This design comes from an exercise in tuning for small area, a short achievable clock period and few clock cycles on the open sky130 flow, not from production work. In this exercise RTL edits were held to simulation tests only and were not proved equivalent to the original. The series may have gaps, and a smaller design here may also do less where the tests do not look.

**flow/design.v**
```verilog
`timescale 1ns / 1ps
module sphere_decoder #(
    parameter WI = 10
)(
    input Clk,
    input Reset,
    input in_valid,
    input flagChannelorData,
    input [ (4*2*WI)-1 : 0] InData,
    output [11 : 0] OutData,
    output out_valid
);
    localparam S_IDLE = 3'd0;
    localparam S_GET = 3'd1;
    localparam S_LAYER4 = 3'd2;
    localparam S_LAYER3 = 3'd3;
    localparam S_LAYER2 = 3'd4;
    localparam S_LAYER1 = 3'd5;
    localparam S_OUT = 3'd6;
    localparam S_PREP = 3'd7;
    reg [2:0] state_r, state_w;
    reg [2:0] count_PSK_r, count_PSK_w;
    reg [3:0] count_best_r, count_best_w;
    reg [ (WI+11) : 0] k_best_r[0:7], k_best_w[0:7];
    reg [ (WI+11) : 0] k_prev_r[0:7], k_prev_w[0:7];
    reg [ (2*WI-1) : 0] channel_r[0:9], channel_w[0:9];
    reg [ (2*WI-1) : 0] z_r[0:3], z_w[0:3];
    reg [ (2*WI-1) : 0] pipelined_1_data1_r;
    reg [ (2*WI-1) : 0] pipelined_1_data2_r;
    reg [ (2*WI-1) : 0] pipelined_1_data3_r;
    reg [ (2*WI-1) : 0] pipelined_1_data4_r;
    reg [2:0] pipelined_1_PSK_r;
    reg [ (WI+11) : 0] pipelined_1_prev_r;
    reg [ (2*WI-1) : 0] pipelined_2_data1_r;
    reg [2:0] pipelined_2_PSK_r;
    reg [ (WI+11) : 0] pipelined_2_prev_r;
    wire [WI-1 : 0] real_1, imag_1;
    wire [WI-1 : 0] real_2, imag_2;
    wire [WI-1 : 0] real_3, imag_3;
    wire [WI-1 : 0] real_4, imag_4;
    wire [WI-1 : 0] temp1, temp2, temp3, temp4, temp5, temp6;
    wire [WI-1 : 0] final_dat_real, final_dat_imag;
    reg  [WI-1 : 0] current_z_real, current_z_imag;
    reg [ (WI-1) : 0] pipelined_3_data1_r;
    reg [11:0] pipelined_3_index_r;
    reg [2:0] pipelined_3_PSK_r;
    wire [WI-1 : 0] real_abs, imag_abs;
    wire [WI-1 : 0] temp9;
    wire [WI-1 : 0] final_dat_pipeleine3;
    reg [ (WI+11) : 0] choose_for_kbest[0:7];
    reg [WI+11 :0] next_best_data;
    reg comp1, comp2, comp3, comp4, comp5, comp6, comp7, comp8;
    wire big1, big2, big3, big4, big5, big6, big7, big8;
    wire can_start_compare;
    wire [3:0] pos;
    reg [2*WI-1 : 0] Rij_1, Rij_2, Rij_3, Rij_4;
    reg [2:0] PSK_1, PSK_2, PSK_3, PSK_4;
    wire [2*WI-1 : 0] result_1, result_2, result_3, result_4;
    reg flagChannelorData_r;
    reg in_valid_r;
    reg [ (4*2*WI)-1 : 0] InData_r;
    always@ (posedge Clk or posedge Reset) begin
        if(Reset) begin
            in_valid_r <= 1'd0;
            flagChannelorData_r <= 1'd0;
            InData_r <= {(8*WI){1'd0}};
        end
        else begin
            flagChannelorData_r <= flagChannelorData;
            in_valid_r <= in_valid;
            InData_r <= InData;
        end
    end
    reg out_valid_r;
    wire out_valid_w;
    assign out_valid = out_valid_r;
    assign out_valid_w = state_w==S_OUT; 
    assign OutData = k_prev_r[0][WI +: 12];
    integer i;
    always@ (*) begin
        for(i=0 ; i<=9; i=i+1) begin
            channel_w[i] = channel_r[i];
        end
        if(in_valid_r && flagChannelorData_r) begin
            if(count_best_r != 3'd2) begin
                channel_w[0] = channel_r[4];
                channel_w[1] = channel_r[5];
                channel_w[2] = channel_r[6];
                channel_w[3] = channel_r[7];
                channel_w[4] = channel_r[8];
                channel_w[5] = channel_r[9];
                channel_w[6] = InData_r[0 +: (2*WI)];
                channel_w[7] = InData_r[(2*WI) +: (2*WI)];
                channel_w[8] = InData_r[(4*WI) +: (2*WI)];
                channel_w[9] = InData_r[(6*WI) +: (2*WI)];
            end
            else begin
                channel_w[0] = channel_r[2];
                channel_w[1] = channel_r[3];
                channel_w[2] = channel_r[4];
                channel_w[3] = channel_r[5];
                channel_w[4] = channel_r[6];
                channel_w[5] = channel_r[7];
                channel_w[6] = channel_r[8];
                channel_w[7] = channel_r[9];
                channel_w[8] = InData_r[0 +: (2*WI)];
                channel_w[9] = InData_r[(2*WI) +: (2*WI)];
            end
        end
    end
    always@ (posedge Clk or posedge Reset) begin
        if(Reset) begin
            for(i=0 ; i<=9; i=i+1) begin
                channel_r[i] <= {(2*WI){1'd0}};
            end
        end
        else begin
            for(i=0 ; i<=9; i=i+1) begin
                channel_r[i] <= channel_w[i];
            end
        end
    end
    always@ (*) begin
        for(i=0 ; i<=3; i=i+1) begin
            z_w[i] = z_r[i];
        end
        if(in_valid_r && (!flagChannelorData_r)) begin
            z_w[0] = InData_r[0 +: (WI*2)];
            z_w[1] = InData_r[(2*WI) +: (WI*2)];
            z_w[2] = InData_r[(4*WI) +: (WI*2)];
            z_w[3] = InData_r[(6*WI) +: (WI*2)];
        end
    end
    always@ (posedge Clk or posedge Reset) begin
        if(Reset) begin
            for(i=0 ; i<=3; i=i+1) begin
                z_r[i] <= {(2*WI){1'd0}};
            end
        end
        else begin
            for(i=0 ; i<=3; i=i+1) begin
                z_r[i] <= z_w[i];
            end
        end
    end
    always@ (*) begin
        case(state_r)
            S_IDLE: state_w = (in_valid_r) ? S_GET : S_IDLE;
            S_GET:  state_w = (!in_valid_r) ? S_LAYER4 : S_GET;
            S_LAYER4: state_w = (count_best_r==4'b0100) ? S_LAYER3 : S_LAYER4;
            S_LAYER3: state_w = (count_best_r==4'b1011) ? S_LAYER2 : S_LAYER3;
            S_LAYER2: state_w = (count_best_r==4'b1011) ? S_LAYER1 : S_LAYER2;
            S_LAYER1: state_w = (count_best_r==4'b1011) ? S_OUT : S_LAYER1;
            S_OUT: state_w = (in_valid && (!flagChannelorData)) ? S_PREP : S_OUT; 
            S_PREP: state_w = S_LAYER4;
            default: state_w = state_r;
        endcase
    end
    always@ (posedge Clk or posedge Reset) begin
        if(Reset) begin
            state_r <= S_IDLE;
            out_valid_r <= 1'd0;
        end
        else begin
            state_r <= state_w;
            out_valid_r <= out_valid_w;
        end
    end
    always@ (*) begin
        count_PSK_w = 3'd0;
        if(state_r == S_LAYER4) begin
            if(state_w == S_LAYER3)
                count_PSK_w = 3'd0;
            else if(&count_PSK_r)
                count_PSK_w = count_PSK_r;
            else if (&(~count_best_r))  
                count_PSK_w = count_PSK_r + 3'd1;  
        end
        else if(state_r >= 3'd3 && state_r <= 3'd5) begin  
            if (!count_best_r[3])
                count_PSK_w = count_PSK_r + 3'd1;
        end
    end
    wire [3:0] temp10;
    assign temp10 = count_best_r + 4'd1;
    always@ (*) begin
        if((in_valid_r && flagChannelorData_r)) begin
            count_best_w = temp10;
        end
        else if(state_r != state_w) begin
            count_best_w = 4'd0;
        end
        else if( (&count_PSK_r) || (count_best_r[3] && count_best_r!=4'b1011) ) begin
            count_best_w = temp10;
        end
        else begin
            count_best_w = count_best_r;
        end
    end
    always@ (posedge Clk or posedge Reset) begin
        if(Reset) begin
            count_PSK_r <= 3'd0;
            count_best_r <= 4'd0;
        end
        else begin
            count_PSK_r <= count_PSK_w;
            count_best_r <= count_best_w;
        end
    end
    complex_mult_approx_unit #(.WI(WI)) u1 (.Rij(Rij_1), .PSK(PSK_1), .result(result_1));
    complex_mult_approx_unit #(.WI(WI)) u2 (.Rij(Rij_2), .PSK(PSK_2), .result(result_2));
    complex_mult_approx_unit #(.WI(WI)) u3 (.Rij(Rij_3), .PSK(PSK_3), .result(result_3));
    complex_mult_approx_unit #(.WI(WI)) u4 (.Rij(Rij_4), .PSK(PSK_4), .result(result_4));
    always@ (*) begin
        if(state_r == S_LAYER4) begin
            Rij_1 = channel_r[9];  
            Rij_2 = {(2*WI){1'd0}}; 
            Rij_3 = {(2*WI){1'd0}}; 
            Rij_4 = {(2*WI){1'd0}}; 
        end
        else if(state_r == S_LAYER3) begin
            Rij_1 = channel_r[7];
            Rij_2 = channel_r[8];
            Rij_3 = {(2*WI){1'd0}}; 
            Rij_4 = {(2*WI){1'd0}}; 
        end
        else if(state_r == S_LAYER2) begin
            Rij_1 = channel_r[4];
            Rij_2 = channel_r[5];
            Rij_3 = channel_r[6];
            Rij_4 = {(2*WI){1'd0}}; 
        end
        else if(state_r == S_LAYER1) begin
            Rij_1 = channel_r[0];
            Rij_2 = channel_r[1];
            Rij_3 = channel_r[2];
            Rij_4 = channel_r[3];
        end
        else begin
            Rij_1 = {(2*WI){1'd0}}; 
            Rij_2 = {(2*WI){1'd0}}; 
            Rij_3 = {(2*WI){1'd0}}; 
            Rij_4 = {(2*WI){1'd0}}; 
        end
    end
    always@ (*) begin
        if(state_r == S_LAYER4) begin
            PSK_1 = count_PSK_r;
            PSK_2 = 3'd0;
            PSK_3 = 3'd0;
            PSK_4 = 3'd0;
        end
        else if(state_r == S_LAYER3) begin
            PSK_1 = count_PSK_r;
            PSK_2 = k_prev_r[count_best_r[2:0]][WI +: 3];
            PSK_3 = 3'd0;
            PSK_4 = 3'd0;
        end
        else if(state_r == S_LAYER2) begin
            PSK_1 = count_PSK_r;
            PSK_2 = k_prev_r[count_best_r[2:0]][(WI+3) +: 3];
            PSK_3 = k_prev_r[count_best_r[2:0]][WI +: 3];
            PSK_4 = 3'd0;
        end
        else if(state_r == S_LAYER1) begin
            PSK_1 = count_PSK_r;
            PSK_2 = k_prev_r[count_best_r[2:0]][(WI+6) +: 3];
            PSK_3 = k_prev_r[count_best_r[2:0]][(WI+3) +: 3];
            PSK_4 = k_prev_r[count_best_r[2:0]][WI +: 3];
        end
        else begin
            PSK_1 = 3'd0;
            PSK_2 = 3'd0;
            PSK_3 = 3'd0;
            PSK_4 = 3'd0;
        end
    end
    always@ (*) begin
        case(state_r)
            S_LAYER4: begin
                current_z_real = z_r[3][WI +: WI];
                current_z_imag = z_r[3][0 +: WI];
            end
            S_LAYER3: begin
                current_z_real = z_r[2][WI +: WI];
                current_z_imag = z_r[2][0  +: WI];
            end
            S_LAYER2: begin
                current_z_real = z_r[1][WI +: WI];
                current_z_imag = z_r[1][0  +: WI];
            end
            S_LAYER1: begin
                current_z_real = z_r[0][WI +: WI];
                current_z_imag = z_r[0][0  +: WI];
            end
            default: begin
                current_z_real = {WI{1'd0}};
                current_z_imag = {WI{1'd0}};
            end
        endcase
    end
    assign real_1 = pipelined_1_data1_r[WI +: (WI)];
    assign imag_1 = pipelined_1_data1_r[0  +: (WI)];
    assign real_2 = pipelined_1_data2_r[WI +: (WI)];
    assign imag_2 = pipelined_1_data2_r[0  +: (WI)];
    assign real_3 = pipelined_1_data3_r[WI +: (WI)];
    assign imag_3 = pipelined_1_data3_r[0  +: (WI)];
    assign real_4 = pipelined_1_data4_r[WI +: (WI)];
    assign imag_4 = pipelined_1_data4_r[0  +: (WI)];
    assign temp1 = real_1 + real_2;
    assign temp2 = imag_1 + imag_2;
    assign temp3 = real_3 + real_4;
    assign temp4 = imag_3 + imag_4;
    assign temp5 = temp1 + temp3;
    assign temp6 = temp2 + temp4;
    assign final_dat_real = current_z_real - temp5;
    assign final_dat_imag = current_z_imag - temp6;
    assign real_abs = (pipelined_2_data1_r[2*WI-1]) ? (~pipelined_2_data1_r[WI +: WI] + { {(WI-1){1'd0}}, 1'd1}) : pipelined_2_data1_r[WI +: WI];
    assign imag_abs = (pipelined_2_data1_r[WI-1])   ? (~pipelined_2_data1_r[0 +:  WI] + { {(WI-1){1'd0}}, 1'd1}) : pipelined_2_data1_r[0 +: WI];
    assign temp9 = real_abs + imag_abs;
    assign final_dat_pipeleine3 = temp9 + pipelined_2_prev_r[0 +: WI];
    always@ (posedge Clk or posedge Reset) begin
        if(Reset) begin
            pipelined_1_data1_r <= {(2*WI){1'd0}}; 
            pipelined_1_data2_r <= {(2*WI){1'd0}};
            pipelined_1_data3_r <= {(2*WI){1'd0}};
            pipelined_1_data4_r <= {(2*WI){1'd0}};
            pipelined_1_prev_r  <= {(WI+12){1'd0}};
            pipelined_1_PSK_r   <= 3'd0;
            pipelined_2_data1_r <= {(2*WI){1'd0}};
            pipelined_2_prev_r  <= {(WI+12){1'd0}};
            pipelined_2_PSK_r   <= 3'd0;
            pipelined_3_data1_r <= {(2*WI){1'd0}};
            pipelined_3_index_r <= 12'd0;
            pipelined_3_PSK_r   <= 3'd0;
        end
        else begin
            pipelined_1_data1_r <= result_1;
            pipelined_1_data2_r <= result_2;
            pipelined_1_data3_r <= result_3;
            pipelined_1_data4_r <= result_4;
            pipelined_1_prev_r  <= k_prev_r[count_best_r[2:0]];
            pipelined_1_PSK_r   <= count_PSK_r;
            pipelined_2_data1_r <= {final_dat_real, final_dat_imag};
            pipelined_2_prev_r  <= pipelined_1_prev_r;
            pipelined_2_PSK_r   <= pipelined_1_PSK_r;
            pipelined_3_data1_r <= final_dat_pipeleine3;
            pipelined_3_index_r <= pipelined_2_prev_r[WI +: 12];
            pipelined_3_PSK_r   <= pipelined_2_PSK_r;
        end
    end
    assign pos = comp1 + comp2 + comp3 + comp4 + comp5 + comp6 + comp7 + comp8;
    assign big1 = pipelined_3_data1_r >= k_best_r[0][0 +: WI];
    assign big2 = pipelined_3_data1_r >= k_best_r[1][0 +: WI];
    assign big3 = pipelined_3_data1_r >= k_best_r[2][0 +: WI];
    assign big4 = pipelined_3_data1_r >= k_best_r[3][0 +: WI];
    assign big5 = pipelined_3_data1_r >= k_best_r[4][0 +: WI];
    assign big6 = pipelined_3_data1_r >= k_best_r[5][0 +: WI];
    assign big7 = pipelined_3_data1_r >= k_best_r[6][0 +: WI];
    assign big8 = pipelined_3_data1_r >= k_best_r[7][0 +: WI];
    assign can_start_compare = ( {count_best_r, count_PSK_r} > 7'b0001010 ) && (state_r >= 3'd3 && state_r <= 3'd5);
    always@ (*) begin
        if(can_start_compare) begin
            comp1 = big1;
            comp2 = big2;
            comp3 = big3;
            comp4 = big4;
            comp5 = big5;
            comp6 = big6;
            comp7 = big7;
            comp8 = big8;
        end
        else begin
            case(pipelined_3_PSK_r)
                3'd0: begin
                    comp1 = 1'd0;
                    comp2 = 1'd0;
                    comp3 = 1'd0;
                    comp4 = 1'd0;
                    comp5 = 1'd0;
                    comp6 = 1'd0;
                    comp7 = 1'd0;
                    comp8 = 1'd0;
                end
                3'd1: begin
                    comp1 = big1;
                    comp2 = 1'd0;
                    comp3 = 1'd0;
                    comp4 = 1'd0;
                    comp5 = 1'd0;
                    comp6 = 1'd0;
                    comp7 = 1'd0;
                    comp8 = 1'd0;
                end
                3'd2: begin
                    comp1 = big1;
                    comp2 = big2;
                    comp3 = 1'd0;
                    comp4 = 1'd0;
                    comp5 = 1'd0;
                    comp6 = 1'd0;
                    comp7 = 1'd0;
                    comp8 = 1'd0;
                end
                3'd3: begin
                    comp1 = big1;
                    comp2 = big2;
                    comp3 = big3;
                    comp4 = 1'd0;
                    comp5 = 1'd0;
                    comp6 = 1'd0;
                    comp7 = 1'd0;
                    comp8 = 1'd0;
                end
                3'd4: begin
                    comp1 = big1;
                    comp2 = big2;
                    comp3 = big3;
                    comp4 = big4;
                    comp5 = 1'd0;
                    comp6 = 1'd0;
                    comp7 = 1'd0;
                    comp8 = 1'd0;
                end
                3'd5: begin
                    comp1 = big1;
                    comp2 = big2;
                    comp3 = big3;
                    comp4 = big4;
                    comp5 = big5;
                    comp6 = 1'd0;
                    comp7 = 1'd0;
                    comp8 = 1'd0;
                end
                3'd6: begin
                    comp1 = big1;
                    comp2 = big2;
                    comp3 = big3;
                    comp4 = big4;
                    comp5 = big5;
                    comp6 = big6;
                    comp7 = 1'd0;
                    comp8 = 1'd0;
                end
                3'd7: begin
                    comp1 = big1;
                    comp2 = big2;
                    comp3 = big3;
                    comp4 = big4;
                    comp5 = big5;
                    comp6 = big6;
                    comp7 = big7;
                    comp8 = 1'd0;
                end
                default: begin
                    comp1 = 1'd0;
                    comp2 = 1'd0;
                    comp3 = 1'd0;
                    comp4 = 1'd0;
                    comp5 = 1'd0;
                    comp6 = 1'd0;
                    comp7 = 1'd0;
                    comp8 = 1'd0;
                end
            endcase
        end
    end
    always@ (*) begin
        case(state_r)
            S_LAYER4: next_best_data = {9'd0, pipelined_3_PSK_r, pipelined_3_data1_r};
            S_LAYER3: next_best_data = {6'd0, pipelined_3_PSK_r, pipelined_3_index_r[0 +: 3], pipelined_3_data1_r};
            S_LAYER2: next_best_data = {3'd0, pipelined_3_PSK_r, pipelined_3_index_r[0 +: 6], pipelined_3_data1_r};
            S_LAYER1: next_best_data = {pipelined_3_PSK_r, pipelined_3_index_r[0 +: 9], pipelined_3_data1_r};
            default: next_best_data = {(WI+12){1'd0}};
        endcase
    end
    always@ (*) begin
        case(pos)
            4'd0: begin
                choose_for_kbest[0] = next_best_data;
                choose_for_kbest[1] = k_best_r[0];
                choose_for_kbest[2] = k_best_r[1];
                choose_for_kbest[3] = k_best_r[2];
                choose_for_kbest[4] = k_best_r[3];
                choose_for_kbest[5] = k_best_r[4];
                choose_for_kbest[6] = k_best_r[5];
                choose_for_kbest[7] = k_best_r[6];          
            end
            4'd1: begin
                choose_for_kbest[0] = k_best_r[0];
                choose_for_kbest[1] = next_best_data;
                choose_for_kbest[2] = k_best_r[1];
                choose_for_kbest[3] = k_best_r[2];
                choose_for_kbest[4] = k_best_r[3];
                choose_for_kbest[5] = k_best_r[4];
                choose_for_kbest[6] = k_best_r[5];
                choose_for_kbest[7] = k_best_r[6];      
            end
            4'd2: begin
                choose_for_kbest[0] = k_best_r[0];
                choose_for_kbest[1] = k_best_r[1];
                choose_for_kbest[2] = next_best_data;
                choose_for_kbest[3] = k_best_r[2];
                choose_for_kbest[4] = k_best_r[3];
                choose_for_kbest[5] = k_best_r[4];
                choose_for_kbest[6] = k_best_r[5];
                choose_for_kbest[7] = k_best_r[6];       
            end
            4'd3: begin
                choose_for_kbest[0] = k_best_r[0];
                choose_for_kbest[1] = k_best_r[1];
                choose_for_kbest[2] = k_best_r[2];
                choose_for_kbest[3] = next_best_data;
                choose_for_kbest[4] = k_best_r[3];
                choose_for_kbest[5] = k_best_r[4];
                choose_for_kbest[6] = k_best_r[5];
                choose_for_kbest[7] = k_best_r[6];       
            end
            4'd4: begin
                choose_for_kbest[0] = k_best_r[0];
                choose_for_kbest[1] = k_best_r[1];
                choose_for_kbest[2] = k_best_r[2];
                choose_for_kbest[3] = k_best_r[3];
                choose_for_kbest[4] = next_best_data;
                choose_for_kbest[5] = k_best_r[4];
                choose_for_kbest[6] = k_best_r[5];
                choose_for_kbest[7] = k_best_r[6];      
            end
            4'd5: begin
                choose_for_kbest[0] = k_best_r[0];
                choose_for_kbest[1] = k_best_r[1];
                choose_for_kbest[2] = k_best_r[2];
                choose_for_kbest[3] = k_best_r[3];
                choose_for_kbest[4] = k_best_r[4];
                choose_for_kbest[5] = next_best_data;
                choose_for_kbest[6] = k_best_r[5];
                choose_for_kbest[7] = k_best_r[6];       
            end
            4'd6: begin
                choose_for_kbest[0] = k_best_r[0];
                choose_for_kbest[1] = k_best_r[1];
                choose_for_kbest[2] = k_best_r[2];
                choose_for_kbest[3] = k_best_r[3];
                choose_for_kbest[4] = k_best_r[4];
                choose_for_kbest[5] = k_best_r[5];
                choose_for_kbest[6] = next_best_data;
                choose_for_kbest[7] = k_best_r[6];       
            end
            4'd7: begin
                choose_for_kbest[0] = k_best_r[0];
                choose_for_kbest[1] = k_best_r[1];
                choose_for_kbest[2] = k_best_r[2];
                choose_for_kbest[3] = k_best_r[3];
                choose_for_kbest[4] = k_best_r[4];
                choose_for_kbest[5] = k_best_r[5];
                choose_for_kbest[6] = k_best_r[6];
                choose_for_kbest[7] = next_best_data;      
            end
            4'd8: begin
                choose_for_kbest[0] = k_best_r[0];
                choose_for_kbest[1] = k_best_r[1];
                choose_for_kbest[2] = k_best_r[2];
                choose_for_kbest[3] = k_best_r[3];
                choose_for_kbest[4] = k_best_r[4];
                choose_for_kbest[5] = k_best_r[5];
                choose_for_kbest[6] = k_best_r[6];
                choose_for_kbest[7] = k_best_r[7];
            end
            default: begin
                for(i=0 ;i<=7; i=i+1) begin
                    choose_for_kbest[i] = {(WI+12){1'd0}};
                end
            end
        endcase
    end
    always@ (*) begin
        for(i=0 ;i<=7 ;i=i+1) begin
            k_best_w[i] = choose_for_kbest[i];
        end
    end
    always@ (*) begin
        for(i=0 ;i<=7 ;i=i+1) begin
            k_prev_w[i] = k_prev_r[i];
        end
        if ((state_r == S_LAYER4 && (count_best_r==4'b0100)) ||  (state_r == S_LAYER3 && (count_best_r==4'b1011)) ||
            (state_r == S_LAYER2 && (count_best_r==4'b1011)) ||  (state_r == S_LAYER1 && (count_best_r==4'b1011))) begin
            for(i=0 ;i<=7 ;i=i+1) begin
                k_prev_w[i] = k_best_r[i];
            end
        end
        else if(state_r == S_PREP) begin
            for(i=0 ;i<=7 ;i=i+1) begin
                k_prev_w[i] = {(WI+12){1'd0}};
            end
        end
    end
    always@ (posedge Clk or posedge Reset) begin
        if(Reset) begin
            for(i=0 ;i<=7 ;i=i+1) begin
                k_best_r[i] <= {(WI+12){1'd0}};
                k_prev_r[i] <= {(WI+12){1'd0}};
            end
        end
        else begin
            for(i=0 ;i<=7 ;i=i+1) begin
                k_best_r[i] <= k_best_w[i];
                k_prev_r[i] <= k_prev_w[i];
            end
        end
    end
endmodule
module sqrt2_reciprocal_approx_unit #(
    parameter WI = 10
)(
    input  [ (WI-1) : 0] x,
    output [ (WI-1) : 0] y
);
    wire [WI+5 : 0] temp1, temp2, temp3;
    wire [WI+5 : 0] shift1, shift2, shift3, shift4;
    assign shift1 = { {6{x[WI-1]}} , x[WI-1 : 6], x[5:0]};
    assign shift2 = { {4{x[WI-1]}} , x[WI-1 : 4], x[3:0], 2'd0};
    assign shift3 = { {3{x[WI-1]}} , x[WI-1 : 3], x[2:0], 3'd0};
    assign shift4 = { {1{x[WI-1]}} , x[WI-1 : 1], x[0], 5'd0};
    assign temp1 = shift1 + shift2;
    assign temp2 = shift3 + shift4;
    assign temp3 = temp1  + temp2;
    assign y = temp3[6 +: WI];
endmodule
module complex_mult_approx_unit #(
    parameter WI = 10
)(
    input [2*WI-1 : 0] Rij,  
    input [2:0] PSK,
    output [2*WI-1 : 0] result
);
    wire [WI-1:0] real_R, imag_R;
    wire [WI-1:0] res1, res2;
    wire [WI-1:0] temp1, temp2, temp3, temp4;
    reg [WI-1:0] data1, data2, data3, data4;
    wire [WI-1:0] real_res, imag_res;
    assign real_R = Rij[WI +: WI];  
    assign imag_R = Rij[0 +: WI];   
    sqrt2_reciprocal_approx_unit #(.WI(WI)) u0 (.x(real_R), .y(res1));  
    sqrt2_reciprocal_approx_unit #(.WI(WI)) u1 (.x(imag_R), .y(res2));  
    assign temp1 = ~real_R + { {(WI-1){1'd0}}, 1'd1};  
    assign temp2 = ~imag_R + { {(WI-1){1'd0}}, 1'd1};  
    assign temp3 = ~res1 + { {(WI-1){1'd0}}, 1'd1};    
    assign temp4 = ~res2 + { {(WI-1){1'd0}}, 1'd1};    
    assign real_res = data1 + data2;
    assign imag_res = data3 + data4;
    assign result = {real_res, imag_res};
    always@ (*) begin
        case(PSK)
            3'd0: begin
                data1 = temp3;
                data2 = res2;
                data3 = temp3;
                data4 = temp4;
            end
            3'd1: begin
                data1 = temp1;
                data2 = {WI{1'd0}};
                data3 = temp2;
                data4 = {WI{1'd0}};
            end
            3'd2: begin
                data1 = temp2;
                data2 = {WI{1'd0}};
                data3 = real_R;
                data4 = {WI{1'd0}};
            end
            3'd3: begin
                data1 = temp3;
                data2 = temp4;
                data3 = res1;
                data4 = temp4;
            end
            3'd4: begin
                data1 = imag_R;
                data2 = {WI{1'd0}};
                data3 = temp1;
                data4 = {WI{1'd0}};
            end
            3'd5: begin
                data1 = res1;
                data2 = res2;
                data3 = temp3;
                data4 = res2;
            end
            3'd6: begin
                data1 = res1;
                data2 = temp4;
                data3 = res1;
                data4 = res2;
            end
            3'd7: begin
                data1 = real_R;
                data2 = {WI{1'd0}};
                data3 = imag_R;
                data4 = {WI{1'd0}};
            end
            default: begin
                data1 = {WI{1'd0}};
                data2 = {WI{1'd0}};
                data3 = {WI{1'd0}};
                data4 = {WI{1'd0}};
            end
        endcase
    end
endmodule
```
**flow/run.sh**
```bash
#!/bin/bash
# synth_recipe.tcl (not shown) runs the flow's synth.tcl, then flattens the netlist and writes it again
# the make line also repeats each setting of config.mk as NAME=value (left out here)
make -C /OpenROAD-flow-scripts/flow DESIGN_CONFIG=/design/flow/config.mk WORK_HOME=/design/flow/orfs CLKGATE_MAP_FILE= SYNTH_SCRIPT=/design/flow/synth_recipe.tcl finish
```
**flow/config.mk**
```make
export PLATFORM = sky130hd
export DESIGN_NAME = sphere_decoder
export DESIGN_NICKNAME = sphere_decoder
export VERILOG_FILES = /design/flow/design.v
export SDC_FILE = /design/flow/constraint.sdc
export NUM_CORES = 4
export LEC_CHECK = 0
export CAP_MARGIN = 20
export CORE_MARGIN = 2
export CORE_UTILIZATION = 40
export SLEW_MARGIN = 20
```
**flow/constraint.sdc**
```tcl
create_clock -name core_clock -period 10.0 [get_ports {Clk}]
set_input_delay 2.0000 -clock core_clock [delete_from_list [all_inputs] [get_ports {Clk}]]
set_output_delay 2.0000 -clock core_clock [all_outputs]
set_load 0.01 [all_outputs]
```
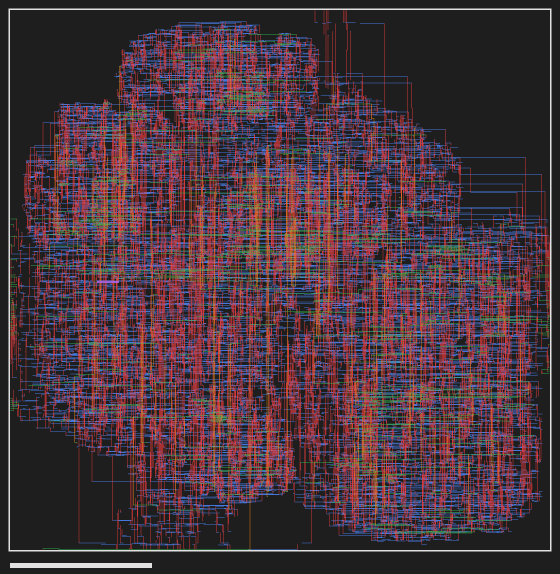
run_1/metal_stack.png
The bar under the picture is 100 um long.
Orange stands for met4, wire length 7390 um. Red stands for met2, wire length 86.9 mm. Green stands for met3, wire length 11100 um. Purple stands for met5, wire length 13.8 um. Blue stands for met1, wire length 83.9 mm.
DR vias: 46000
routed length per placed instance: 24.3 um
total global routing track utilization: 0.258

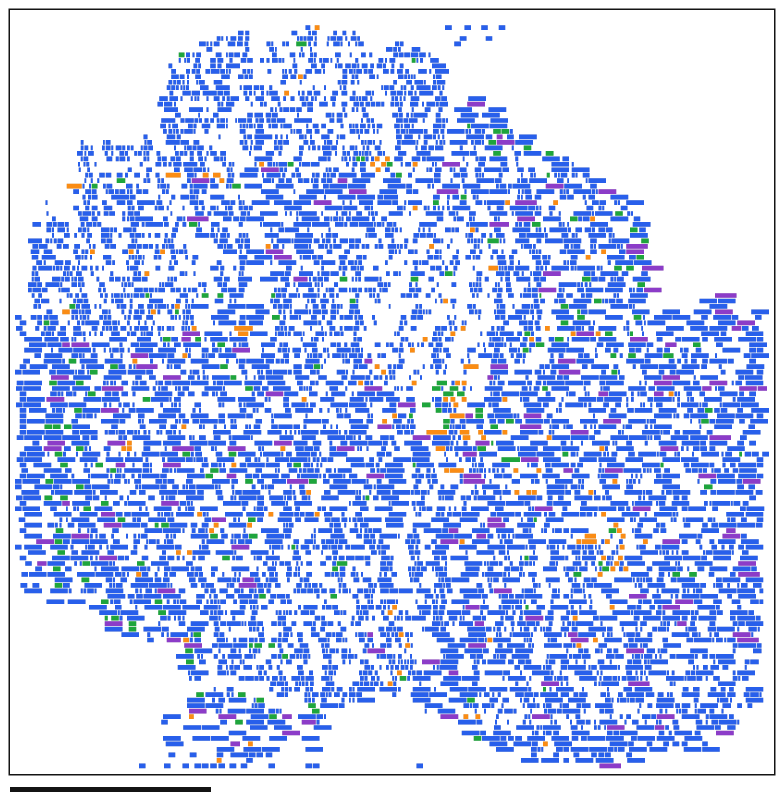
run_1/drive_strength.png
The bar under the picture is 100 um long.
Purple stands for drive 6 and up, cells 151, most used clkbuf_16. Green stands for drive 2, cells 179, most used mux2_2. Orange stands for drive 3 to 4, cells 132, most used buf_4. Blue stands for drive 1 or less, cells 5453, most used dfrtp_1.
final non-filler cell area: 63000 um^2
non-clock buffer instance count of the final layout: 216

==> summary.log, run 1 <==
[status] status finished clean
[synth] count of cell types in the netlist 105
[drt] max layer used met5
[setup_path] largest incremental delay on the critical path 870 ps
[die] starting density of the core 0.404
[grt] global routing usage on met2 0.412
[place] dpl cells 7622
[place] count of buffers inserted at the top-level ports 96
[timing] maximum clock frequency 117 MHz
[cells_and_area] final core utilization 0.450
[setup_path] arrival time of data at the critical path endpoint 9160 ps
[timing] period utilization 0.856
[synth] leading register cell type out of synthesis dfrtp_1
[timing] tightest slew margin relative to the limit 0.152
[cts] # H-tree levels 3
[drt] met2 WL post-DR 86900 um
[cells_and_area] buffering overhead 0.0316
[worst_hold_path] launch instance of the worst min-delay path pipelined_1_PSK_r[1]
[drt] routed length on met1 83900 um
[grt] overflow left after global routing 0
[die] count of pins on the block boundary 97
[drt] WL final 189000 um
[synth] sequential-to-total area share from yosys stat 0.376
[synth] Synthesized Nets 6434
[cells_and_area] Cell Count, Final, Fillers Out 7791
[cts] buffer type at the clock tree root clkbuf_16
Testbench counts for the RTL of run 1, summed over its fixed seeds: cycles 83,744.
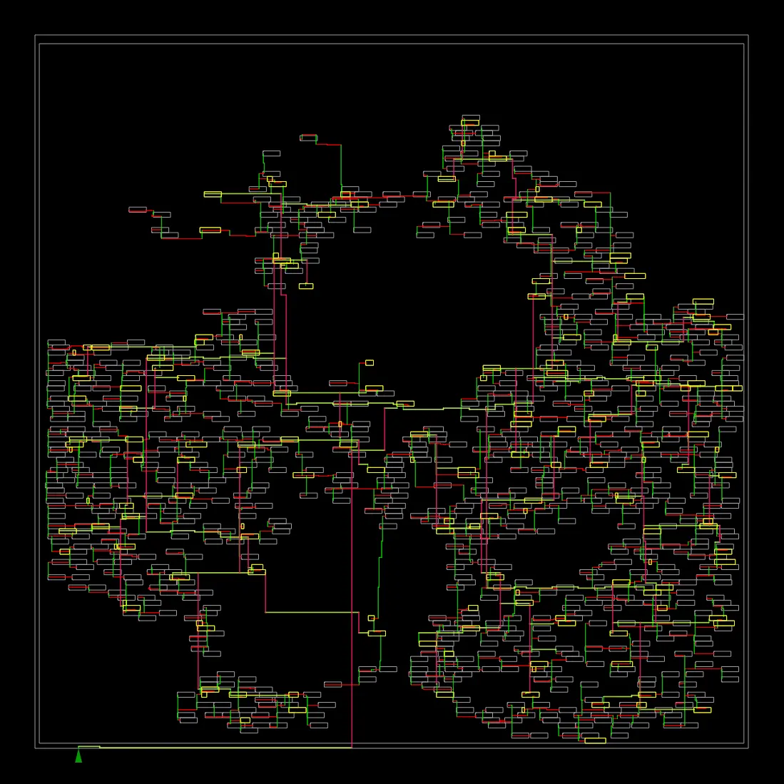
run_1/final_clocks.png
Worst-Skew Late Latency: 740 ps
clock sink count: 849
clk_skew: 71.0 ps
layout clock buffer count: 125
Seq cells: 849

-- run 1: sequential cells by signal, indices dropped and copies added, names as in the netlist, 4 cells and up --
name,cells
channel_r,200
k_best_r,155
k_prev_r,155
InData_r,80
z_r,80
pipelined_1_data1_r,20
pipelined_1_data2_r,20
pipelined_1_data3_r,20
pipelined_1_data4_r,20
pipelined_2_data1_r,20
pipelined_1_prev_r,19
pipelined_2_prev_r,19
pipelined_3_data1_r,10
pipelined_3_index_r,9
count_best_r,4
-- run 1: worst register-to-register path, delay by kind of cell, from the launching register on --
family          cells  cell delay [ps]
compound gates     11             3290
mux                 1              530
buf+inv             2              660
simple gates        5             1130
xor+xnor            4              760
flops               1              870
fa+ha+maj           4             1190
run_1/clock_map.png
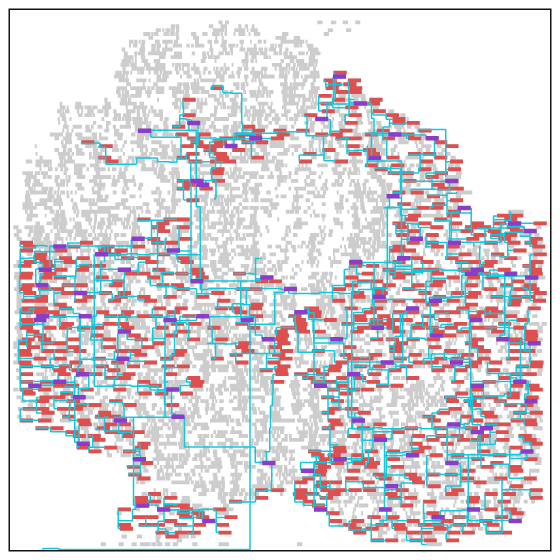

==> run 2: a larger rewrite; changed files in full <==
==> flow/design.v <==
`timescale 1ns / 1ps
module sphere_decoder #(
    parameter WI = 10
)(
    input Clk,
    input Reset,
    input in_valid,
    input flagChannelorData,
    input [ (4*2*WI)-1 : 0] InData,
    output [11 : 0] OutData,
    output out_valid
);
    integer i, j, k;
    function [9:0] h10;
        input [9:0] x;
        reg [15:0] xe, s1, c1, s2, c2, t;
        begin
            xe = {{6{x[9]}}, x};
            s1 = xe ^ (xe << 2) ^ (xe << 3);
            c1 = ((xe & (xe << 2)) | (xe & (xe << 3)) | ((xe << 2) & (xe << 3))) << 1;
            s2 = s1 ^ c1 ^ (xe << 5);
            c2 = ((s1 & c1) | (s1 & (xe << 5)) | (c1 & (xe << 5))) << 1;
            t = s2 + c2;
            h10 = t[15:6];
        end
    endfunction
    function le10;
        input [9:0] a, b;
        reg gt;
        integer q;
        begin
            gt = 1'b0;
            for (q = 0; q < 10; q = q + 1)
                gt = (a[q] & ~b[q]) | ((a[q] | ~b[q]) & gt);
            le10 = ~gt;
        end
    endfunction
    reg [1:0]  bc;           
    reg        fresh;        
    reg        run;          
    reg [5:0]  cnt;          
    reg        ov_r;
    wire start = in_valid & ~flagChannelorData & ~run;
    reg [19:0] ch [0:9];
    reg [19:0] zr [0:3];
    always @(posedge Clk) begin
        if (bc == 2'd0) begin
            ch[0] <= InData[19:0];  ch[1] <= InData[39:20];
            ch[2] <= InData[59:40]; ch[3] <= InData[79:60];
        end
        if (bc == 2'd1) begin
            ch[4] <= InData[19:0];  ch[5] <= InData[39:20];
            ch[6] <= InData[59:40]; ch[7] <= InData[79:60];
        end
        if (bc == 2'd2) begin
            ch[8] <= InData[19:0];  ch[9] <= InData[39:20];
        end
        if (!run) begin
            zr[0] <= InData[19:0];  zr[1] <= InData[39:20];
            zr[2] <= InData[59:40]; zr[3] <= InData[79:60];
        end
    end
    reg [3:0] lay;           
    reg       hold_b;        
    reg       a_srt0, a_l0;  
    reg [7:0] pf_sel;        
    reg       d_first, d_hold, d_last;
    reg [9:0] h_sel;         
    reg [3:0] h_slot;        
    reg       h_dsel;        
    wire [5:0] nn = run ? cnt + 6'd1 : (fresh ? 6'd61 : 6'd0);
    wire       nrun = start | (run & (cnt != 6'd34));
    always @(posedge Clk or posedge Reset) begin
        if (Reset) begin
            bc <= 2'd0;
            fresh <= 1'b0;
            run <= 1'b0;
            cnt <= 6'd0;
            ov_r <= 1'b0;
            lay <= 4'b0001;
            hold_b <= 1'b0;
            a_srt0 <= 1'b0;
            a_l0 <= 1'b0;
            pf_sel <= 8'd0;
            d_first <= 1'b0;
            d_hold <= 1'b1;
            d_last <= 1'b0;
            h_sel <= 10'd0;
            h_slot <= 4'd0;
            h_dsel <= 1'b0;
        end else begin
            if (in_valid & flagChannelorData & (bc != 2'd3)) begin
                bc <= bc + 2'd1;
                if (bc == 2'd2)
                    fresh <= 1'b1;
            end
            if (start)
                fresh <= 1'b0;
            run <= nrun;
            if (nrun)
                cnt <= nn;
            else
                cnt <= 6'd0;
            if (start)
                ov_r <= 1'b0;
            else if (run & (cnt == 6'd34))
                ov_r <= 1'b1;
            if (nrun && nn >= 6'd1 && nn <= 6'd11)
                lay <= 4'b0010;
            else if (nrun && nn >= 6'd12 && nn <= 6'd22)
                lay <= 4'b0100;
            else if (nrun && nn >= 6'd23 && nn <= 6'd33)
                lay <= 4'b1000;
            else
                lay <= 4'b0001;
            hold_b <= nrun & (nn >= 6'd61);
            a_srt0 <= nrun & (nn == 6'd2);
            a_l0 <= nrun & ((nn == 6'd13) || (nn == 6'd24));
            pf_sel[0] <= nrun & (nn == 6'd2);
            pf_sel[1] <= nrun & ((nn == 6'd13) || (nn == 6'd24));
            pf_sel[2] <= nrun & ((nn == 6'd3) || (nn == 6'd14) || (nn == 6'd25));
            pf_sel[3] <= nrun & ((nn == 6'd4) || (nn == 6'd15) || (nn == 6'd26));
            pf_sel[4] <= nrun & ((nn == 6'd5) || (nn == 6'd16) || (nn == 6'd27));
            pf_sel[5] <= nrun & ((nn == 6'd6) || (nn == 6'd17) || (nn == 6'd28));
            pf_sel[6] <= nrun & ((nn == 6'd7) || (nn == 6'd18) || (nn == 6'd29));
            pf_sel[7] <= nrun & ((nn == 6'd8) || (nn == 6'd19) || (nn == 6'd30));
            d_first <= nrun & ((nn == 6'd2) || (nn == 6'd5) || (nn == 6'd16) || (nn == 6'd27));
            d_last  <= nrun & ((nn == 6'd2) || (nn == 6'd12) || (nn == 6'd23));
            d_hold  <= ~(nrun & ((nn == 6'd2) || (nn >= 6'd5 && nn <= 6'd12) ||
                                 (nn >= 6'd16 && nn <= 6'd23) || (nn >= 6'd27 && nn <= 6'd34)));
            h_sel[0] <= nrun & (nn == 6'd22);                   
            h_sel[1] <= nrun & (nn == 6'd20);                   
            h_sel[2] <= nrun & (nn == 6'd21);                   
            h_sel[3] <= nrun & (nn == 6'd19);                   
            h_sel[4] <= nrun & (nn == 6'd11);                   
            h_sel[5] <= nrun & (nn == 6'd9);                    
            h_sel[6] <= nrun & (nn == 6'd10);                   
            h_sel[7] <= nrun & (nn == 6'd0);                    
            h_sel[8] <= nrun & ((nn == 6'd61) || (nn == 6'd31));  
            h_sel[9] <= nrun & ((nn == 6'd62) || (nn == 6'd32));  
            h_dsel <= nrun & ((nn == 6'd22) || (nn == 6'd11) || (nn == 6'd0) ||
                              (nn == 6'd62) || (nn == 6'd32));
            h_slot[0] <= |{h_sel[0], h_sel[4], h_sel[7], h_sel[9]};
            h_slot[1] <= |{h_sel[1], h_sel[5], h_sel[8]};
            h_slot[2] <= |{h_sel[2], h_sel[6]};
            h_slot[3] <= h_sel[3];
        end
    end
    assign out_valid = ov_r;
    reg [19:0] hin;
    always @(*) begin
        hin = 20'd0;
        for (i = 0; i < 10; i = i + 1)
            hin = hin | ({20{h_sel[i]}} & ch[i]);
    end
    reg [9:0] ha_r, hb_r;
    always @(posedge Clk) begin
        ha_r <= h10(hin[19:10]);
        hb_r <= h10(hin[9:0]);
    end
    wire [9:0] hu = ha_r - hb_r;
    wire [9:0] hv = ha_r + hb_r;
    reg [9:0] ru [0:3];
    reg [9:0] rv [0:3];
    reg [19:0] rdg;          
    always @(posedge Clk) begin
        if (h_dsel)
            rdg <= hin;
        for (i = 0; i < 4; i = i + 1)
            if (h_slot[i]) begin
                ru[i] <= hu;
                rv[i] <= hv;
            end
    end
    reg [19:0] r1, r2, r3, zl;
    always @(*) begin
        r1 = ({20{lay[1]}} & ch[8]) | ({20{lay[2]}} & ch[5]) | ({20{lay[3]}} & ch[1]);
        r2 = ({20{lay[2]}} & ch[6]) | ({20{lay[3]}} & ch[2]);
        r3 = ({20{lay[3]}} & ch[3]);
        zl = ({20{lay[0]}} & zr[3]) | ({20{lay[1]}} & zr[2]) |
             ({20{lay[2]}} & zr[1]) | ({20{lay[3]}} & zr[0]);
    end
    reg [21:0] L [0:7];
    reg [18:0] S [0:3];
    reg [12:0] srt [0:7];
    reg [8:0]  path_d;
    reg [18:0] pf_in, parf;
    always @(*) begin
        pf_in = ({19{pf_sel[0]}} & {srt[1][12:3], 6'd0, srt[1][2:0]}) |
                ({19{pf_sel[1]}} & {L[1][21:12], L[1][8:0]}) |
                ({19{pf_sel[2]}} & {L[2][21:12], L[2][8:0]}) |
                ({19{pf_sel[3]}} & {L[3][21:12], L[3][8:0]});
        for (i = 0; i < 4; i = i + 1)
            pf_in = pf_in | ({19{pf_sel[4+i]}} & S[i]);
    end
    always @(posedge Clk)
        parf <= pf_in;
    reg [18:0] par;
    always @(*) begin
        if (a_srt0)
            par = {srt[0][12:3], 6'd0, srt[0][2:0]};
        else if (a_l0)
            par = {L[0][21:12], L[0][8:0]};
        else
            par = parf;
    end
    wire [2:0] act = {lay[3], lay[3] | lay[2], lay[3] | lay[2] | lay[1]};
    reg [9:0] tre [1:3];
    reg [9:0] tim [1:3];
    reg [3:1] nre, nim;
    reg [2:0] s;
    reg [19:0] rs;
    reg c0, c1, c2, c3;
    always @(*) begin
        for (k = 1; k <= 3; k = k + 1) begin
            s = par[3*k-1 -: 3];
            rs = (k == 1) ? r1 : (k == 2) ? r2 : r3;
            c0 = act[k-1] & ((s == 3'd0) | (s == 3'd6));
            c1 = act[k-1] & ((s == 3'd1) | (s == 3'd7));
            c2 = act[k-1] & ((s == 3'd2) | (s == 3'd4));
            c3 = act[k-1] & ((s == 3'd3) | (s == 3'd5));
            nre[k] = act[k-1] & s[2];
            nim[k] = act[k-1] & s[1];
            tre[k] = (({10{c0}} & ru[k]) | ({10{c1}} & rs[19:10]) |
                      ({10{c2}} & rs[9:0]) | ({10{c3}} & rv[k])) ^ {10{nre[k]}};
            tim[k] = (({10{c0}} & rv[k]) | ({10{c1}} & rs[9:0]) |
                      ({10{c2}} & rs[19:10]) | ({10{c3}} & ru[k])) ^ {10{nim[k]}};
        end
    end
    function [9:0] add4;
        input [9:0] z, t1, t2, t3;
        input n1, n2, n3;
        reg [9:0] s1, cy1, s2, cy2;
        begin
            s1 = z ^ t1 ^ t2;
            cy1 = {((z & t1) | (z & t2) | (t1 & t2)), 1'b0} | {9'd0, n1};
            s2 = s1 ^ cy1 ^ t3;
            cy2 = {((s1 & cy1) | (s1 & t3) | (cy1 & t3)), 1'b0} | {9'd0, n2};
            add4 = s2 + cy2 + n3;
        end
    endfunction
    wire [9:0] ba_re = add4(zl[19:10], tre[1], tre[2], tre[3], nre[1], nre[2], nre[3]);
    wire [9:0] ba_im = add4(zl[9:0], tim[1], tim[2], tim[3], nim[1], nim[2], nim[3]);
    reg [19:0] b_r;
    reg [9:0]  p_r;
    reg [8:0]  path_b;
    always @(posedge Clk) begin
        if (!run)
            b_r <= InData[79:60];
        else if (!hold_b)
            b_r <= {ba_re, ba_im};
        if (!run || hold_b)
            p_r <= 10'd0;
        else
            p_r <= par[18:9];
        path_b <= par[8:0];
    end
    wire [9:0] da = rdg[19:10], db = rdg[9:0], du = ru[0], dv = rv[0];
    wire [9:0] bre = b_r[19:10], bim = b_r[9:0];
    wire [9:0] er [0:7];
    wire [9:0] ei [0:7];
    assign er[0] = bre + du;  assign ei[0] = bim + dv;
    assign er[1] = bre + da;  assign ei[1] = bim + db;
    assign er[2] = bre + db;  assign ei[2] = bim - da;
    assign er[3] = bre + dv;  assign ei[3] = bim - du;
    assign er[4] = bre - db;  assign ei[4] = bim + da;
    assign er[5] = bre - dv;  assign ei[5] = bim + du;
    assign er[6] = bre - du;  assign ei[6] = bim - dv;
    assign er[7] = bre - da;  assign ei[7] = bim - db;
    function [9:0] ped3;
        input [9:0] p, x, y;
        reg [9:0] xa, ya, s1, cy;
        begin
            xa = x ^ {10{x[9]}};
            ya = y ^ {10{y[9]}};
            s1 = p ^ xa ^ ya;
            cy = {((p & xa) | (p & ya) | (xa & ya)), 1'b0} | {9'd0, x[9]};
            ped3 = s1 + cy + y[9];
        end
    endfunction
    reg [9:0] ped [0:7];
    reg [8:0] path_c;
    always @(posedge Clk) begin
        for (k = 0; k < 8; k = k + 1)
            ped[k] <= ped3(p_r, er[k], ei[k]);
        path_c <= path_b;
    end
    reg [27:0] cw;           
    reg [6:0] bits [0:7];
    reg [2:0] rank [0:7];
    reg [12:0] so [0:7];
    reg fs1, fc1, fs2, fc2, fs3, fc3;
    integer q;
    always @(*) begin
        q = 0;
        for (k = 0; k < 8; k = k + 1)
            bits[k] = 7'd0;
        for (j = 0; j < 8; j = j + 1)
            for (k = j + 1; k < 8; k = k + 1) begin
                cw[q] = le10(ped[j], ped[k]);
                bits[k][j] = cw[q];
                bits[j][k-1] = ~cw[q];
                q = q + 1;
            end
        for (k = 0; k < 8; k = k + 1) begin
            fs1 = bits[k][0] ^ bits[k][1] ^ bits[k][2];
            fc1 = (bits[k][0] & bits[k][1]) | (bits[k][0] & bits[k][2]) | (bits[k][1] & bits[k][2]);
            fs2 = bits[k][3] ^ bits[k][4] ^ bits[k][5];
            fc2 = (bits[k][3] & bits[k][4]) | (bits[k][3] & bits[k][5]) | (bits[k][4] & bits[k][5]);
            fs3 = fs1 ^ fs2 ^ bits[k][6];
            fc3 = (fs1 & fs2) | (fs1 & bits[k][6]) | (fs2 & bits[k][6]);
            rank[k] = {(fc1 & fc2) | (fc1 & fc3) | (fc2 & fc3), fc1 ^ fc2 ^ fc3, fs3};
        end
        for (i = 0; i < 8; i = i + 1) begin
            so[i] = 13'd0;
            for (k = 0; k < 8; k = k + 1)
                so[i] = so[i] | ({13{rank[k] == i}} & {ped[k], k[2:0]});
        end
    end
    always @(posedge Clk) begin
        for (i = 0; i < 8; i = i + 1)
            srt[i] <= so[i];
        path_d <= path_c;
    end
    reg [63:0] c;
    reg [21:0] mo [0:7];
    reg [21:0] nb;
    reg selA, selB;
    always @(*) begin
        c = 64'd0;
        for (j = 0; j < 8; j = j + 1)
            for (k = 0; k < 8; k = k + 1)
                if (j + k <= 7)
                    c[8*j+k] = d_hold | (~d_first & le10(L[j][21:12], srt[k][12:3]));
        for (i = 0; i < 8; i = i + 1) begin
            mo[i] = 22'd0;
            for (j = 0; j <= i; j = j + 1) begin
                if (i == j)
                    selA = c[8*j];
                else
                    selA = c[8*j+i-j] & ~c[8*j+i-j-1];
                mo[i] = mo[i] | ({22{selA}} & L[j]);
            end
            for (k = 0; k <= i; k = k + 1) begin
                if (i == k)
                    selB = ~c[k];
                else
                    selB = ~c[8*(i-k)+k] & c[8*(i-k-1)+k];
                nb = {srt[k][12:3], path_d, srt[k][2:0]};
                mo[i] = mo[i] | ({22{selB}} & nb);
            end
        end
    end
    always @(posedge Clk) begin
        for (i = 0; i < 8; i = i + 1)
            L[i] <= mo[i];
        if (d_last)
            for (i = 0; i < 4; i = i + 1)
                S[i] <= {mo[i+4][21:12], mo[i+4][8:0]};
    end
    assign OutData = {L[0][2:0], L[0][5:3], L[0][8:6], L[0][11:9]};
endmodule
==> flow/config.mk <==
export PLATFORM = sky130hd
export DESIGN_NAME = sphere_decoder
export DESIGN_NICKNAME = sphere_decoder
export VERILOG_FILES = /design/flow/design.v
export SDC_FILE = /design/flow/constraint.sdc
export NUM_CORES = 4
export LEC_CHECK = 0
export CAP_MARGIN = 20
export CORE_MARGIN = 2
export CORE_UTILIZATION = 40
export SETUP_SLACK_MARGIN = 5
export SLEW_MARGIN = 20
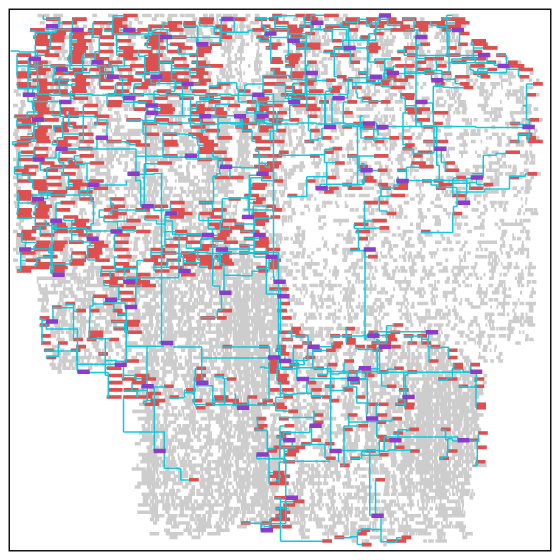
run_2/clock_map.png
Cyan stands for clock wires, length 13400 um. Purple stands for cells driving clock nets, count 106. Red stands for flip-flops, count 929.
There are 107 routed clock nets. Position of the flops: spread over the die.
Worst-Skew Late Latency: 800 ps
clk_skew: 91.0 ps

==> run 2 against run 1 <==
Critical path type unchanged. Sequential cell count up 80. Sequential share of layout area down 4.5 points. Count of clock-buffer cells in the layout up 17. Synthesized cell count up 16%. Area after synthesis up 15%. Global-route usage up 12 points. Design area up 30%. Worst hold slack worse by 30 ps. Maximum frequency up 45%. Critical path depth down 3. Via count up 41%.
==> summary.log, run 2 <==
[cells_and_area] Largest register FFs 200 [unchanged]
[timing] tightest slew margin relative to the limit 0.143 [-0.00896]
[worst_hold_path] launch instance of the worst min-delay path path_c[6]
[timing] Setup Viol. Count Final 0
[place] count of buffers inserted at the top-level ports 96 [unchanged]
[grt] total global routing track utilization 0.374 [+0.116]
[cells_and_area] register with the most flip-flops ch
[cells_and_area] final core utilization 0.503 [+0.0527]
[cells_and_area] registers with the most flip-flops ch x200, L x133, srt x104
[setup_path] Worst Reg-to-Reg Cells 24
[cells_and_area] final non-filler cell area 81700 um^2 [+30%]
[drt] WL final 331000 um [+75%]
[setup_path] largest incremental delay on the critical path 570 ps [-300 ps]
[die] starting density of the core 0.402 [-0.00218]
[setup_path] arrival time of data at the critical path endpoint 6600 ps [-2560 ps]
[die] count of pins on the block boundary 97 [unchanged]
[timing] period utilization 0.590 [-0.266]
[place] dpl cells 8736 [+15%]
[cells_and_area] most frequent cells in the layout buf_4, edfxtp_1, nand2_1, a22oi_1, inv_1
[status] status finished clean
[synth] sequential-to-total area share from yosys stat 0.364 [-0.0119]
[synth] Synthesized Nets 7358 [+14%]
[cts] buffer type at the clock tree root clkbuf_16
[synth] count of cell types in the netlist 88 [-16%]
[setup_path] path type of the worst setup path flop to flop
[cells_and_area] Cell Count, Final, Fillers Out 9516 [+22%]
[grt] vias in the first global route 61800
[timing] maximum clock frequency 169 MHz [+45%]
[drt] routed length per placed instance 34.8 um [+43%]
[place] final weighted congestion of routability-driven global placement 1.03
[synth] gate count after technology mapping 6799
Testbench counts for the RTL of run 2, summed over its fixed seeds: cycles 13,872.
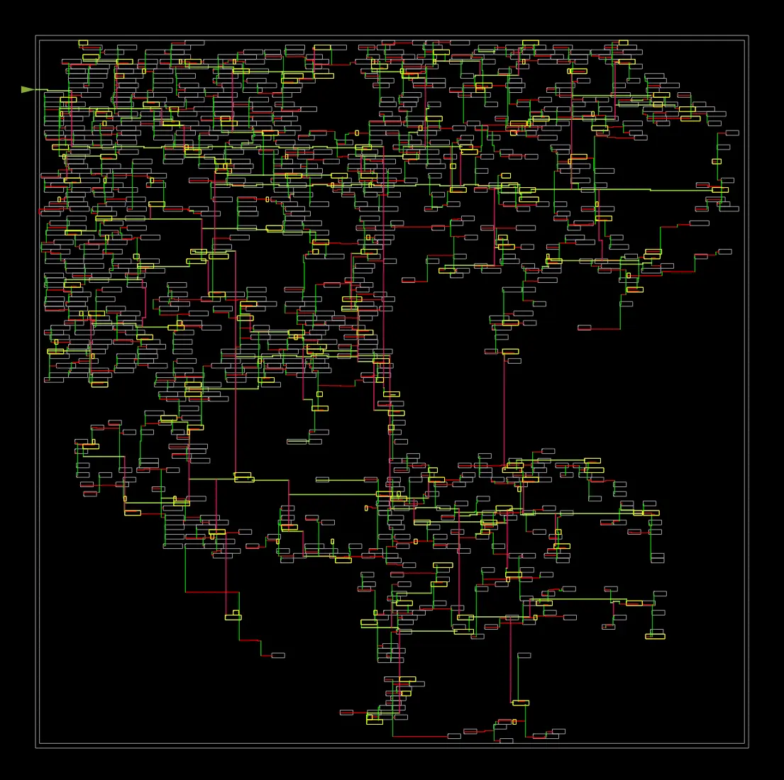
run_2/final_clocks.png
clock sink count: 929
CTS Buf Count: 106
layout clock buffer count: 142
Seq cells: 929

[run 2: cell types whose count changed after synthesis, moves of 280 or more]
| cell | change |
|---|---|
| dfxtp_1 | +393 |
| dfrtp_1 | -809 |
| a22oi_1 | +465 |
| edfxtp_1 | +494 |
| o21ai_0 | -280 |
| mux2i_1 | -303 |
[run 2: cell families after synthesis]
group / after synthesis
AO/OA/AOI/OAI: 2165
AND/OR/NAND/NOR: 1460
buffers and inverters: 1031
flip-flops: 929
adder cells (fa/ha/maj): 704
XOR/XNOR: 467
multiplexers: 43
[run 2: metal layers]
metal  vias to the layer above  track usage  share of wire
met5                         -            0        0.00047
met4                        20        0.264          0.089
met3                      1563        0.131           0.14
met2                      5345        0.547           0.41
met1                     31600        0.459           0.36
li1                      26500            -              -
[run 2: area by class of cell]
cell class,instances,area [um^2],area share
clock buffers,142,3010,0.0369
multi-input cells,4856,41600,0.509
inverters,470,1790,0.0219
well taps,2175,2720,0.0333
flip-flops and latches,929,23900,0.292
repair inverters,3,32.5,0.000398
diodes,3,7.51,0.0000919
clock inverters,58,689,0.00844
repair buffers,880,7980,0.0977
==> run 3, diff against run 2 <==
--- a/flow/config.mk
+++ b/flow/config.mk
@@ -10,3 +10,2 @@
 export CORE_UTILIZATION = 40
-export SETUP_SLACK_MARGIN = 5
 export SLEW_MARGIN = 20
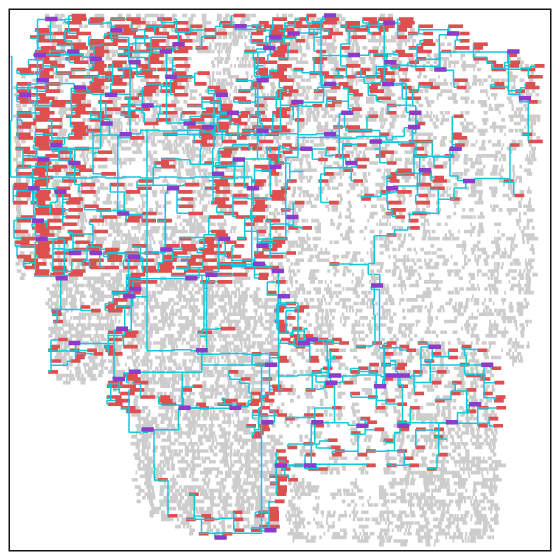
run_3/clock_map.png
Purple stands for cells driving clock nets, count 105. Red stands for flip-flops, count 929. Cyan stands for clock wires, length 13300 um.
There are 106 routed clock nets.
Worst-Skew Late Latency: 820 ps
clk_skew: 140 ps

==> run 3 against run 2 <==
Highest routed layer unchanged. Still clean. Sequential share of layout area grew 3.3 points. Setup slack got worse by 1200 ps. Synthesized cell count is the same. Core utilization fell by 5.4 points. Largest cell class unchanged. First-iteration DRC count fell by 14%.
==> summary.log, run 3 <==
[status] status finished clean
[cts] buffer type at the clock tree root clkbuf_16
[grt] vias in the first global route 58900 [-4.7%]
[setup_path] arrival time of data at the critical path endpoint 7780 ps [+1180 ps]
[timing] fin crit period 7130 ps
[drt] post-detailed-route via-to-cell ratio 6.79
[drt] WL final 315000 um [-4.9%]
[cells_and_area] area delta synth->final 11.8%
[timing] period utilization 0.713 [+0.123]
[synth] Synthesized Nets 7358 [unchanged]
[grt] number of antenna violations at the first check in global routing 12
[die] starting density of the core 0.402 [unchanged]
[timing] tightest slew margin relative to the limit 0.0691 [-0.0737]
[synth] most instantiated library cell after synthesis a22oi_1
[setup_path] Worst Reg-to-Reg Cells 18 [-25%]
[place] worst slack after detailed placement 3010 ps
[cells_and_area] most frequent cells in the layout a22oi_1, edfxtp_1, nand2_1, inv_1, dfxtp_1
[cells_and_area] final non-filler cell area 73000 um^2 [-11%]
[setup_path] largest incremental delay on the critical path 1000 ps [+430 ps]
[worst_hold_path] launch instance of the worst min-delay path path_b[7]
[cts] clock sink count 929 [unchanged]
[synth] simple-gate portion of the synthesized area 0.109
[cells_and_area] Cell Count, Final, Fillers Out 8983 [-5.6%]
[drt] number of routed nets with antenna violations 0
[place] dpl cells 8779 [+0.49%]
[drt] routed length per placed instance 35.0 um [+0.71%]
[place] count of buffers inserted at the top-level ports 96 [unchanged]
[timing] Setup Viol. Count Final 0 [unchanged]
[setup_path] critical-path cell list inv_1, o21ai_1, a31oi_1, maj3_1, maj3_1, maj3_1, maj3_1, maj3_1, maj3_2, maj3_1, fa_1, inv_1, fa_1, fa_1, nor3b_2, a22o_1, a221oi_1, nand3_1
[setup_path] path type of the worst setup path flop to flop
[grt] total global routing track utilization 0.365 [-0.00992]
[synth] gate count after technology mapping 6799 [unchanged]
[setup_path] slowest library cell on the worst path nor3b_2
[cells_and_area] register with the most flip-flops ch
[timing] maximum clock frequency 140 MHz [-17%]
[cells_and_area] final core utilization 0.450 [-0.0535]
[timing] final number of hold-violating endpoints 0
[die] Core ar. 162000 um^2
[die] count of pins on the block boundary 97 [unchanged]
[setup_path] source of the worst register-to-register timing path ped[0][0]
[cells_and_area] registers with the most flip-flops ch x200, L x133, srt x104
[worst_hold_path] cell count of the worst hold path 0
[cells_and_area] Largest register FFs 200 [unchanged]
[synth] sequential-to-total area share from yosys stat 0.364 [unchanged]
[synth] count of cell types in the netlist 88 [unchanged]
[place] final weighted congestion of routability-driven global placement 1.04 [+1.4%]
[grt] global-route wire length before repair 441000 um
[cells_and_area] final net count 7272
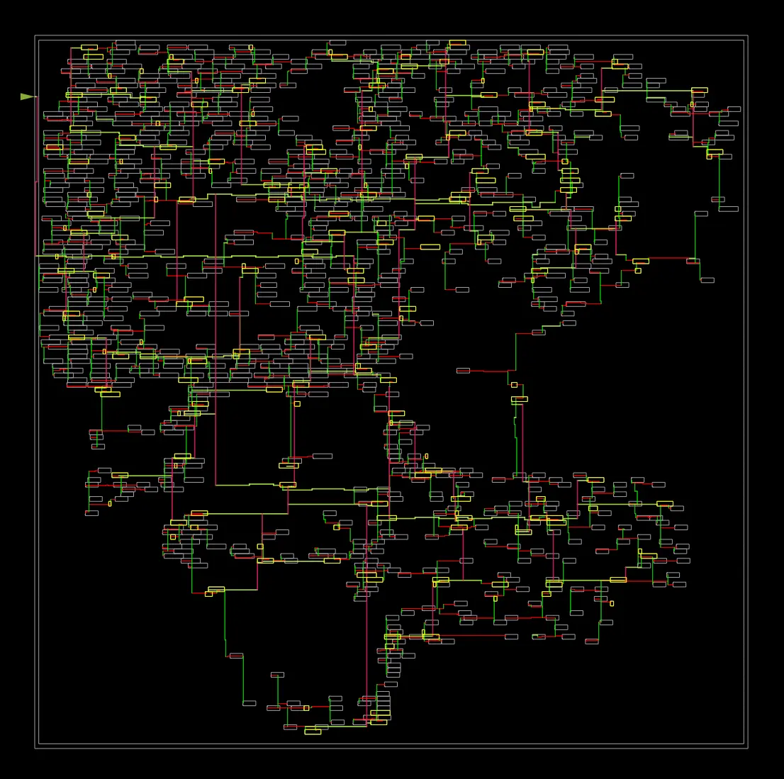
run_3/final_clocks.png
CTS Buf Count: 105
layout clock buffer count: 133

[run 3: cell counts after synthesis]
No cell type changed its count.
[run 3: area by class of cell]
cell class	count	area [um^2]
multi-input cells	4839	38000
clock buffers	133	2850
flip-flops and latches	929	23800
repair buffers	368	3000
well taps	2175	2720
fillers	15400	89400
diodes	5	12.5
inverters	470	1770
clock inverters	64	892
[run 3: worst max-delay path by stage]
stage          cells after the start          to  slack [ps]      start
5_1_grt                           18  srt[0][11]        2650  ped[2][0]
6_report                          18   srt[2][8]        2870  ped[0][0]
4_1_cts                           18   srt[0][7]        3010  ped[2][2]
2_1_floorplan                     20   srt[2][8]        4050  ped[3][0]
3_3_place_gp                      18   srt[2][8]        2990  ped[0][0]
3_5_place_dp                      15   srt[5][0]        3010  ped[6][1]
[run 3: routing by layer]
| layer | part of all wire | GRT usage |
|---|---|---|
| met5 | 0.00038 | 0.00201 |
| met1 | 0.38 | 0.454 |
| met3 | 0.12 | 0.109 |
| met4 | 0.082 | 0.234 |
| met2 | 0.42 | 0.548 |
[run 3: critical path, delay by kind of cell (launching register included)]
kind,cells,cell delay (ps)
buf+inv,2,230
flops,1,870
simple gates,2,1130
compound gates,4,620
fa+ha+maj,10,4230
==> run 4, diff against run 3 <==
--- a/flow/design.v
+++ b/flow/design.v
@@ -28,9 +28,19 @@
         input [9:0] a, b;
-        reg gt;
+        reg [9:0] g, e;
+        reg [4:0] g1, e1;
+        reg [2:0] g2, e2;
+        reg gg, eg;
         integer q;
         begin
-            gt = 1'b0;
-            for (q = 0; q < 10; q = q + 1)
-                gt = (a[q] & ~b[q]) | ((a[q] | ~b[q]) & gt);
-            le10 = ~gt;
+            g = a & ~b;
+            e = ~(a ^ b);
+            for (q = 0; q < 5; q = q + 1) begin
+                g1[q] = g[2*q+1] | (e[2*q+1] & g[2*q]);
+                e1[q] = e[2*q+1] & e[2*q];
+            end
+            g2[0] = g1[1] | (e1[1] & g1[0]);  e2[0] = e1[1] & e1[0];
+            g2[1] = g1[3] | (e1[3] & g1[2]);  e2[1] = e1[3] & e1[2];
+            g2[2] = g1[4];                    e2[2] = e1[4];
+            gg = g2[1] | (e2[1] & g2[0]);     eg = e2[1] & e2[0];
+            le10 = ~(g2[2] | (e2[2] & gg));
         end
@@ -70,2 +80,3 @@
     reg       h_dsel;        
+    reg       h_clr;         
     wire [5:0] nn = run ? cnt + 6'd1 : (fresh ? 6'd61 : 6'd0);
@@ -90,2 +101,3 @@
             h_dsel <= 1'b0;
+            h_clr <= 1'b0;
         end else begin
@@ -122,3 +134,3 @@
             pf_sel[3] <= nrun & ((nn == 6'd4) || (nn == 6'd15) || (nn == 6'd26));
-            pf_sel[4] <= nrun & ((nn == 6'd5) || (nn == 6'd16) || (nn == 6'd27));
+            pf_sel[4] <= nrun & ((nn == 6'd5) || (nn == 6'd16) || (nn == 6'd27));  
             pf_sel[5] <= nrun & ((nn == 6'd6) || (nn == 6'd17) || (nn == 6'd28));
@@ -144,4 +156,5 @@
             h_slot[1] <= |{h_sel[1], h_sel[5], h_sel[8]};
-            h_slot[2] <= |{h_sel[2], h_sel[6]};
-            h_slot[3] <= h_sel[3];
+            h_slot[2] <= |{h_sel[2], h_sel[6], h_clr};
+            h_slot[3] <= h_sel[3] | h_clr;
+            h_clr <= nrun & ((nn == 6'd63) || (nn == 6'd33));
         end
@@ -183,3 +196,3 @@
     reg [21:0] L [0:7];
-    reg [18:0] S [0:3];
+    reg [18:0] S [0:2];
     reg [12:0] srt [0:7];
@@ -191,5 +204,6 @@
                 ({19{pf_sel[2]}} & {L[2][21:12], L[2][8:0]}) |
-                ({19{pf_sel[3]}} & {L[3][21:12], L[3][8:0]});
-        for (i = 0; i < 4; i = i + 1)
-            pf_in = pf_in | ({19{pf_sel[4+i]}} & S[i]);
+                ({19{pf_sel[3]}} & {L[3][21:12], L[3][8:0]}) |
+                ({19{pf_sel[4]}} & {L[4][21:12], L[4][8:0]});
+        for (i = 0; i < 3; i = i + 1)
+            pf_in = pf_in | ({19{pf_sel[5+i]}} & S[i]);
     end
@@ -206,3 +220,2 @@
     end
-    wire [2:0] act = {lay[3], lay[3] | lay[2], lay[3] | lay[2] | lay[1]};
     reg [9:0] tre [1:3];
@@ -212,3 +225,4 @@
     reg [19:0] rs;
-    reg c0, c1, c2, c3;
+    reg [1:0] cl;
+    reg [9:0] xr, xi;
     always @(*) begin
@@ -217,12 +231,13 @@
             rs = (k == 1) ? r1 : (k == 2) ? r2 : r3;
-            c0 = act[k-1] & ((s == 3'd0) | (s == 3'd6));
-            c1 = act[k-1] & ((s == 3'd1) | (s == 3'd7));
-            c2 = act[k-1] & ((s == 3'd2) | (s == 3'd4));
-            c3 = act[k-1] & ((s == 3'd3) | (s == 3'd5));
-            nre[k] = act[k-1] & s[2];
-            nim[k] = act[k-1] & s[1];
-            tre[k] = (({10{c0}} & ru[k]) | ({10{c1}} & rs[19:10]) |
-                      ({10{c2}} & rs[9:0]) | ({10{c3}} & rv[k])) ^ {10{nre[k]}};
-            tim[k] = (({10{c0}} & rv[k]) | ({10{c1}} & rs[9:0]) |
-                      ({10{c2}} & rs[19:10]) | ({10{c3}} & ru[k])) ^ {10{nim[k]}};
+            cl = {s[2] ^ s[1], s[0]};
+            case (cl)
+                2'd0: begin xr = ru[k];      xi = rv[k];      end
+                2'd1: begin xr = rs[19:10];  xi = rs[9:0];    end
+                2'd2: begin xr = rs[9:0];    xi = rs[19:10];  end
+                default: begin xr = rv[k];   xi = ru[k];      end
+            endcase
+            nre[k] = s[2];
+            nim[k] = s[1];
+            tre[k] = xr ^ {10{nre[k]}};
+            tim[k] = xi ^ {10{nim[k]}};
         end
@@ -233,2 +248,3 @@
         reg [9:0] s1, cy1, s2, cy2;
+        reg [10:0] t;
         begin
@@ -238,3 +254,4 @@
             cy2 = {((s1 & cy1) | (s1 & t3) | (cy1 & t3)), 1'b0} | {9'd0, n2};
-            add4 = s2 + cy2 + n3;
+            t = {s2, 1'b1} + {cy2, n3};
+            add4 = t[10:1];
         end
@@ -247,6 +264,4 @@
     always @(posedge Clk) begin
-        if (!run)
-            b_r <= InData[79:60];
-        else if (!hold_b)
-            b_r <= {ba_re, ba_im};
+        b_r <= ({20{~run}} & InData[79:60]) | ({20{hold_b}} & zr[3]) |
+               ({20{run & ~hold_b}} & {ba_re, ba_im});
         if (!run || hold_b)
@@ -272,2 +287,3 @@
         reg [9:0] xa, ya, s1, cy;
+        reg [10:0] t;
         begin
@@ -277,3 +293,4 @@
             cy = {((p & xa) | (p & ya) | (xa & ya)), 1'b0} | {9'd0, x[9]};
-            ped3 = s1 + cy + y[9];
+            t = {s1, 1'b1} + {cy, y[9]};
+            ped3 = t[10:1];
         end
@@ -289,5 +306,6 @@
     reg [6:0] bits [0:7];
-    reg [2:0] rank [0:7];
+    reg [6:0] t;
+    reg [7:0] oh [0:7];
+    reg tx;
     reg [12:0] so [0:7];
-    reg fs1, fc1, fs2, fc2, fs3, fc3;
     integer q;
@@ -305,9 +323,13 @@
         for (k = 0; k < 8; k = k + 1) begin
-            fs1 = bits[k][0] ^ bits[k][1] ^ bits[k][2];
-            fc1 = (bits[k][0] & bits[k][1]) | (bits[k][0] & bits[k][2]) | (bits[k][1] & bits[k][2]);
-            fs2 = bits[k][3] ^ bits[k][4] ^ bits[k][5];
-            fc2 = (bits[k][3] & bits[k][4]) | (bits[k][3] & bits[k][5]) | (bits[k][4] & bits[k][5]);
-            fs3 = fs1 ^ fs2 ^ bits[k][6];
-            fc3 = (fs1 & fs2) | (fs1 & bits[k][6]) | (fs2 & bits[k][6]);
-            rank[k] = {(fc1 & fc2) | (fc1 & fc3) | (fc2 & fc3), fc1 ^ fc2 ^ fc3, fs3};
+            t = bits[k];
+            tx = t[0] & t[6]; t[6] = t[0] | t[6]; t[0] = tx; tx = t[2] & t[3]; t[3] = t[2] | t[3]; t[2] = tx; tx = t[4] & t[5]; t[5] = t[4] | t[5]; t[4] = tx;
+            tx = t[0] & t[2]; t[2] = t[0] | t[2]; t[0] = tx; tx = t[1] & t[4]; t[4] = t[1] | t[4]; t[1] = tx; tx = t[3] & t[6]; t[6] = t[3] | t[6]; t[3] = tx;
+            tx = t[0] & t[1]; t[1] = t[0] | t[1]; t[0] = tx; tx = t[2] & t[5]; t[5] = t[2] | t[5]; t[2] = tx; tx = t[3] & t[4]; t[4] = t[3] | t[4]; t[3] = tx;
+            tx = t[1] & t[2]; t[2] = t[1] | t[2]; t[1] = tx; tx = t[4] & t[6]; t[6] = t[4] | t[6]; t[4] = tx;
+            tx = t[2] & t[3]; t[3] = t[2] | t[3]; t[2] = tx; tx = t[4] & t[5]; t[5] = t[4] | t[5]; t[4] = tx;
+            tx = t[1] & t[2]; t[2] = t[1] | t[2]; t[1] = tx; tx = t[3] & t[4]; t[4] = t[3] | t[4]; t[3] = tx; tx = t[5] & t[6]; t[6] = t[5] | t[6]; t[5] = tx;
+            oh[k][0] = ~t[6];
+            for (i = 1; i < 7; i = i + 1)
+                oh[k][i] = t[7-i] & ~t[6-i];
+            oh[k][7] = t[0];
         end
@@ -316,3 +338,3 @@
             for (k = 0; k < 8; k = k + 1)
-                so[i] = so[i] | ({13{rank[k] == i}} & {ped[k], k[2:0]});
+                so[i] = so[i] | ({13{oh[k][i]}} & {ped[k], k[2:0]});
         end
@@ -357,4 +379,4 @@
         if (d_last)
-            for (i = 0; i < 4; i = i + 1)
-                S[i] <= {mo[i+4][21:12], mo[i+4][8:0]};
+            for (i = 0; i < 3; i = i + 1)
+                S[i] <= {mo[i+5][21:12], mo[i+5][8:0]};
     end
--- a/flow/config.mk
+++ b/flow/config.mk
@@ -9,3 +9,4 @@
 export CORE_MARGIN = 2
-export CORE_UTILIZATION = 40
+export CORE_UTILIZATION = 25
+export SETUP_SLACK_MARGIN = 5
 export SLEW_MARGIN = 20
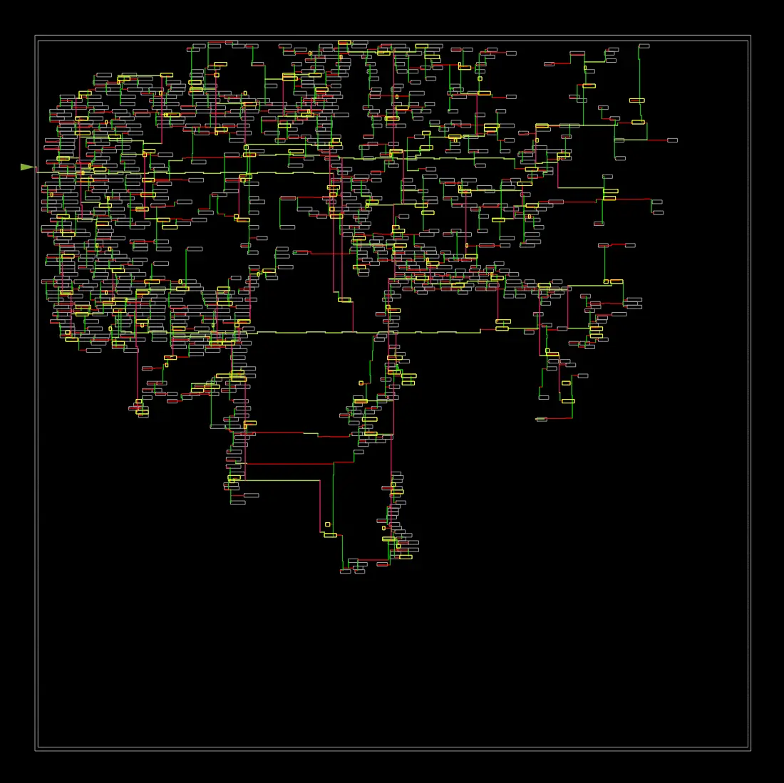
run_4/final_clocks.png
CTS Buf Count: 101
clk_skew: 51.3 ps
Seq cells: 911

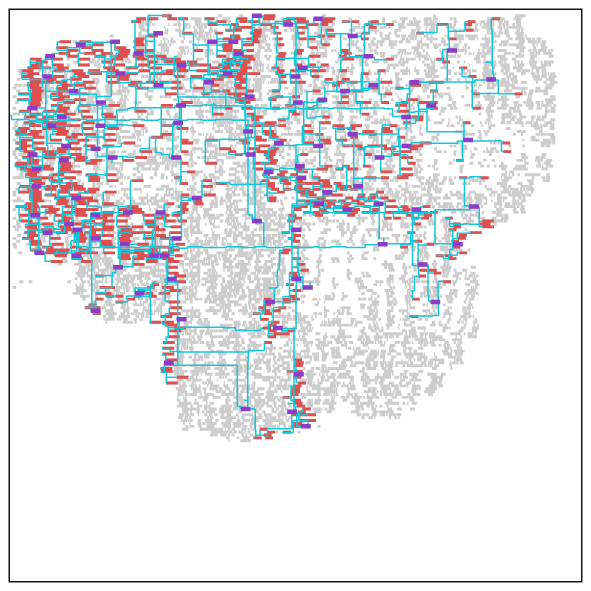
run_4/clock_map.png
Red stands for flip-flops, count 911. Cyan stands for clock wires, length 13000 um. Purple stands for cells driving clock nets, count 101.
There are 102 routed clock nets.
Worst-Skew Late Latency: 780 ps

==> run 4 against run 3 <==
Register-to-register slack improved by 2000 ps. Routed wire length rose by 8.9%. Count of clock-buffer cells in the layout fell by 10. Area after synthesis rose by 8.8%. First-iteration DRC count rose by 1.3%. Final cell count rose by 27%. Global-route usage fell by 14 points. Die area rose by 73%.
==> summary.log, run 4 <==
[timing] final number of hold-violating endpoints 0 [unchanged]
[cells_and_area] Fill cells 29200 [+89%]
[cells_and_area] most frequent cells in the layout ha_1, a22oi_1, inv_1, edfxtp_1, nand2_1
[grt] vias in the first global route 64900 [+10%]
[setup_path] largest incremental delay on the critical path 910 ps [-90 ps]
[status] status finished clean
[cts] clock sink count 911 [-1.9%]
[setup_path] critical-path cell list inv_1, ha_1, o21ai_0, a21oi_1, o221ai_1, a21oi_1, o21ai_1, buf_4, and3b_1, buf_4, or3_1, nor3_1, o211ai_1
[die] starting density of the core 0.252 [-0.151]
[setup_path] arrival time of data at the critical path endpoint 5700 ps [-2080 ps]
[timing] Setup Viol. Count Final 0 [unchanged]
[synth] gate count after technology mapping 7450 [+9.6%]
[cells_and_area] Clock-cell share 0.0439 [-0.00724]
[setup_path] Worst path top cell family by delay simple AND/OR/NAND/NOR gates
[setup_path] path type of the worst setup path flop to flop
[die] Tap Cells 3743 [+72%]
[die] count of pins on the block boundary 97 [unchanged]
[setup_path] buffers and inverters on the worst path 3 [+1]
[cts] buffer type at the clock tree root clkbuf_16
[timing] fin crit period 5110 ps [-2020 ps]
[synth] simple-gate portion of the synthesized area 0.121 [+0.0122]
[cells_and_area] buffering overhead 0.0488 [+0.00772]
[place] worst slack after detailed placement 3700 ps [+682 ps]
[synth] most instantiated library cell after synthesis ha_1
[timing] maximum clock frequency 196 MHz [+39%]
[drt] post-detailed-route via-to-cell ratio 5.94 [-13%]
[setup_path] slowest library cell on the worst path nor3_1
[synth] Synthesized Nets 8600 [+17%]
[cells_and_area] final non-filler cell area 83200 um^2 [+14%]
[cells_and_area] non-clock buffer instance count of the final layout 458 [+24%]
[cells_and_area] multi-input logic area 45800 um^2 [+21%]
[cells_and_area] Non-clk invs 476 [+1.3%]
[cells_and_area] multi-input combinational area share 0.551 [+0.0301]
[timing] period utilization 0.511 [-0.202]
[grt] global routing usage on met2 0.340 [-0.208]
[grt] total global routing track utilization 0.227 [-0.138]
[synth] sequential-to-total area share from yosys stat 0.324 [-0.0400]
[place] dpl cells 11000 [+26%]
[drt] number of routed nets with antenna violations 0 [unchanged]
[cells_and_area] Inserted Diodes 21 [+16]
[grt] most crowded layer after global routing met2
Testbench counts for the RTL of run 4, summed over its fixed seeds: cycles 13,872.
[run 4: cell types whose count changed in the layout (fill, tap and decap cells not counted), moves of 42 or more]
cell	previous run	this run
nand2b_1	86	40
nor2_1	305	348
maj3_1	210	6
o21a_1	20	105
dfxtp_2	0	44
nand4_1	123	182
ha_1	264	879
fa_1	208	166
nor2b_1	99	52
and2_1	12	60
o21ai_0	174	254
buf_4	271	334
[run 4: path summary, 6_finish.rpt]
kind / from / end / slack [ps] / depth (start not counted)
worst min-delay path: path_b[2] / path_c[2] / 330 / 0
worst max register to register: srt[0][8] / L[4][8] / 4890 / 13
worst max-delay path: srt[0][8] / L[4][8] / 4890 / 13
max in group asynchronous: Reset / lay[2] / 7670 / 2
min in group asynchronous: Reset / pf_sel[6] / 1740 / 2
worst min register to register: path_b[2] / path_c[2] / 330 / 0
[run 4: per-layer routing]
metal / wire, um / vias to the layer above
met4: 20300 / 24
met1: 137000 / 33100
li1: - / 28400
met2: 144000 / 4796
met5: 166 / -
met3: 40800 / 1202
[run 4: metrics by stage]
stage                     utilization  hold slack [ps]
after floorplan                     -              310
after global placement          0.272              311
after detailed placement        0.272              312
after CTS                       0.289              327
after global routing            0.294              329
final                           0.295              328
==> run 5, diff against run 4 <==
--- a/flow/design.v
+++ b/flow/design.v
@@ -28,6 +28,6 @@
         input [9:0] a, b;
-        reg [9:0] g, e;
-        reg [4:0] g1, e1;
-        reg [2:0] g2, e2;
-        reg gg, eg;
+        reg [9:0] g, l;
+        reg [4:0] g1, l1;
+        reg [2:0] g2, l2;
+        reg gg;
         integer q;
@@ -35,12 +35,12 @@
             g = a & ~b;
-            e = ~(a ^ b);
+            l = ~a & b;
             for (q = 0; q < 5; q = q + 1) begin
-                g1[q] = g[2*q+1] | (e[2*q+1] & g[2*q]);
-                e1[q] = e[2*q+1] & e[2*q];
+                g1[q] = g[2*q+1] | (~l[2*q+1] & g[2*q]);
+                l1[q] = l[2*q+1] | (~g[2*q+1] & l[2*q]);
             end
-            g2[0] = g1[1] | (e1[1] & g1[0]);  e2[0] = e1[1] & e1[0];
-            g2[1] = g1[3] | (e1[3] & g1[2]);  e2[1] = e1[3] & e1[2];
-            g2[2] = g1[4];                    e2[2] = e1[4];
-            gg = g2[1] | (e2[1] & g2[0]);     eg = e2[1] & e2[0];
-            le10 = ~(g2[2] | (e2[2] & gg));
+            g2[0] = g1[1] | (~l1[1] & g1[0]);  l2[0] = l1[1] | (~g1[1] & l1[0]);
+            g2[1] = g1[3] | (~l1[3] & g1[2]);  l2[1] = l1[3] | (~g1[3] & l1[2]);
+            g2[2] = g1[4];                     l2[2] = l1[4];
+            gg = g2[1] | (~l2[1] & g2[0]);
+            le10 = ~(g2[2] | (~l2[2] & gg));
         end
--- a/flow/config.mk
+++ b/flow/config.mk
@@ -9,3 +9,4 @@
 export CORE_MARGIN = 2
-export CORE_UTILIZATION = 25
+export CORE_UTILIZATION = 30
+export PLACE_DENSITY = 0.45
 export SETUP_SLACK_MARGIN = 5
==> run 5 against run 4 <==
The layout now fails its checks (max-capacitance violations, max-slew violations). Non-clock buffer count increased by 75. Routed wire length increased by 5.7%. Critical path depth decreased by 5. Core utilization increased by 5.5 points. Final cell count decreased by 4.5%. Critical path type unchanged.
==> summary.log, run 5 <==
[cells_and_area] Clock-cell share 0.0464 [+0.00249]
[cts] buffer type at the clock tree root clkbuf_16
[setup_path] arrival time of data at the critical path endpoint 5540 ps [-160 ps]
[timing] final number of hold-violating endpoints 0 [unchanged]
[cells_and_area] sequential share of cell area 0.287
[status] Failing Checks max-capacitance violations, max-slew violations
[synth] combinational family with the most area after synthesis compound AO/OA/AOI/OAI gates
[place] worst slack after detailed placement 3670 ps [-23.5 ps]
[drt] max layer used met5
[cells_and_area] Seq cells 911 [unchanged]
[cts] clock sink count 911 [unchanged]
[drt] number of routed nets with antenna violations 0 [unchanged]
[drt] met3 wirelength from detailed routing 37800 um [-7.5%]
[drt] routed length on met1 143000 um [+4.2%]
[synth] Synthesized Nets 8317 [-3.3%]
[timing] Hold Slack 318 ps [-9.24 ps]
[cells_and_area] final core utilization 0.350 [+0.0553]
[cells_and_area] Non-clk invs 534 [+12%]
[cells_and_area] final net count 8318
[grt] vias in the first global route 64100 [-1.2%]
[drt] met2 WL post-DR 158000 um [+9.4%]
[cells_and_area] non-clock buffer instance count of the final layout 533 [+16%]
[die] starting density of the core 0.301 [+0.0497]
[cells_and_area] cell class ranked first by area multi-input gates
[die] Tap Cells 3026 [-19%]
[drt] Initial DRT Pass Iterations 13
[timing] Setup Viol. Count Final 0 [unchanged]
[cells_and_area] most frequent cells in the layout nand2_1, a22oi_1, inv_1, edfxtp_1, buf_4
[synth] most instantiated library cell after synthesis nand2_1
[timing] fin crit period 5040 ps [-77.1 ps]
[synth] simple-gate portion of the synthesized area 0.144 [+0.0220]
[timing] max-slew violation count 1
[cells_and_area] Inserted Diodes 4 [-81%]
[synth] gate count after technology mapping 7744 [+3.9%]
[status] status complete, but fails checks
[cells_and_area] multi-input combinational area share 0.536 [-0.0151]
[setup_path] path type of the worst setup path flop to flop
[cells_and_area] final non-filler cell area 80300 um^2 [-3.6%]
[cells_and_area] multi-input logic area 43000 um^2 [-6.2%]
[cells_and_area] Fill cells 23500 [-20%]
[cts] clock transition at the register clock pins on the worst setup and hold paths after CTS 60 ps
[grt] overflow left after global routing 0
[timing] period utilization 0.504 [-0.00771]
[timing] worst path setup slack after routing 4960 ps
[synth] sequential-to-total area share from yosys stat 0.333 [+0.00918]
[run] count of max-cap constraint violations 1
[cells_and_area] buffering overhead 0.0570 [+0.00816]
[drt] post-detailed-route via-to-cell ratio 6.30 [+6.1%]
[cts] CTS Buf Count 107 [+5.9%]
[die] count of pins on the block boundary 97 [unchanged]
[timing] maximum clock frequency 199 MHz [+1.5%]
Testbench counts for the RTL of run 5, summed over its fixed seeds: cycles 13,872.
[run 5: worst paths after layout]
| check | start | cells past startpoint | to | slack, ps |
|---|---|---|---|---|
| worst max register to register | d_first | 8 | S[2][4] | 4960 |
| max in group asynchronous | Reset | 2 | pf_sel[1] | 7710 |
| worst min-delay path | path_b[2] | 0 | path_c[2] | 320 |
| min in group asynchronous | Reset | 2 | pf_sel[2] | 1670 |
| worst max-delay path | d_first | 8 | S[2][4] | 4960 |
| worst min register to register | path_b[2] | 0 | path_c[2] | 320 |
[run 5: critical path, cell delays in order (launching register included)]
cell	delay [ps]
dfrtp_1	370
buf_4	270
clkinv_1	710
nand2_1	1150
a2111oi_2	40
buf_4	280
or4_1	690
or4_1	780
a221o_1	420
[run 5: layer usage]
layer	GRT usage	vias up
met5	0	-
li1	-	29100
met3	0.0714	1175
met2	0.453	4674
met4	0.155	14
met1	0.373	33500
[run 5: stage by stage]
stage	std cells
2_1_floorplan	7744
3_3_place_gp	10500
3_5_place_dp	10500
4_1_cts	10800
5_1_grt	10900
6_report	10900
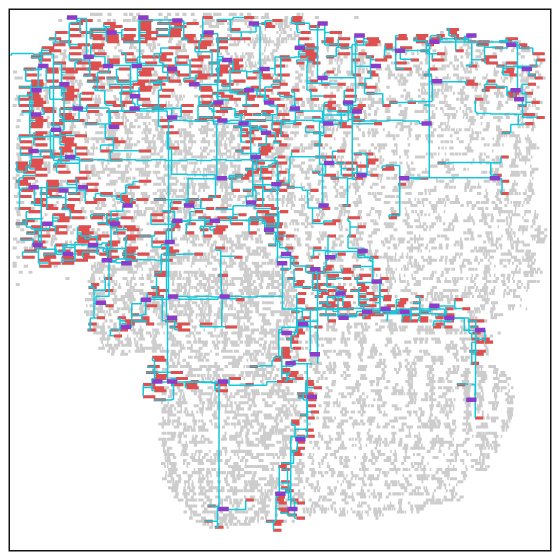
run_5/clock_map.png
Red stands for flip-flops, count 911. Cyan stands for clock wires, length 13600 um. Purple stands for cells driving clock nets, count 107.
There are 108 routed clock nets.
clk_skew: 79.9 ps
Worst-Skew Late Latency: 790 ps

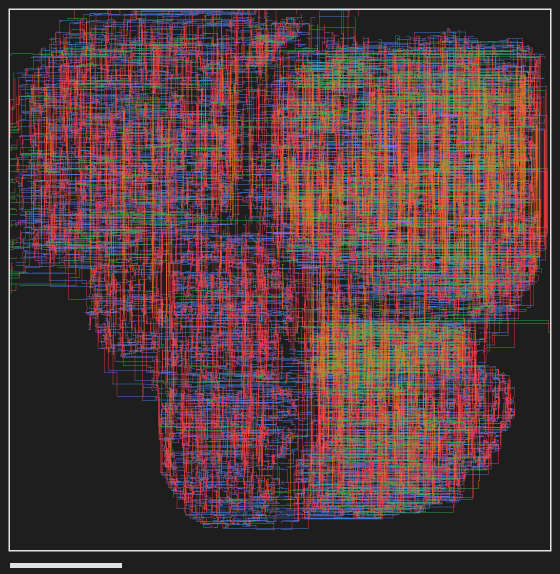
run_5/metal_stack.png
The bar under the picture is 100 um long.
Orange stands for met4, wire length 23.7 mm. Blue stands for met1, wire length 143 mm. Red stands for met2, wire length 158 mm. Purple stands for met5, wire length 95.7 um. Green stands for met3, wire length 37.8 mm.
routed length per placed instance: 33.3 um
total global routing track utilization: 0.292
WL final: 362000 um
DR vias: 68400

==> run 6, diff against run 5 <==
--- a/flow/design.v
+++ b/flow/design.v
@@ -195,3 +195,10 @@
     end
+    reg [21:0] L0;
+    reg [18:0] Lr [1:7];
     reg [21:0] L [0:7];
+    always @(*) begin
+        L[0] = L0;
+        for (i = 1; i < 8; i = i + 1)
+            L[i] = {Lr[i][18:9], 3'd0, Lr[i][8:0]};
+    end
     reg [18:0] S [0:2];
@@ -376,4 +383,5 @@
     always @(posedge Clk) begin
-        for (i = 0; i < 8; i = i + 1)
-            L[i] <= mo[i];
+        L0 <= mo[0];
+        for (i = 1; i < 8; i = i + 1)
+            Lr[i] <= {mo[i][21:12], mo[i][8:0]};
         if (d_last)
--- a/flow/config.mk
+++ b/flow/config.mk
@@ -9,4 +9,3 @@
 export CORE_MARGIN = 2
-export CORE_UTILIZATION = 30
-export PLACE_DENSITY = 0.45
+export CORE_UTILIZATION = 25
 export SETUP_SLACK_MARGIN = 5
==> run 6 against run 5 <==
Now clean on timing, DRC and antenna. Sequential share of layout area barely moved. Global-route usage is 5.4 points lower. Core utilization fell by 5.8 points. Worst hold slack better by 4.1 ps. Critical path type unchanged. Critical endpoint is now S[2][17]. Highest routed layer unchanged.
==> summary.log, run 6 <==
[synth] gate count after technology mapping 7716 [-0.36%]
[cts] CTS Buf Count 98 [-8.4%]
[timing] maximum clock frequency 196 MHz [-1.2%]
[drt] max layer used met5
[place] dpl cells 11100 [+6.1%]
[timing] Setup Viol. Count Final 0 [unchanged]
[grt] overflow left after global routing 0 [unchanged]
[timing] max-slew violation count 0 [-1]
[drt] number of routed nets with antenna violations 0 [unchanged]
[drt] post-detailed-route via-to-cell ratio 6.12 [-2.8%]
[timing] period utilization 0.510 [+0.00606]
[cts] clock transition at the register clock pins on the worst setup and hold paths after CTS 70 ps [about the same]
[timing] Hold Slack 322 ps [+4.12 ps]
[synth] Synthesized Nets 8288 [-0.35%]
[cells_and_area] final net count 8269 [-0.59%]
[status] status finished clean
[drt] routed length on met1 137000 um [-3.7%]
[timing] clk_skew 112 ps [+31.8 ps]
[cells_and_area] most frequent cells in the layout nand2_1, a22oi_1, inv_1, edfxtp_1, nor2_1
[setup_path] arrival time of data at the critical path endpoint 5570 ps [+30 ps]
[synth] combinational family with the most area after synthesis compound AO/OA/AOI/OAI gates
[drt] Initial DRT Pass Iterations 13 [unchanged]
[die] starting density of the core 0.251 [-0.0505]
[setup_path] critical-path cell list inv_1, nor4_1, a211oi_1, nand2_1, a21oi_1, and4_1, a22oi_1, o211ai_1, a2111oi_1, nand3_1
[cells_and_area] Cell Count, Final, Fillers Out 11500 [+5.9%]
Testbench counts for the RTL of run 6, summed over its fixed seeds: cycles 13,872.
-- run 6: final timing paths --
check / slack [ps] / start / endpoint / cells past startpoint
worst max-delay path: 4900 / flop / S[2][17] / 10
worst min-delay path: 320 / path_c[0] / path_d[0] / 0
worst max register to register: 4900 / flop / S[2][17] / 10
worst min register to register: 320 / path_c[0] / path_d[0] / 0
max in group asynchronous: 7530 / Reset / lay[2] / 2
min in group asynchronous: 1790 / Reset / ov_r / 2
-- run 6: layer usage --
layer / vias to the layer above / track usage
met1: 34000 / 0.309
li1: 29000 / -
met5: - / 0
met2: 5920 / 0.350
met4: 14 / 0.112
met3: 1571 / 0.0807
-- run 6: cell type report --
class	count	area, um^2	share of cell area
clock buffer	116	2570	0.0320
clock inverter	69	792	0.00985
tap	3705	4640	0.0577
multi-input combinational	5640	42700	0.531
timing repair buffer	512	4430	0.0551
timing repair inverter	2	15.0	0.000187
sequential	911	23100	0.287
inverter	532	2090	0.0260
antenna	16	40.0	0.000498
-- run 6: what timing repair did --
item / 4_1_cts / 5_1_grt
resized for setup: 144 / 220
hold endpoints to repair: 0 / 0
hold buffers: 0 / 0
setup buffers: 78 / 91
gates cloned: 7 / 3
pin swaps: 39 / 114
endpoints found under the setup margin: 160 / 149
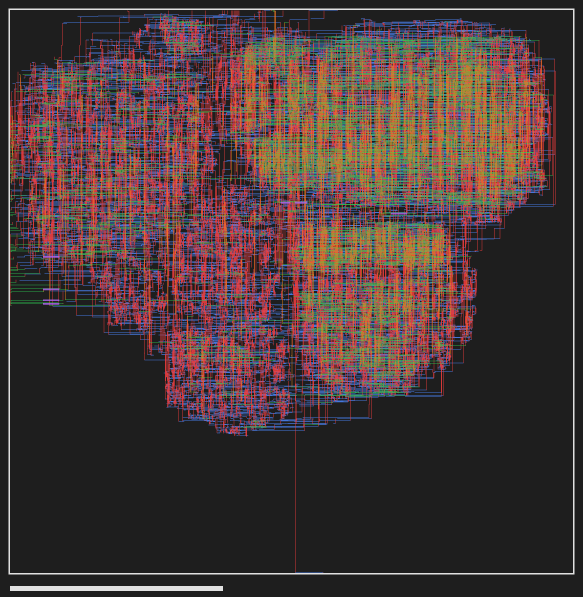
run_6/metal_stack.png
The bar under the picture is 200 um long.
Green stands for met3, wire length 47.2 mm. Orange stands for met4, wire length 23.4 mm. Blue stands for met1, wire length 137 mm. Red stands for met2, wire length 144 mm. Purple stands for met5, wire length 86.5 um.
WL final: 352000 um
routed length per placed instance: 30.6 um
DR vias: 70400
total global routing track utilization: 0.238

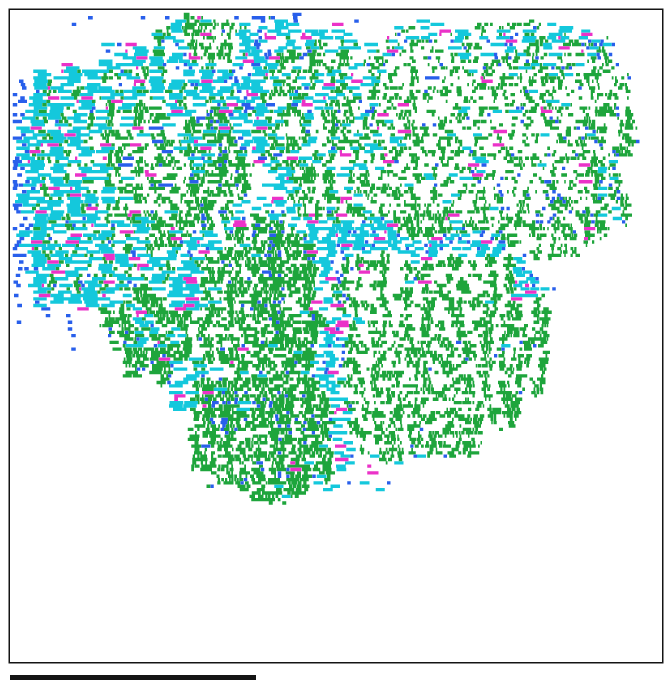
run_6/cell_classes.png
The bar under the picture is 200 um long.
Green stands for all other logic, cells 6174, share of their area 59%. Magenta stands for clock drivers and dummy loads, cells 185, share of their area 4.4%. Cyan stands for flip-flops, cells 911, share of their area 30%. Blue stands for other buffers and delay cells, cells 512, share of their area 5.9%.
sequential share of cell area: 0.287
final core utilization: 0.292
Core ar.: 276000 um^2
final non-filler cell area: 80400 um^2
total number of placement rows: 193

==> run 7, diff against run 6 <==
--- a/flow/config.mk
+++ b/flow/config.mk
@@ -7,6 +7,7 @@
 export LEC_CHECK = 0
-export CAP_MARGIN = 20
+export CAP_MARGIN = 30
 export CORE_MARGIN = 2
-export CORE_UTILIZATION = 25
+export CORE_UTILIZATION = 30
+export PLACE_DENSITY = 0.45
 export SETUP_SLACK_MARGIN = 5
-export SLEW_MARGIN = 20
+export SLEW_MARGIN = 30
==> run 7 against run 6 <==
Still clean. Global-route usage grew 5.9 points. Sequential share of layout area grew 0.14 points. Design area shrank 0.46%. Register-to-register slack lost 20 ps. Sequential cell count is the same. Critical path type unchanged. Critical endpoint is now S[1][14]. Largest cell class unchanged.
==> summary.log, run 7 <==
[synth] gate count after technology mapping 7716 [unchanged]
[drt] post-detailed-route via-to-cell ratio 6.31 [+3.0%]
[synth] count of cell types in the netlist 115
[setup_path] count of cell instances traversed by the critical path 11 [+1]
[grt] met3 Usage GRT 0.0708 [-0.00983]
[cells_and_area] register with the most flip-flops ch
[timing] period utilization 0.511 [+0.00173]
[die] starting density of the core 0.301 [+0.0506]
[cts] Worst-Skew Late Latency 800 ps
[cells_and_area] most frequent cells in the layout nand2_1, a22oi_1, inv_1, edfxtp_1, nor2_1
[drt] Initial DRT Pass Iterations 12 [-1]
[drt] max layer used met5
[drt] number of routed nets with antenna violations 0 [unchanged]
[cells_and_area] final net count 8273 [+0.048%]
[grt] overflow left after global routing 0 [unchanged]
[place] instance area at placement 73500 um^2
[status] status finished clean
[cts] CTS Buf Count 107 [+9.2%]
[worst_hold_path] destination of the worst hold path path_c[1]
[timing] max-slew violation count 0 [unchanged]
[cts] total of hold buffers inserted after clock tree synthesis 0 [unchanged]
[worst_hold_path] launch instance of the worst min-delay path path_b[1]
[setup_path] source of the worst register-to-register timing path srt[2][5]
[drt] routed length on met1 145000 um [+5.8%]
[timing] Hold Slack 327 ps [+4.79 ps]
[synth] leading register cell type out of synthesis edfxtp_1
[synth] top cell types by occurrence after synthesis nand2_1, a22oi_1, inv_1
[setup_path] crit path from srt[2][5]
[drt] WL final 365000 um [+3.9%]
[cts] Clock Tree Buf Depth 3
[grt] global routing usage on met2 0.461 [+0.110]
[timing] clk_skew 105 ps [-6.91 ps]
[synth] combinational family with the most area after synthesis compound AO/OA/AOI/OAI gates
[setup_path] reg-to-reg critical path endpoint S[1][14]
[grt] most crowded layer after global routing met2
[setup_path] arrival time of data at the critical path endpoint 5620 ps [+50 ps]
[worst_hold_path] class of the most critical hold timing path flop to flop
[synth] Ys Warns 16
[cts] clock transition at the register clock pins on the worst setup and hold paths after CTS 70 ps [about the same]
[cells_and_area] final core utilization 0.349 [+0.0572]
[setup_path] minimum setup slack among reg-to-reg paths 4890 ps [-20 ps]
[grt] met1 Usage GRT 0.381 [+0.0717]
[synth] Synthesized Nets 8288 [unchanged]
[timing] Setup Viol. Count Final 0 [unchanged]
[setup_path] Worst Reg-to-Reg Cells 11 [+1]
[timing] maximum clock frequency 196 MHz [-0.34%]
[synth] most instantiated library cell after synthesis nand2_1
[grt] total global routing track utilization 0.297 [+0.0590]
[setup_path] Setup crit end S[1][14]
==> run 7: cell count changes in the layout (fill, tap and decap cells not counted), sizes merged, moves of 4 or more <==
cell,delta
bufinv,+4
inv,-5
diode,-10
clkinvlp,-4
clkbuf,+20
==> run 7: area by class of cell <==
type | instances | area, um^2 | area share
Multi-Input combinational cell | 5639 | 42800 | 0.535
Timing Repair Buffer | 508 | 4440 | 0.0555
Clock inverter | 66 | 895 | 0.0112
Tap cell | 3026 | 3790 | 0.0473
Antenna cell | 6 | 15.0 | 0.000188
Inverter | 532 | 2080 | 0.0260
Clock buffer | 137 | 2900 | 0.0363
Sequential cell | 911 | 23100 | 0.289
Timing Repair inverter | 2 | 15.0 | 0.000188
==> run 7: what timing repair did <==
action,4_1_cts,5_1_grt
gates cloned,6,2
setup buffers,81,76
resized for setup,162,210
pin swaps,43,83
endpoints found under the setup margin,145,126
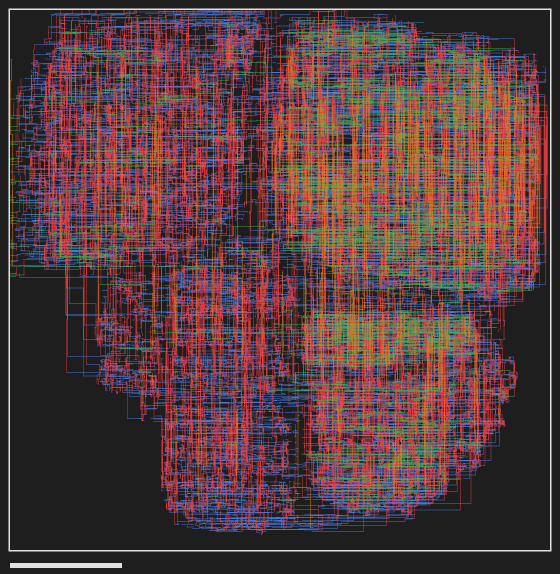
run_7/metal_stack.png
The bar under the picture is 100 um long.
Blue stands for met1, wire length 145 mm. Red stands for met2, wire length 159 mm. Orange stands for met4, wire length 23.8 mm. Green stands for met3, wire length 37.0 mm. Purple stands for met5, wire length 46.0 um.
DR vias: 68300
routed length per placed instance: 33.8 um

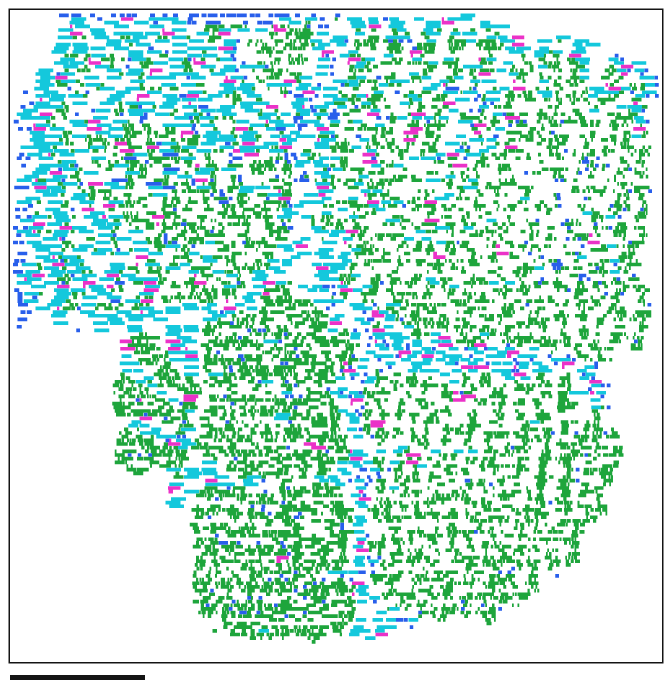
run_7/cell_classes.png
The bar under the picture is 100 um long.
Cyan stands for flip-flops, cells 911, share of their area 30%. Green stands for all other logic, cells 6173, share of their area 59%. Blue stands for other buffers and delay cells, cells 508, share of their area 5.8%. Magenta stands for clock drivers and dummy loads, cells 203, share of their area 5.0%.
total number of placement rows: 176
Core ar.: 229000 um^2
final non-filler cell area: 80000 um^2

==> run 8, diff against run 7 <==
--- a/flow/design.v
+++ b/flow/design.v
@@ -52,3 +52,3 @@
     reg        ov_r;
-    wire start = in_valid & ~flagChannelorData & ~run;
+    wire start = in_valid & ~flagChannelorData & (~run | ov_r);
     reg [19:0] ch [0:9];
@@ -67,3 +67,3 @@
         end
-        if (!run) begin
+        if (~run | ov_r) begin
             zr[0] <= InData[19:0];  zr[1] <= InData[39:20];
@@ -81,3 +81,3 @@
     reg       h_clr;         
-    wire [5:0] nn = run ? cnt + 6'd1 : (fresh ? 6'd61 : 6'd0);
+    wire [5:0] nn = (run & ~ov_r) ? cnt + 6'd1 : (fresh ? 6'd61 : 6'd0);
     wire       nrun = start | (run & (cnt != 6'd34));
@@ -117,3 +117,3 @@
                 ov_r <= 1'b0;
-            else if (run & (cnt == 6'd34))
+            else if (run & (cnt == 6'd33))
                 ov_r <= 1'b1;
@@ -271,5 +271,5 @@
     always @(posedge Clk) begin
-        b_r <= ({20{~run}} & InData[79:60]) | ({20{hold_b}} & zr[3]) |
-               ({20{run & ~hold_b}} & {ba_re, ba_im});
-        if (!run || hold_b)
+        b_r <= ({20{~run | ov_r}} & InData[79:60]) | ({20{hold_b}} & zr[3]) |
+               ({20{run & ~hold_b & ~ov_r}} & {ba_re, ba_im});
+        if (!run || hold_b || ov_r)
             p_r <= 10'd0;
@@ -390,3 +390,6 @@
     end
-    assign OutData = {L[0][2:0], L[0][5:3], L[0][8:6], L[0][11:9]};
+    wire        of34 = run & ov_r;
+    wire [11:0] outp = (of34 & ~le10(L[0][21:12], srt[0][12:3])) ?
+                       {path_d, srt[0][2:0]} : L[0][11:0];
+    assign OutData = {outp[2:0], outp[5:3], outp[8:6], outp[11:9]};
 endmodule
--- a/flow/config.mk
+++ b/flow/config.mk
@@ -7,3 +7,3 @@
 export LEC_CHECK = 0
-export CAP_MARGIN = 30
+export CAP_MARGIN = 20
 export CORE_MARGIN = 2
@@ -12,2 +12,2 @@
 export SETUP_SLACK_MARGIN = 5
-export SLEW_MARGIN = 30
+export SLEW_MARGIN = 20
==> run 8 against run 7 <==
Sequential cell count unchanged. Area after synthesis decreased by 2.3%. Still clean on timing, DRC and antenna. Final cell count is 1.9% lower. Global-route usage rose by 0.50 points. Synthesized cell count fell by 3.3%. Sequential share of layout area barely moved. Maximum frequency is 13% lower. Critical path type is now flop to primary output. First-iteration DRC count rose by 5.4%. Core utilization up 0.77 points.
==> summary.log, run 8 <==
[synth] Ys Warns 16 [unchanged]
[timing] maximum clock frequency 169 MHz [-13%]
[die] starting density of the core 0.301 [about the same]
[cells_and_area] Seq cells 911 [unchanged]
[die] Core ar. 224000 um^2 [-2.3%]
[synth] top cell types by occurrence after synthesis a22oi_1, clkbuf_1, nand2_1
[timing] Hold Slack 323 ps [-4.62 ps]
[cells_and_area] register with the most flip-flops ch
[cts] Worst-Skew Late Latency 820 ps [+20 ps]
[cells_and_area] number of multi-input combinational cells 5426 [-3.8%]
[setup_path] source of the worst register-to-register timing path pf_sel[1]
[cells_and_area] layout clock buffer count 138 [+0.73%]
[drt] post-detailed-route via-to-cell ratio 6.29 [-0.27%]
[grt] overflow left after global routing 0 [unchanged]
[synth] most instantiated library cell after synthesis a22oi_1
[worst_hold_path] launch instance of the worst min-delay path path_b[6]
[drt] number of routed nets with antenna violations 0 [unchanged]
[drt] routed length per placed instance 33.9 um [+0.56%]
[die] Tap Cells 2992 [-1.1%]
[timing] max-slew violation count 0 [unchanged]
[cts] clock transition at the register clock pins on the worst setup and hold paths after CTS 60 ps [about the same]
[status] status finished clean
[setup_path] Worst Reg-to-Reg Cells 26 [+15]
[grt] total global routing track utilization 0.302 [+0.00497]
[cells_and_area] Clock-cell share 0.0474 [-0.0000822]
[drt] DR vias 66800 [-2.2%]
[cells_and_area] area occupied by registers 23100 um^2 [about the same]
[die] total number of placement rows 174 [-1.1%]
[cells_and_area] Non-clk invs 513 [-3.9%]
[drt] WL final 360000 um [-1.4%]
[setup_path] count of cell instances traversed by the critical path 10 [-1]
[cells_and_area] multi-input logic area 42200 um^2 [-1.3%]
[synth] leading register cell type out of synthesis edfxtp_1
[timing] period utilization 0.591 [+0.0793]
[worst_hold_path] class of the most critical hold timing path flop to flop
[synth] count of cell types in the netlist 92 [-20%]
[cells_and_area] Inserted Diodes 9 [+3]
[cells_and_area] cell class ranked first by area multi-input gates
[setup_path] minimum setup slack among reg-to-reg paths 4750 ps [-140 ps]
Testbench counts for the RTL of run 8, summed over its fixed seeds: cycles 13,488.
## run 8: cell types whose count changed after synthesis, moves of 28 or more
cell / previous run / this run
a21oi_1: 371 / 429
buf_2: 98 / 7
xor2_1: 60 / 99
o21bai_1: 46 / 80
a22o_1: 114 / 71
and3_1: 77 / 40
a32oi_1: 44 / 5
nor2_1: 439 / 384
a222oi_1: 133 / 211
inv_2: 36 / 5
clkbuf_1: 454 / 559
nand4_1: 143 / 115
nand2_1: 581 / 505
## run 8: timing repair
action / CTS / global route
hold buffers: 0 / 0
buffers inserted: 134 / 74
resized for setup: 315 / 194
cloned: 13 / 0
endpoints found under the setup margin: 152 / 187
pin swaps: 99 / 150
## run 8: cell families after synthesis
kind of cell,after synthesis,synth area share
AO/OA/AOI/OAI,2537,0.274
flip-flops,911,0.341
buffers and inverters,1126,0.0628
multiplexers,25,0.00395
XOR/XNOR,457,0.0593
adder cells (fa/ha/maj),630,0.130
AND/OR/NAND/NOR,1773,0.129
## run 8: per-layer routing
layer / global-route usage / vias up / wire, um
met5: 0.000840 / - / 121
met4: 0.165 / 18 / 24500
met3: 0.0767 / 1218 / 36600
met2: 0.467 / 4488 / 157000
met1: 0.382 / 32800 / 142000
li1: - / 28200 / -
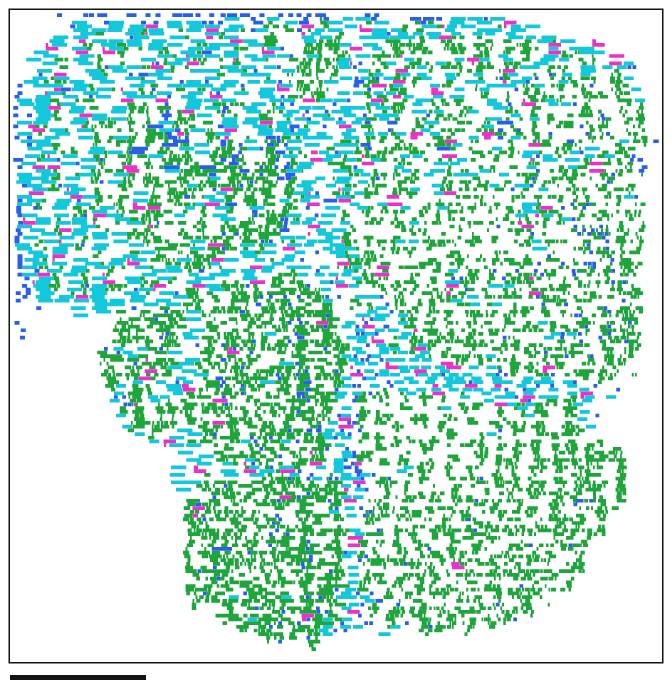
run_8/cell_classes.png
The bar under the picture is 100 um long.
Blue stands for other buffers and delay cells, cells 563, share of their area 6.6%. Cyan stands for flip-flops, cells 911, share of their area 30%. Green stands for all other logic, cells 5939, share of their area 58%. Magenta stands for clock drivers and dummy loads, cells 206, share of their area 5.0%.
sequential share of cell area: 0.289
final non-filler cell area: 79900 um^2

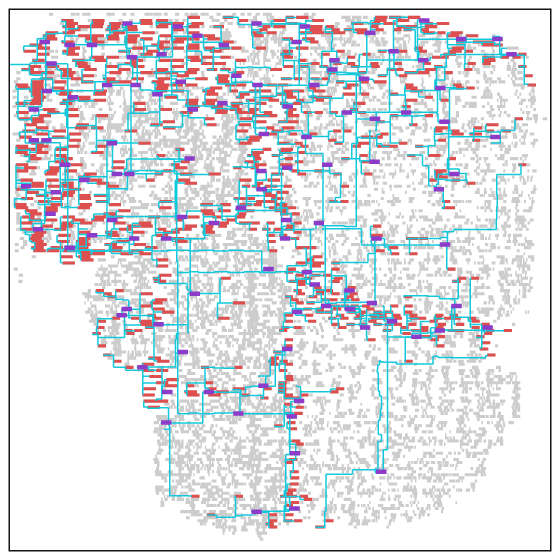
run_8/clock_map.png
Purple stands for cells driving clock nets, count 108. Red stands for flip-flops, count 911. Cyan stands for clock wires, length 14600 um.
There are 109 routed clock nets.
clk_skew: 115 ps


==> layout pictures side by side <==
Wiring by layer.
image #1
The bar under the picture is 100 um long.
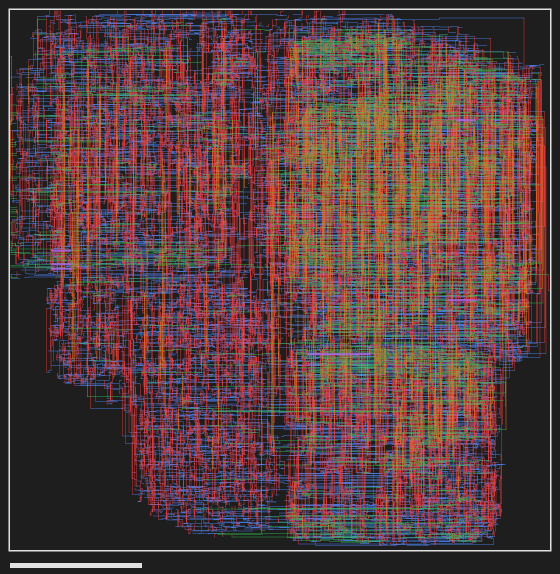
image #2
The bar under the picture is 200 um long.
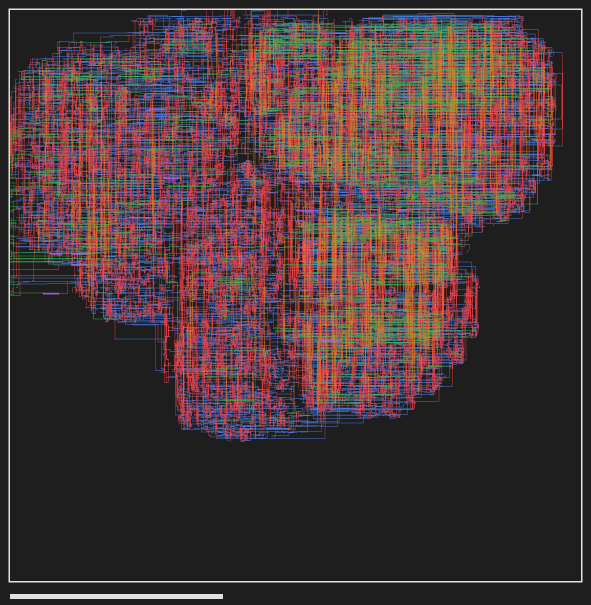
| from | picture |
|---|---|
| run 4 | image #2 |
| run 3 | image #1 |

Key to image #1:
Blue stands for met1, wire length 118 mm. Red stands for met2, wire length 133 mm. Purple stands for met5, wire length 121 um. Orange stands for met4, wire length 25.9 mm. Green stands for met3, wire length 37.7 mm.

[re-timing with driven ports]
How much do the figures lean on ideal ports? The routed layouts below were timed once more, with nothing changed but the port constraints. Step 1: set_driving_cell puts a clkbuf_16 on Clk and a buf_2 on each other input, an assumption about the parent block. Step 2, shift: input delay + t, output delay - t, t = (earliest + latest rising clock arrival at the registers) / 2. This alone moves slack from input paths to output paths. Slacks: ideal ports / drivers / drivers and shift; pairs: ideal ports / drivers.
run | t, ns | setup slack, ns | worst data-port slew with drivers (ns)
run 1 | 0.776 | 1.440 / 1.440 / 1.440 | 0.07
run 2 | 0.842 | 4.096 / 4.096 / 4.096 | 0.10
run 3 | 0.828 | 2.869 / 2.869 / 2.869 | 0.13
run 4 | 0.834 | 4.886 / 4.886 / 4.886 | 0.13
run 5 | 0.855 | 4.963 / 4.963 / 4.963 | 0.10
run 6 | 0.819 | 4.903 / 4.903 / 4.903 | 0.13
run 7 | 0.847 | 4.886 / 4.886 / 4.886 | 0.10
run 8 | 0.859 | 4.093 / 3.998 / 4.755 | 0.10
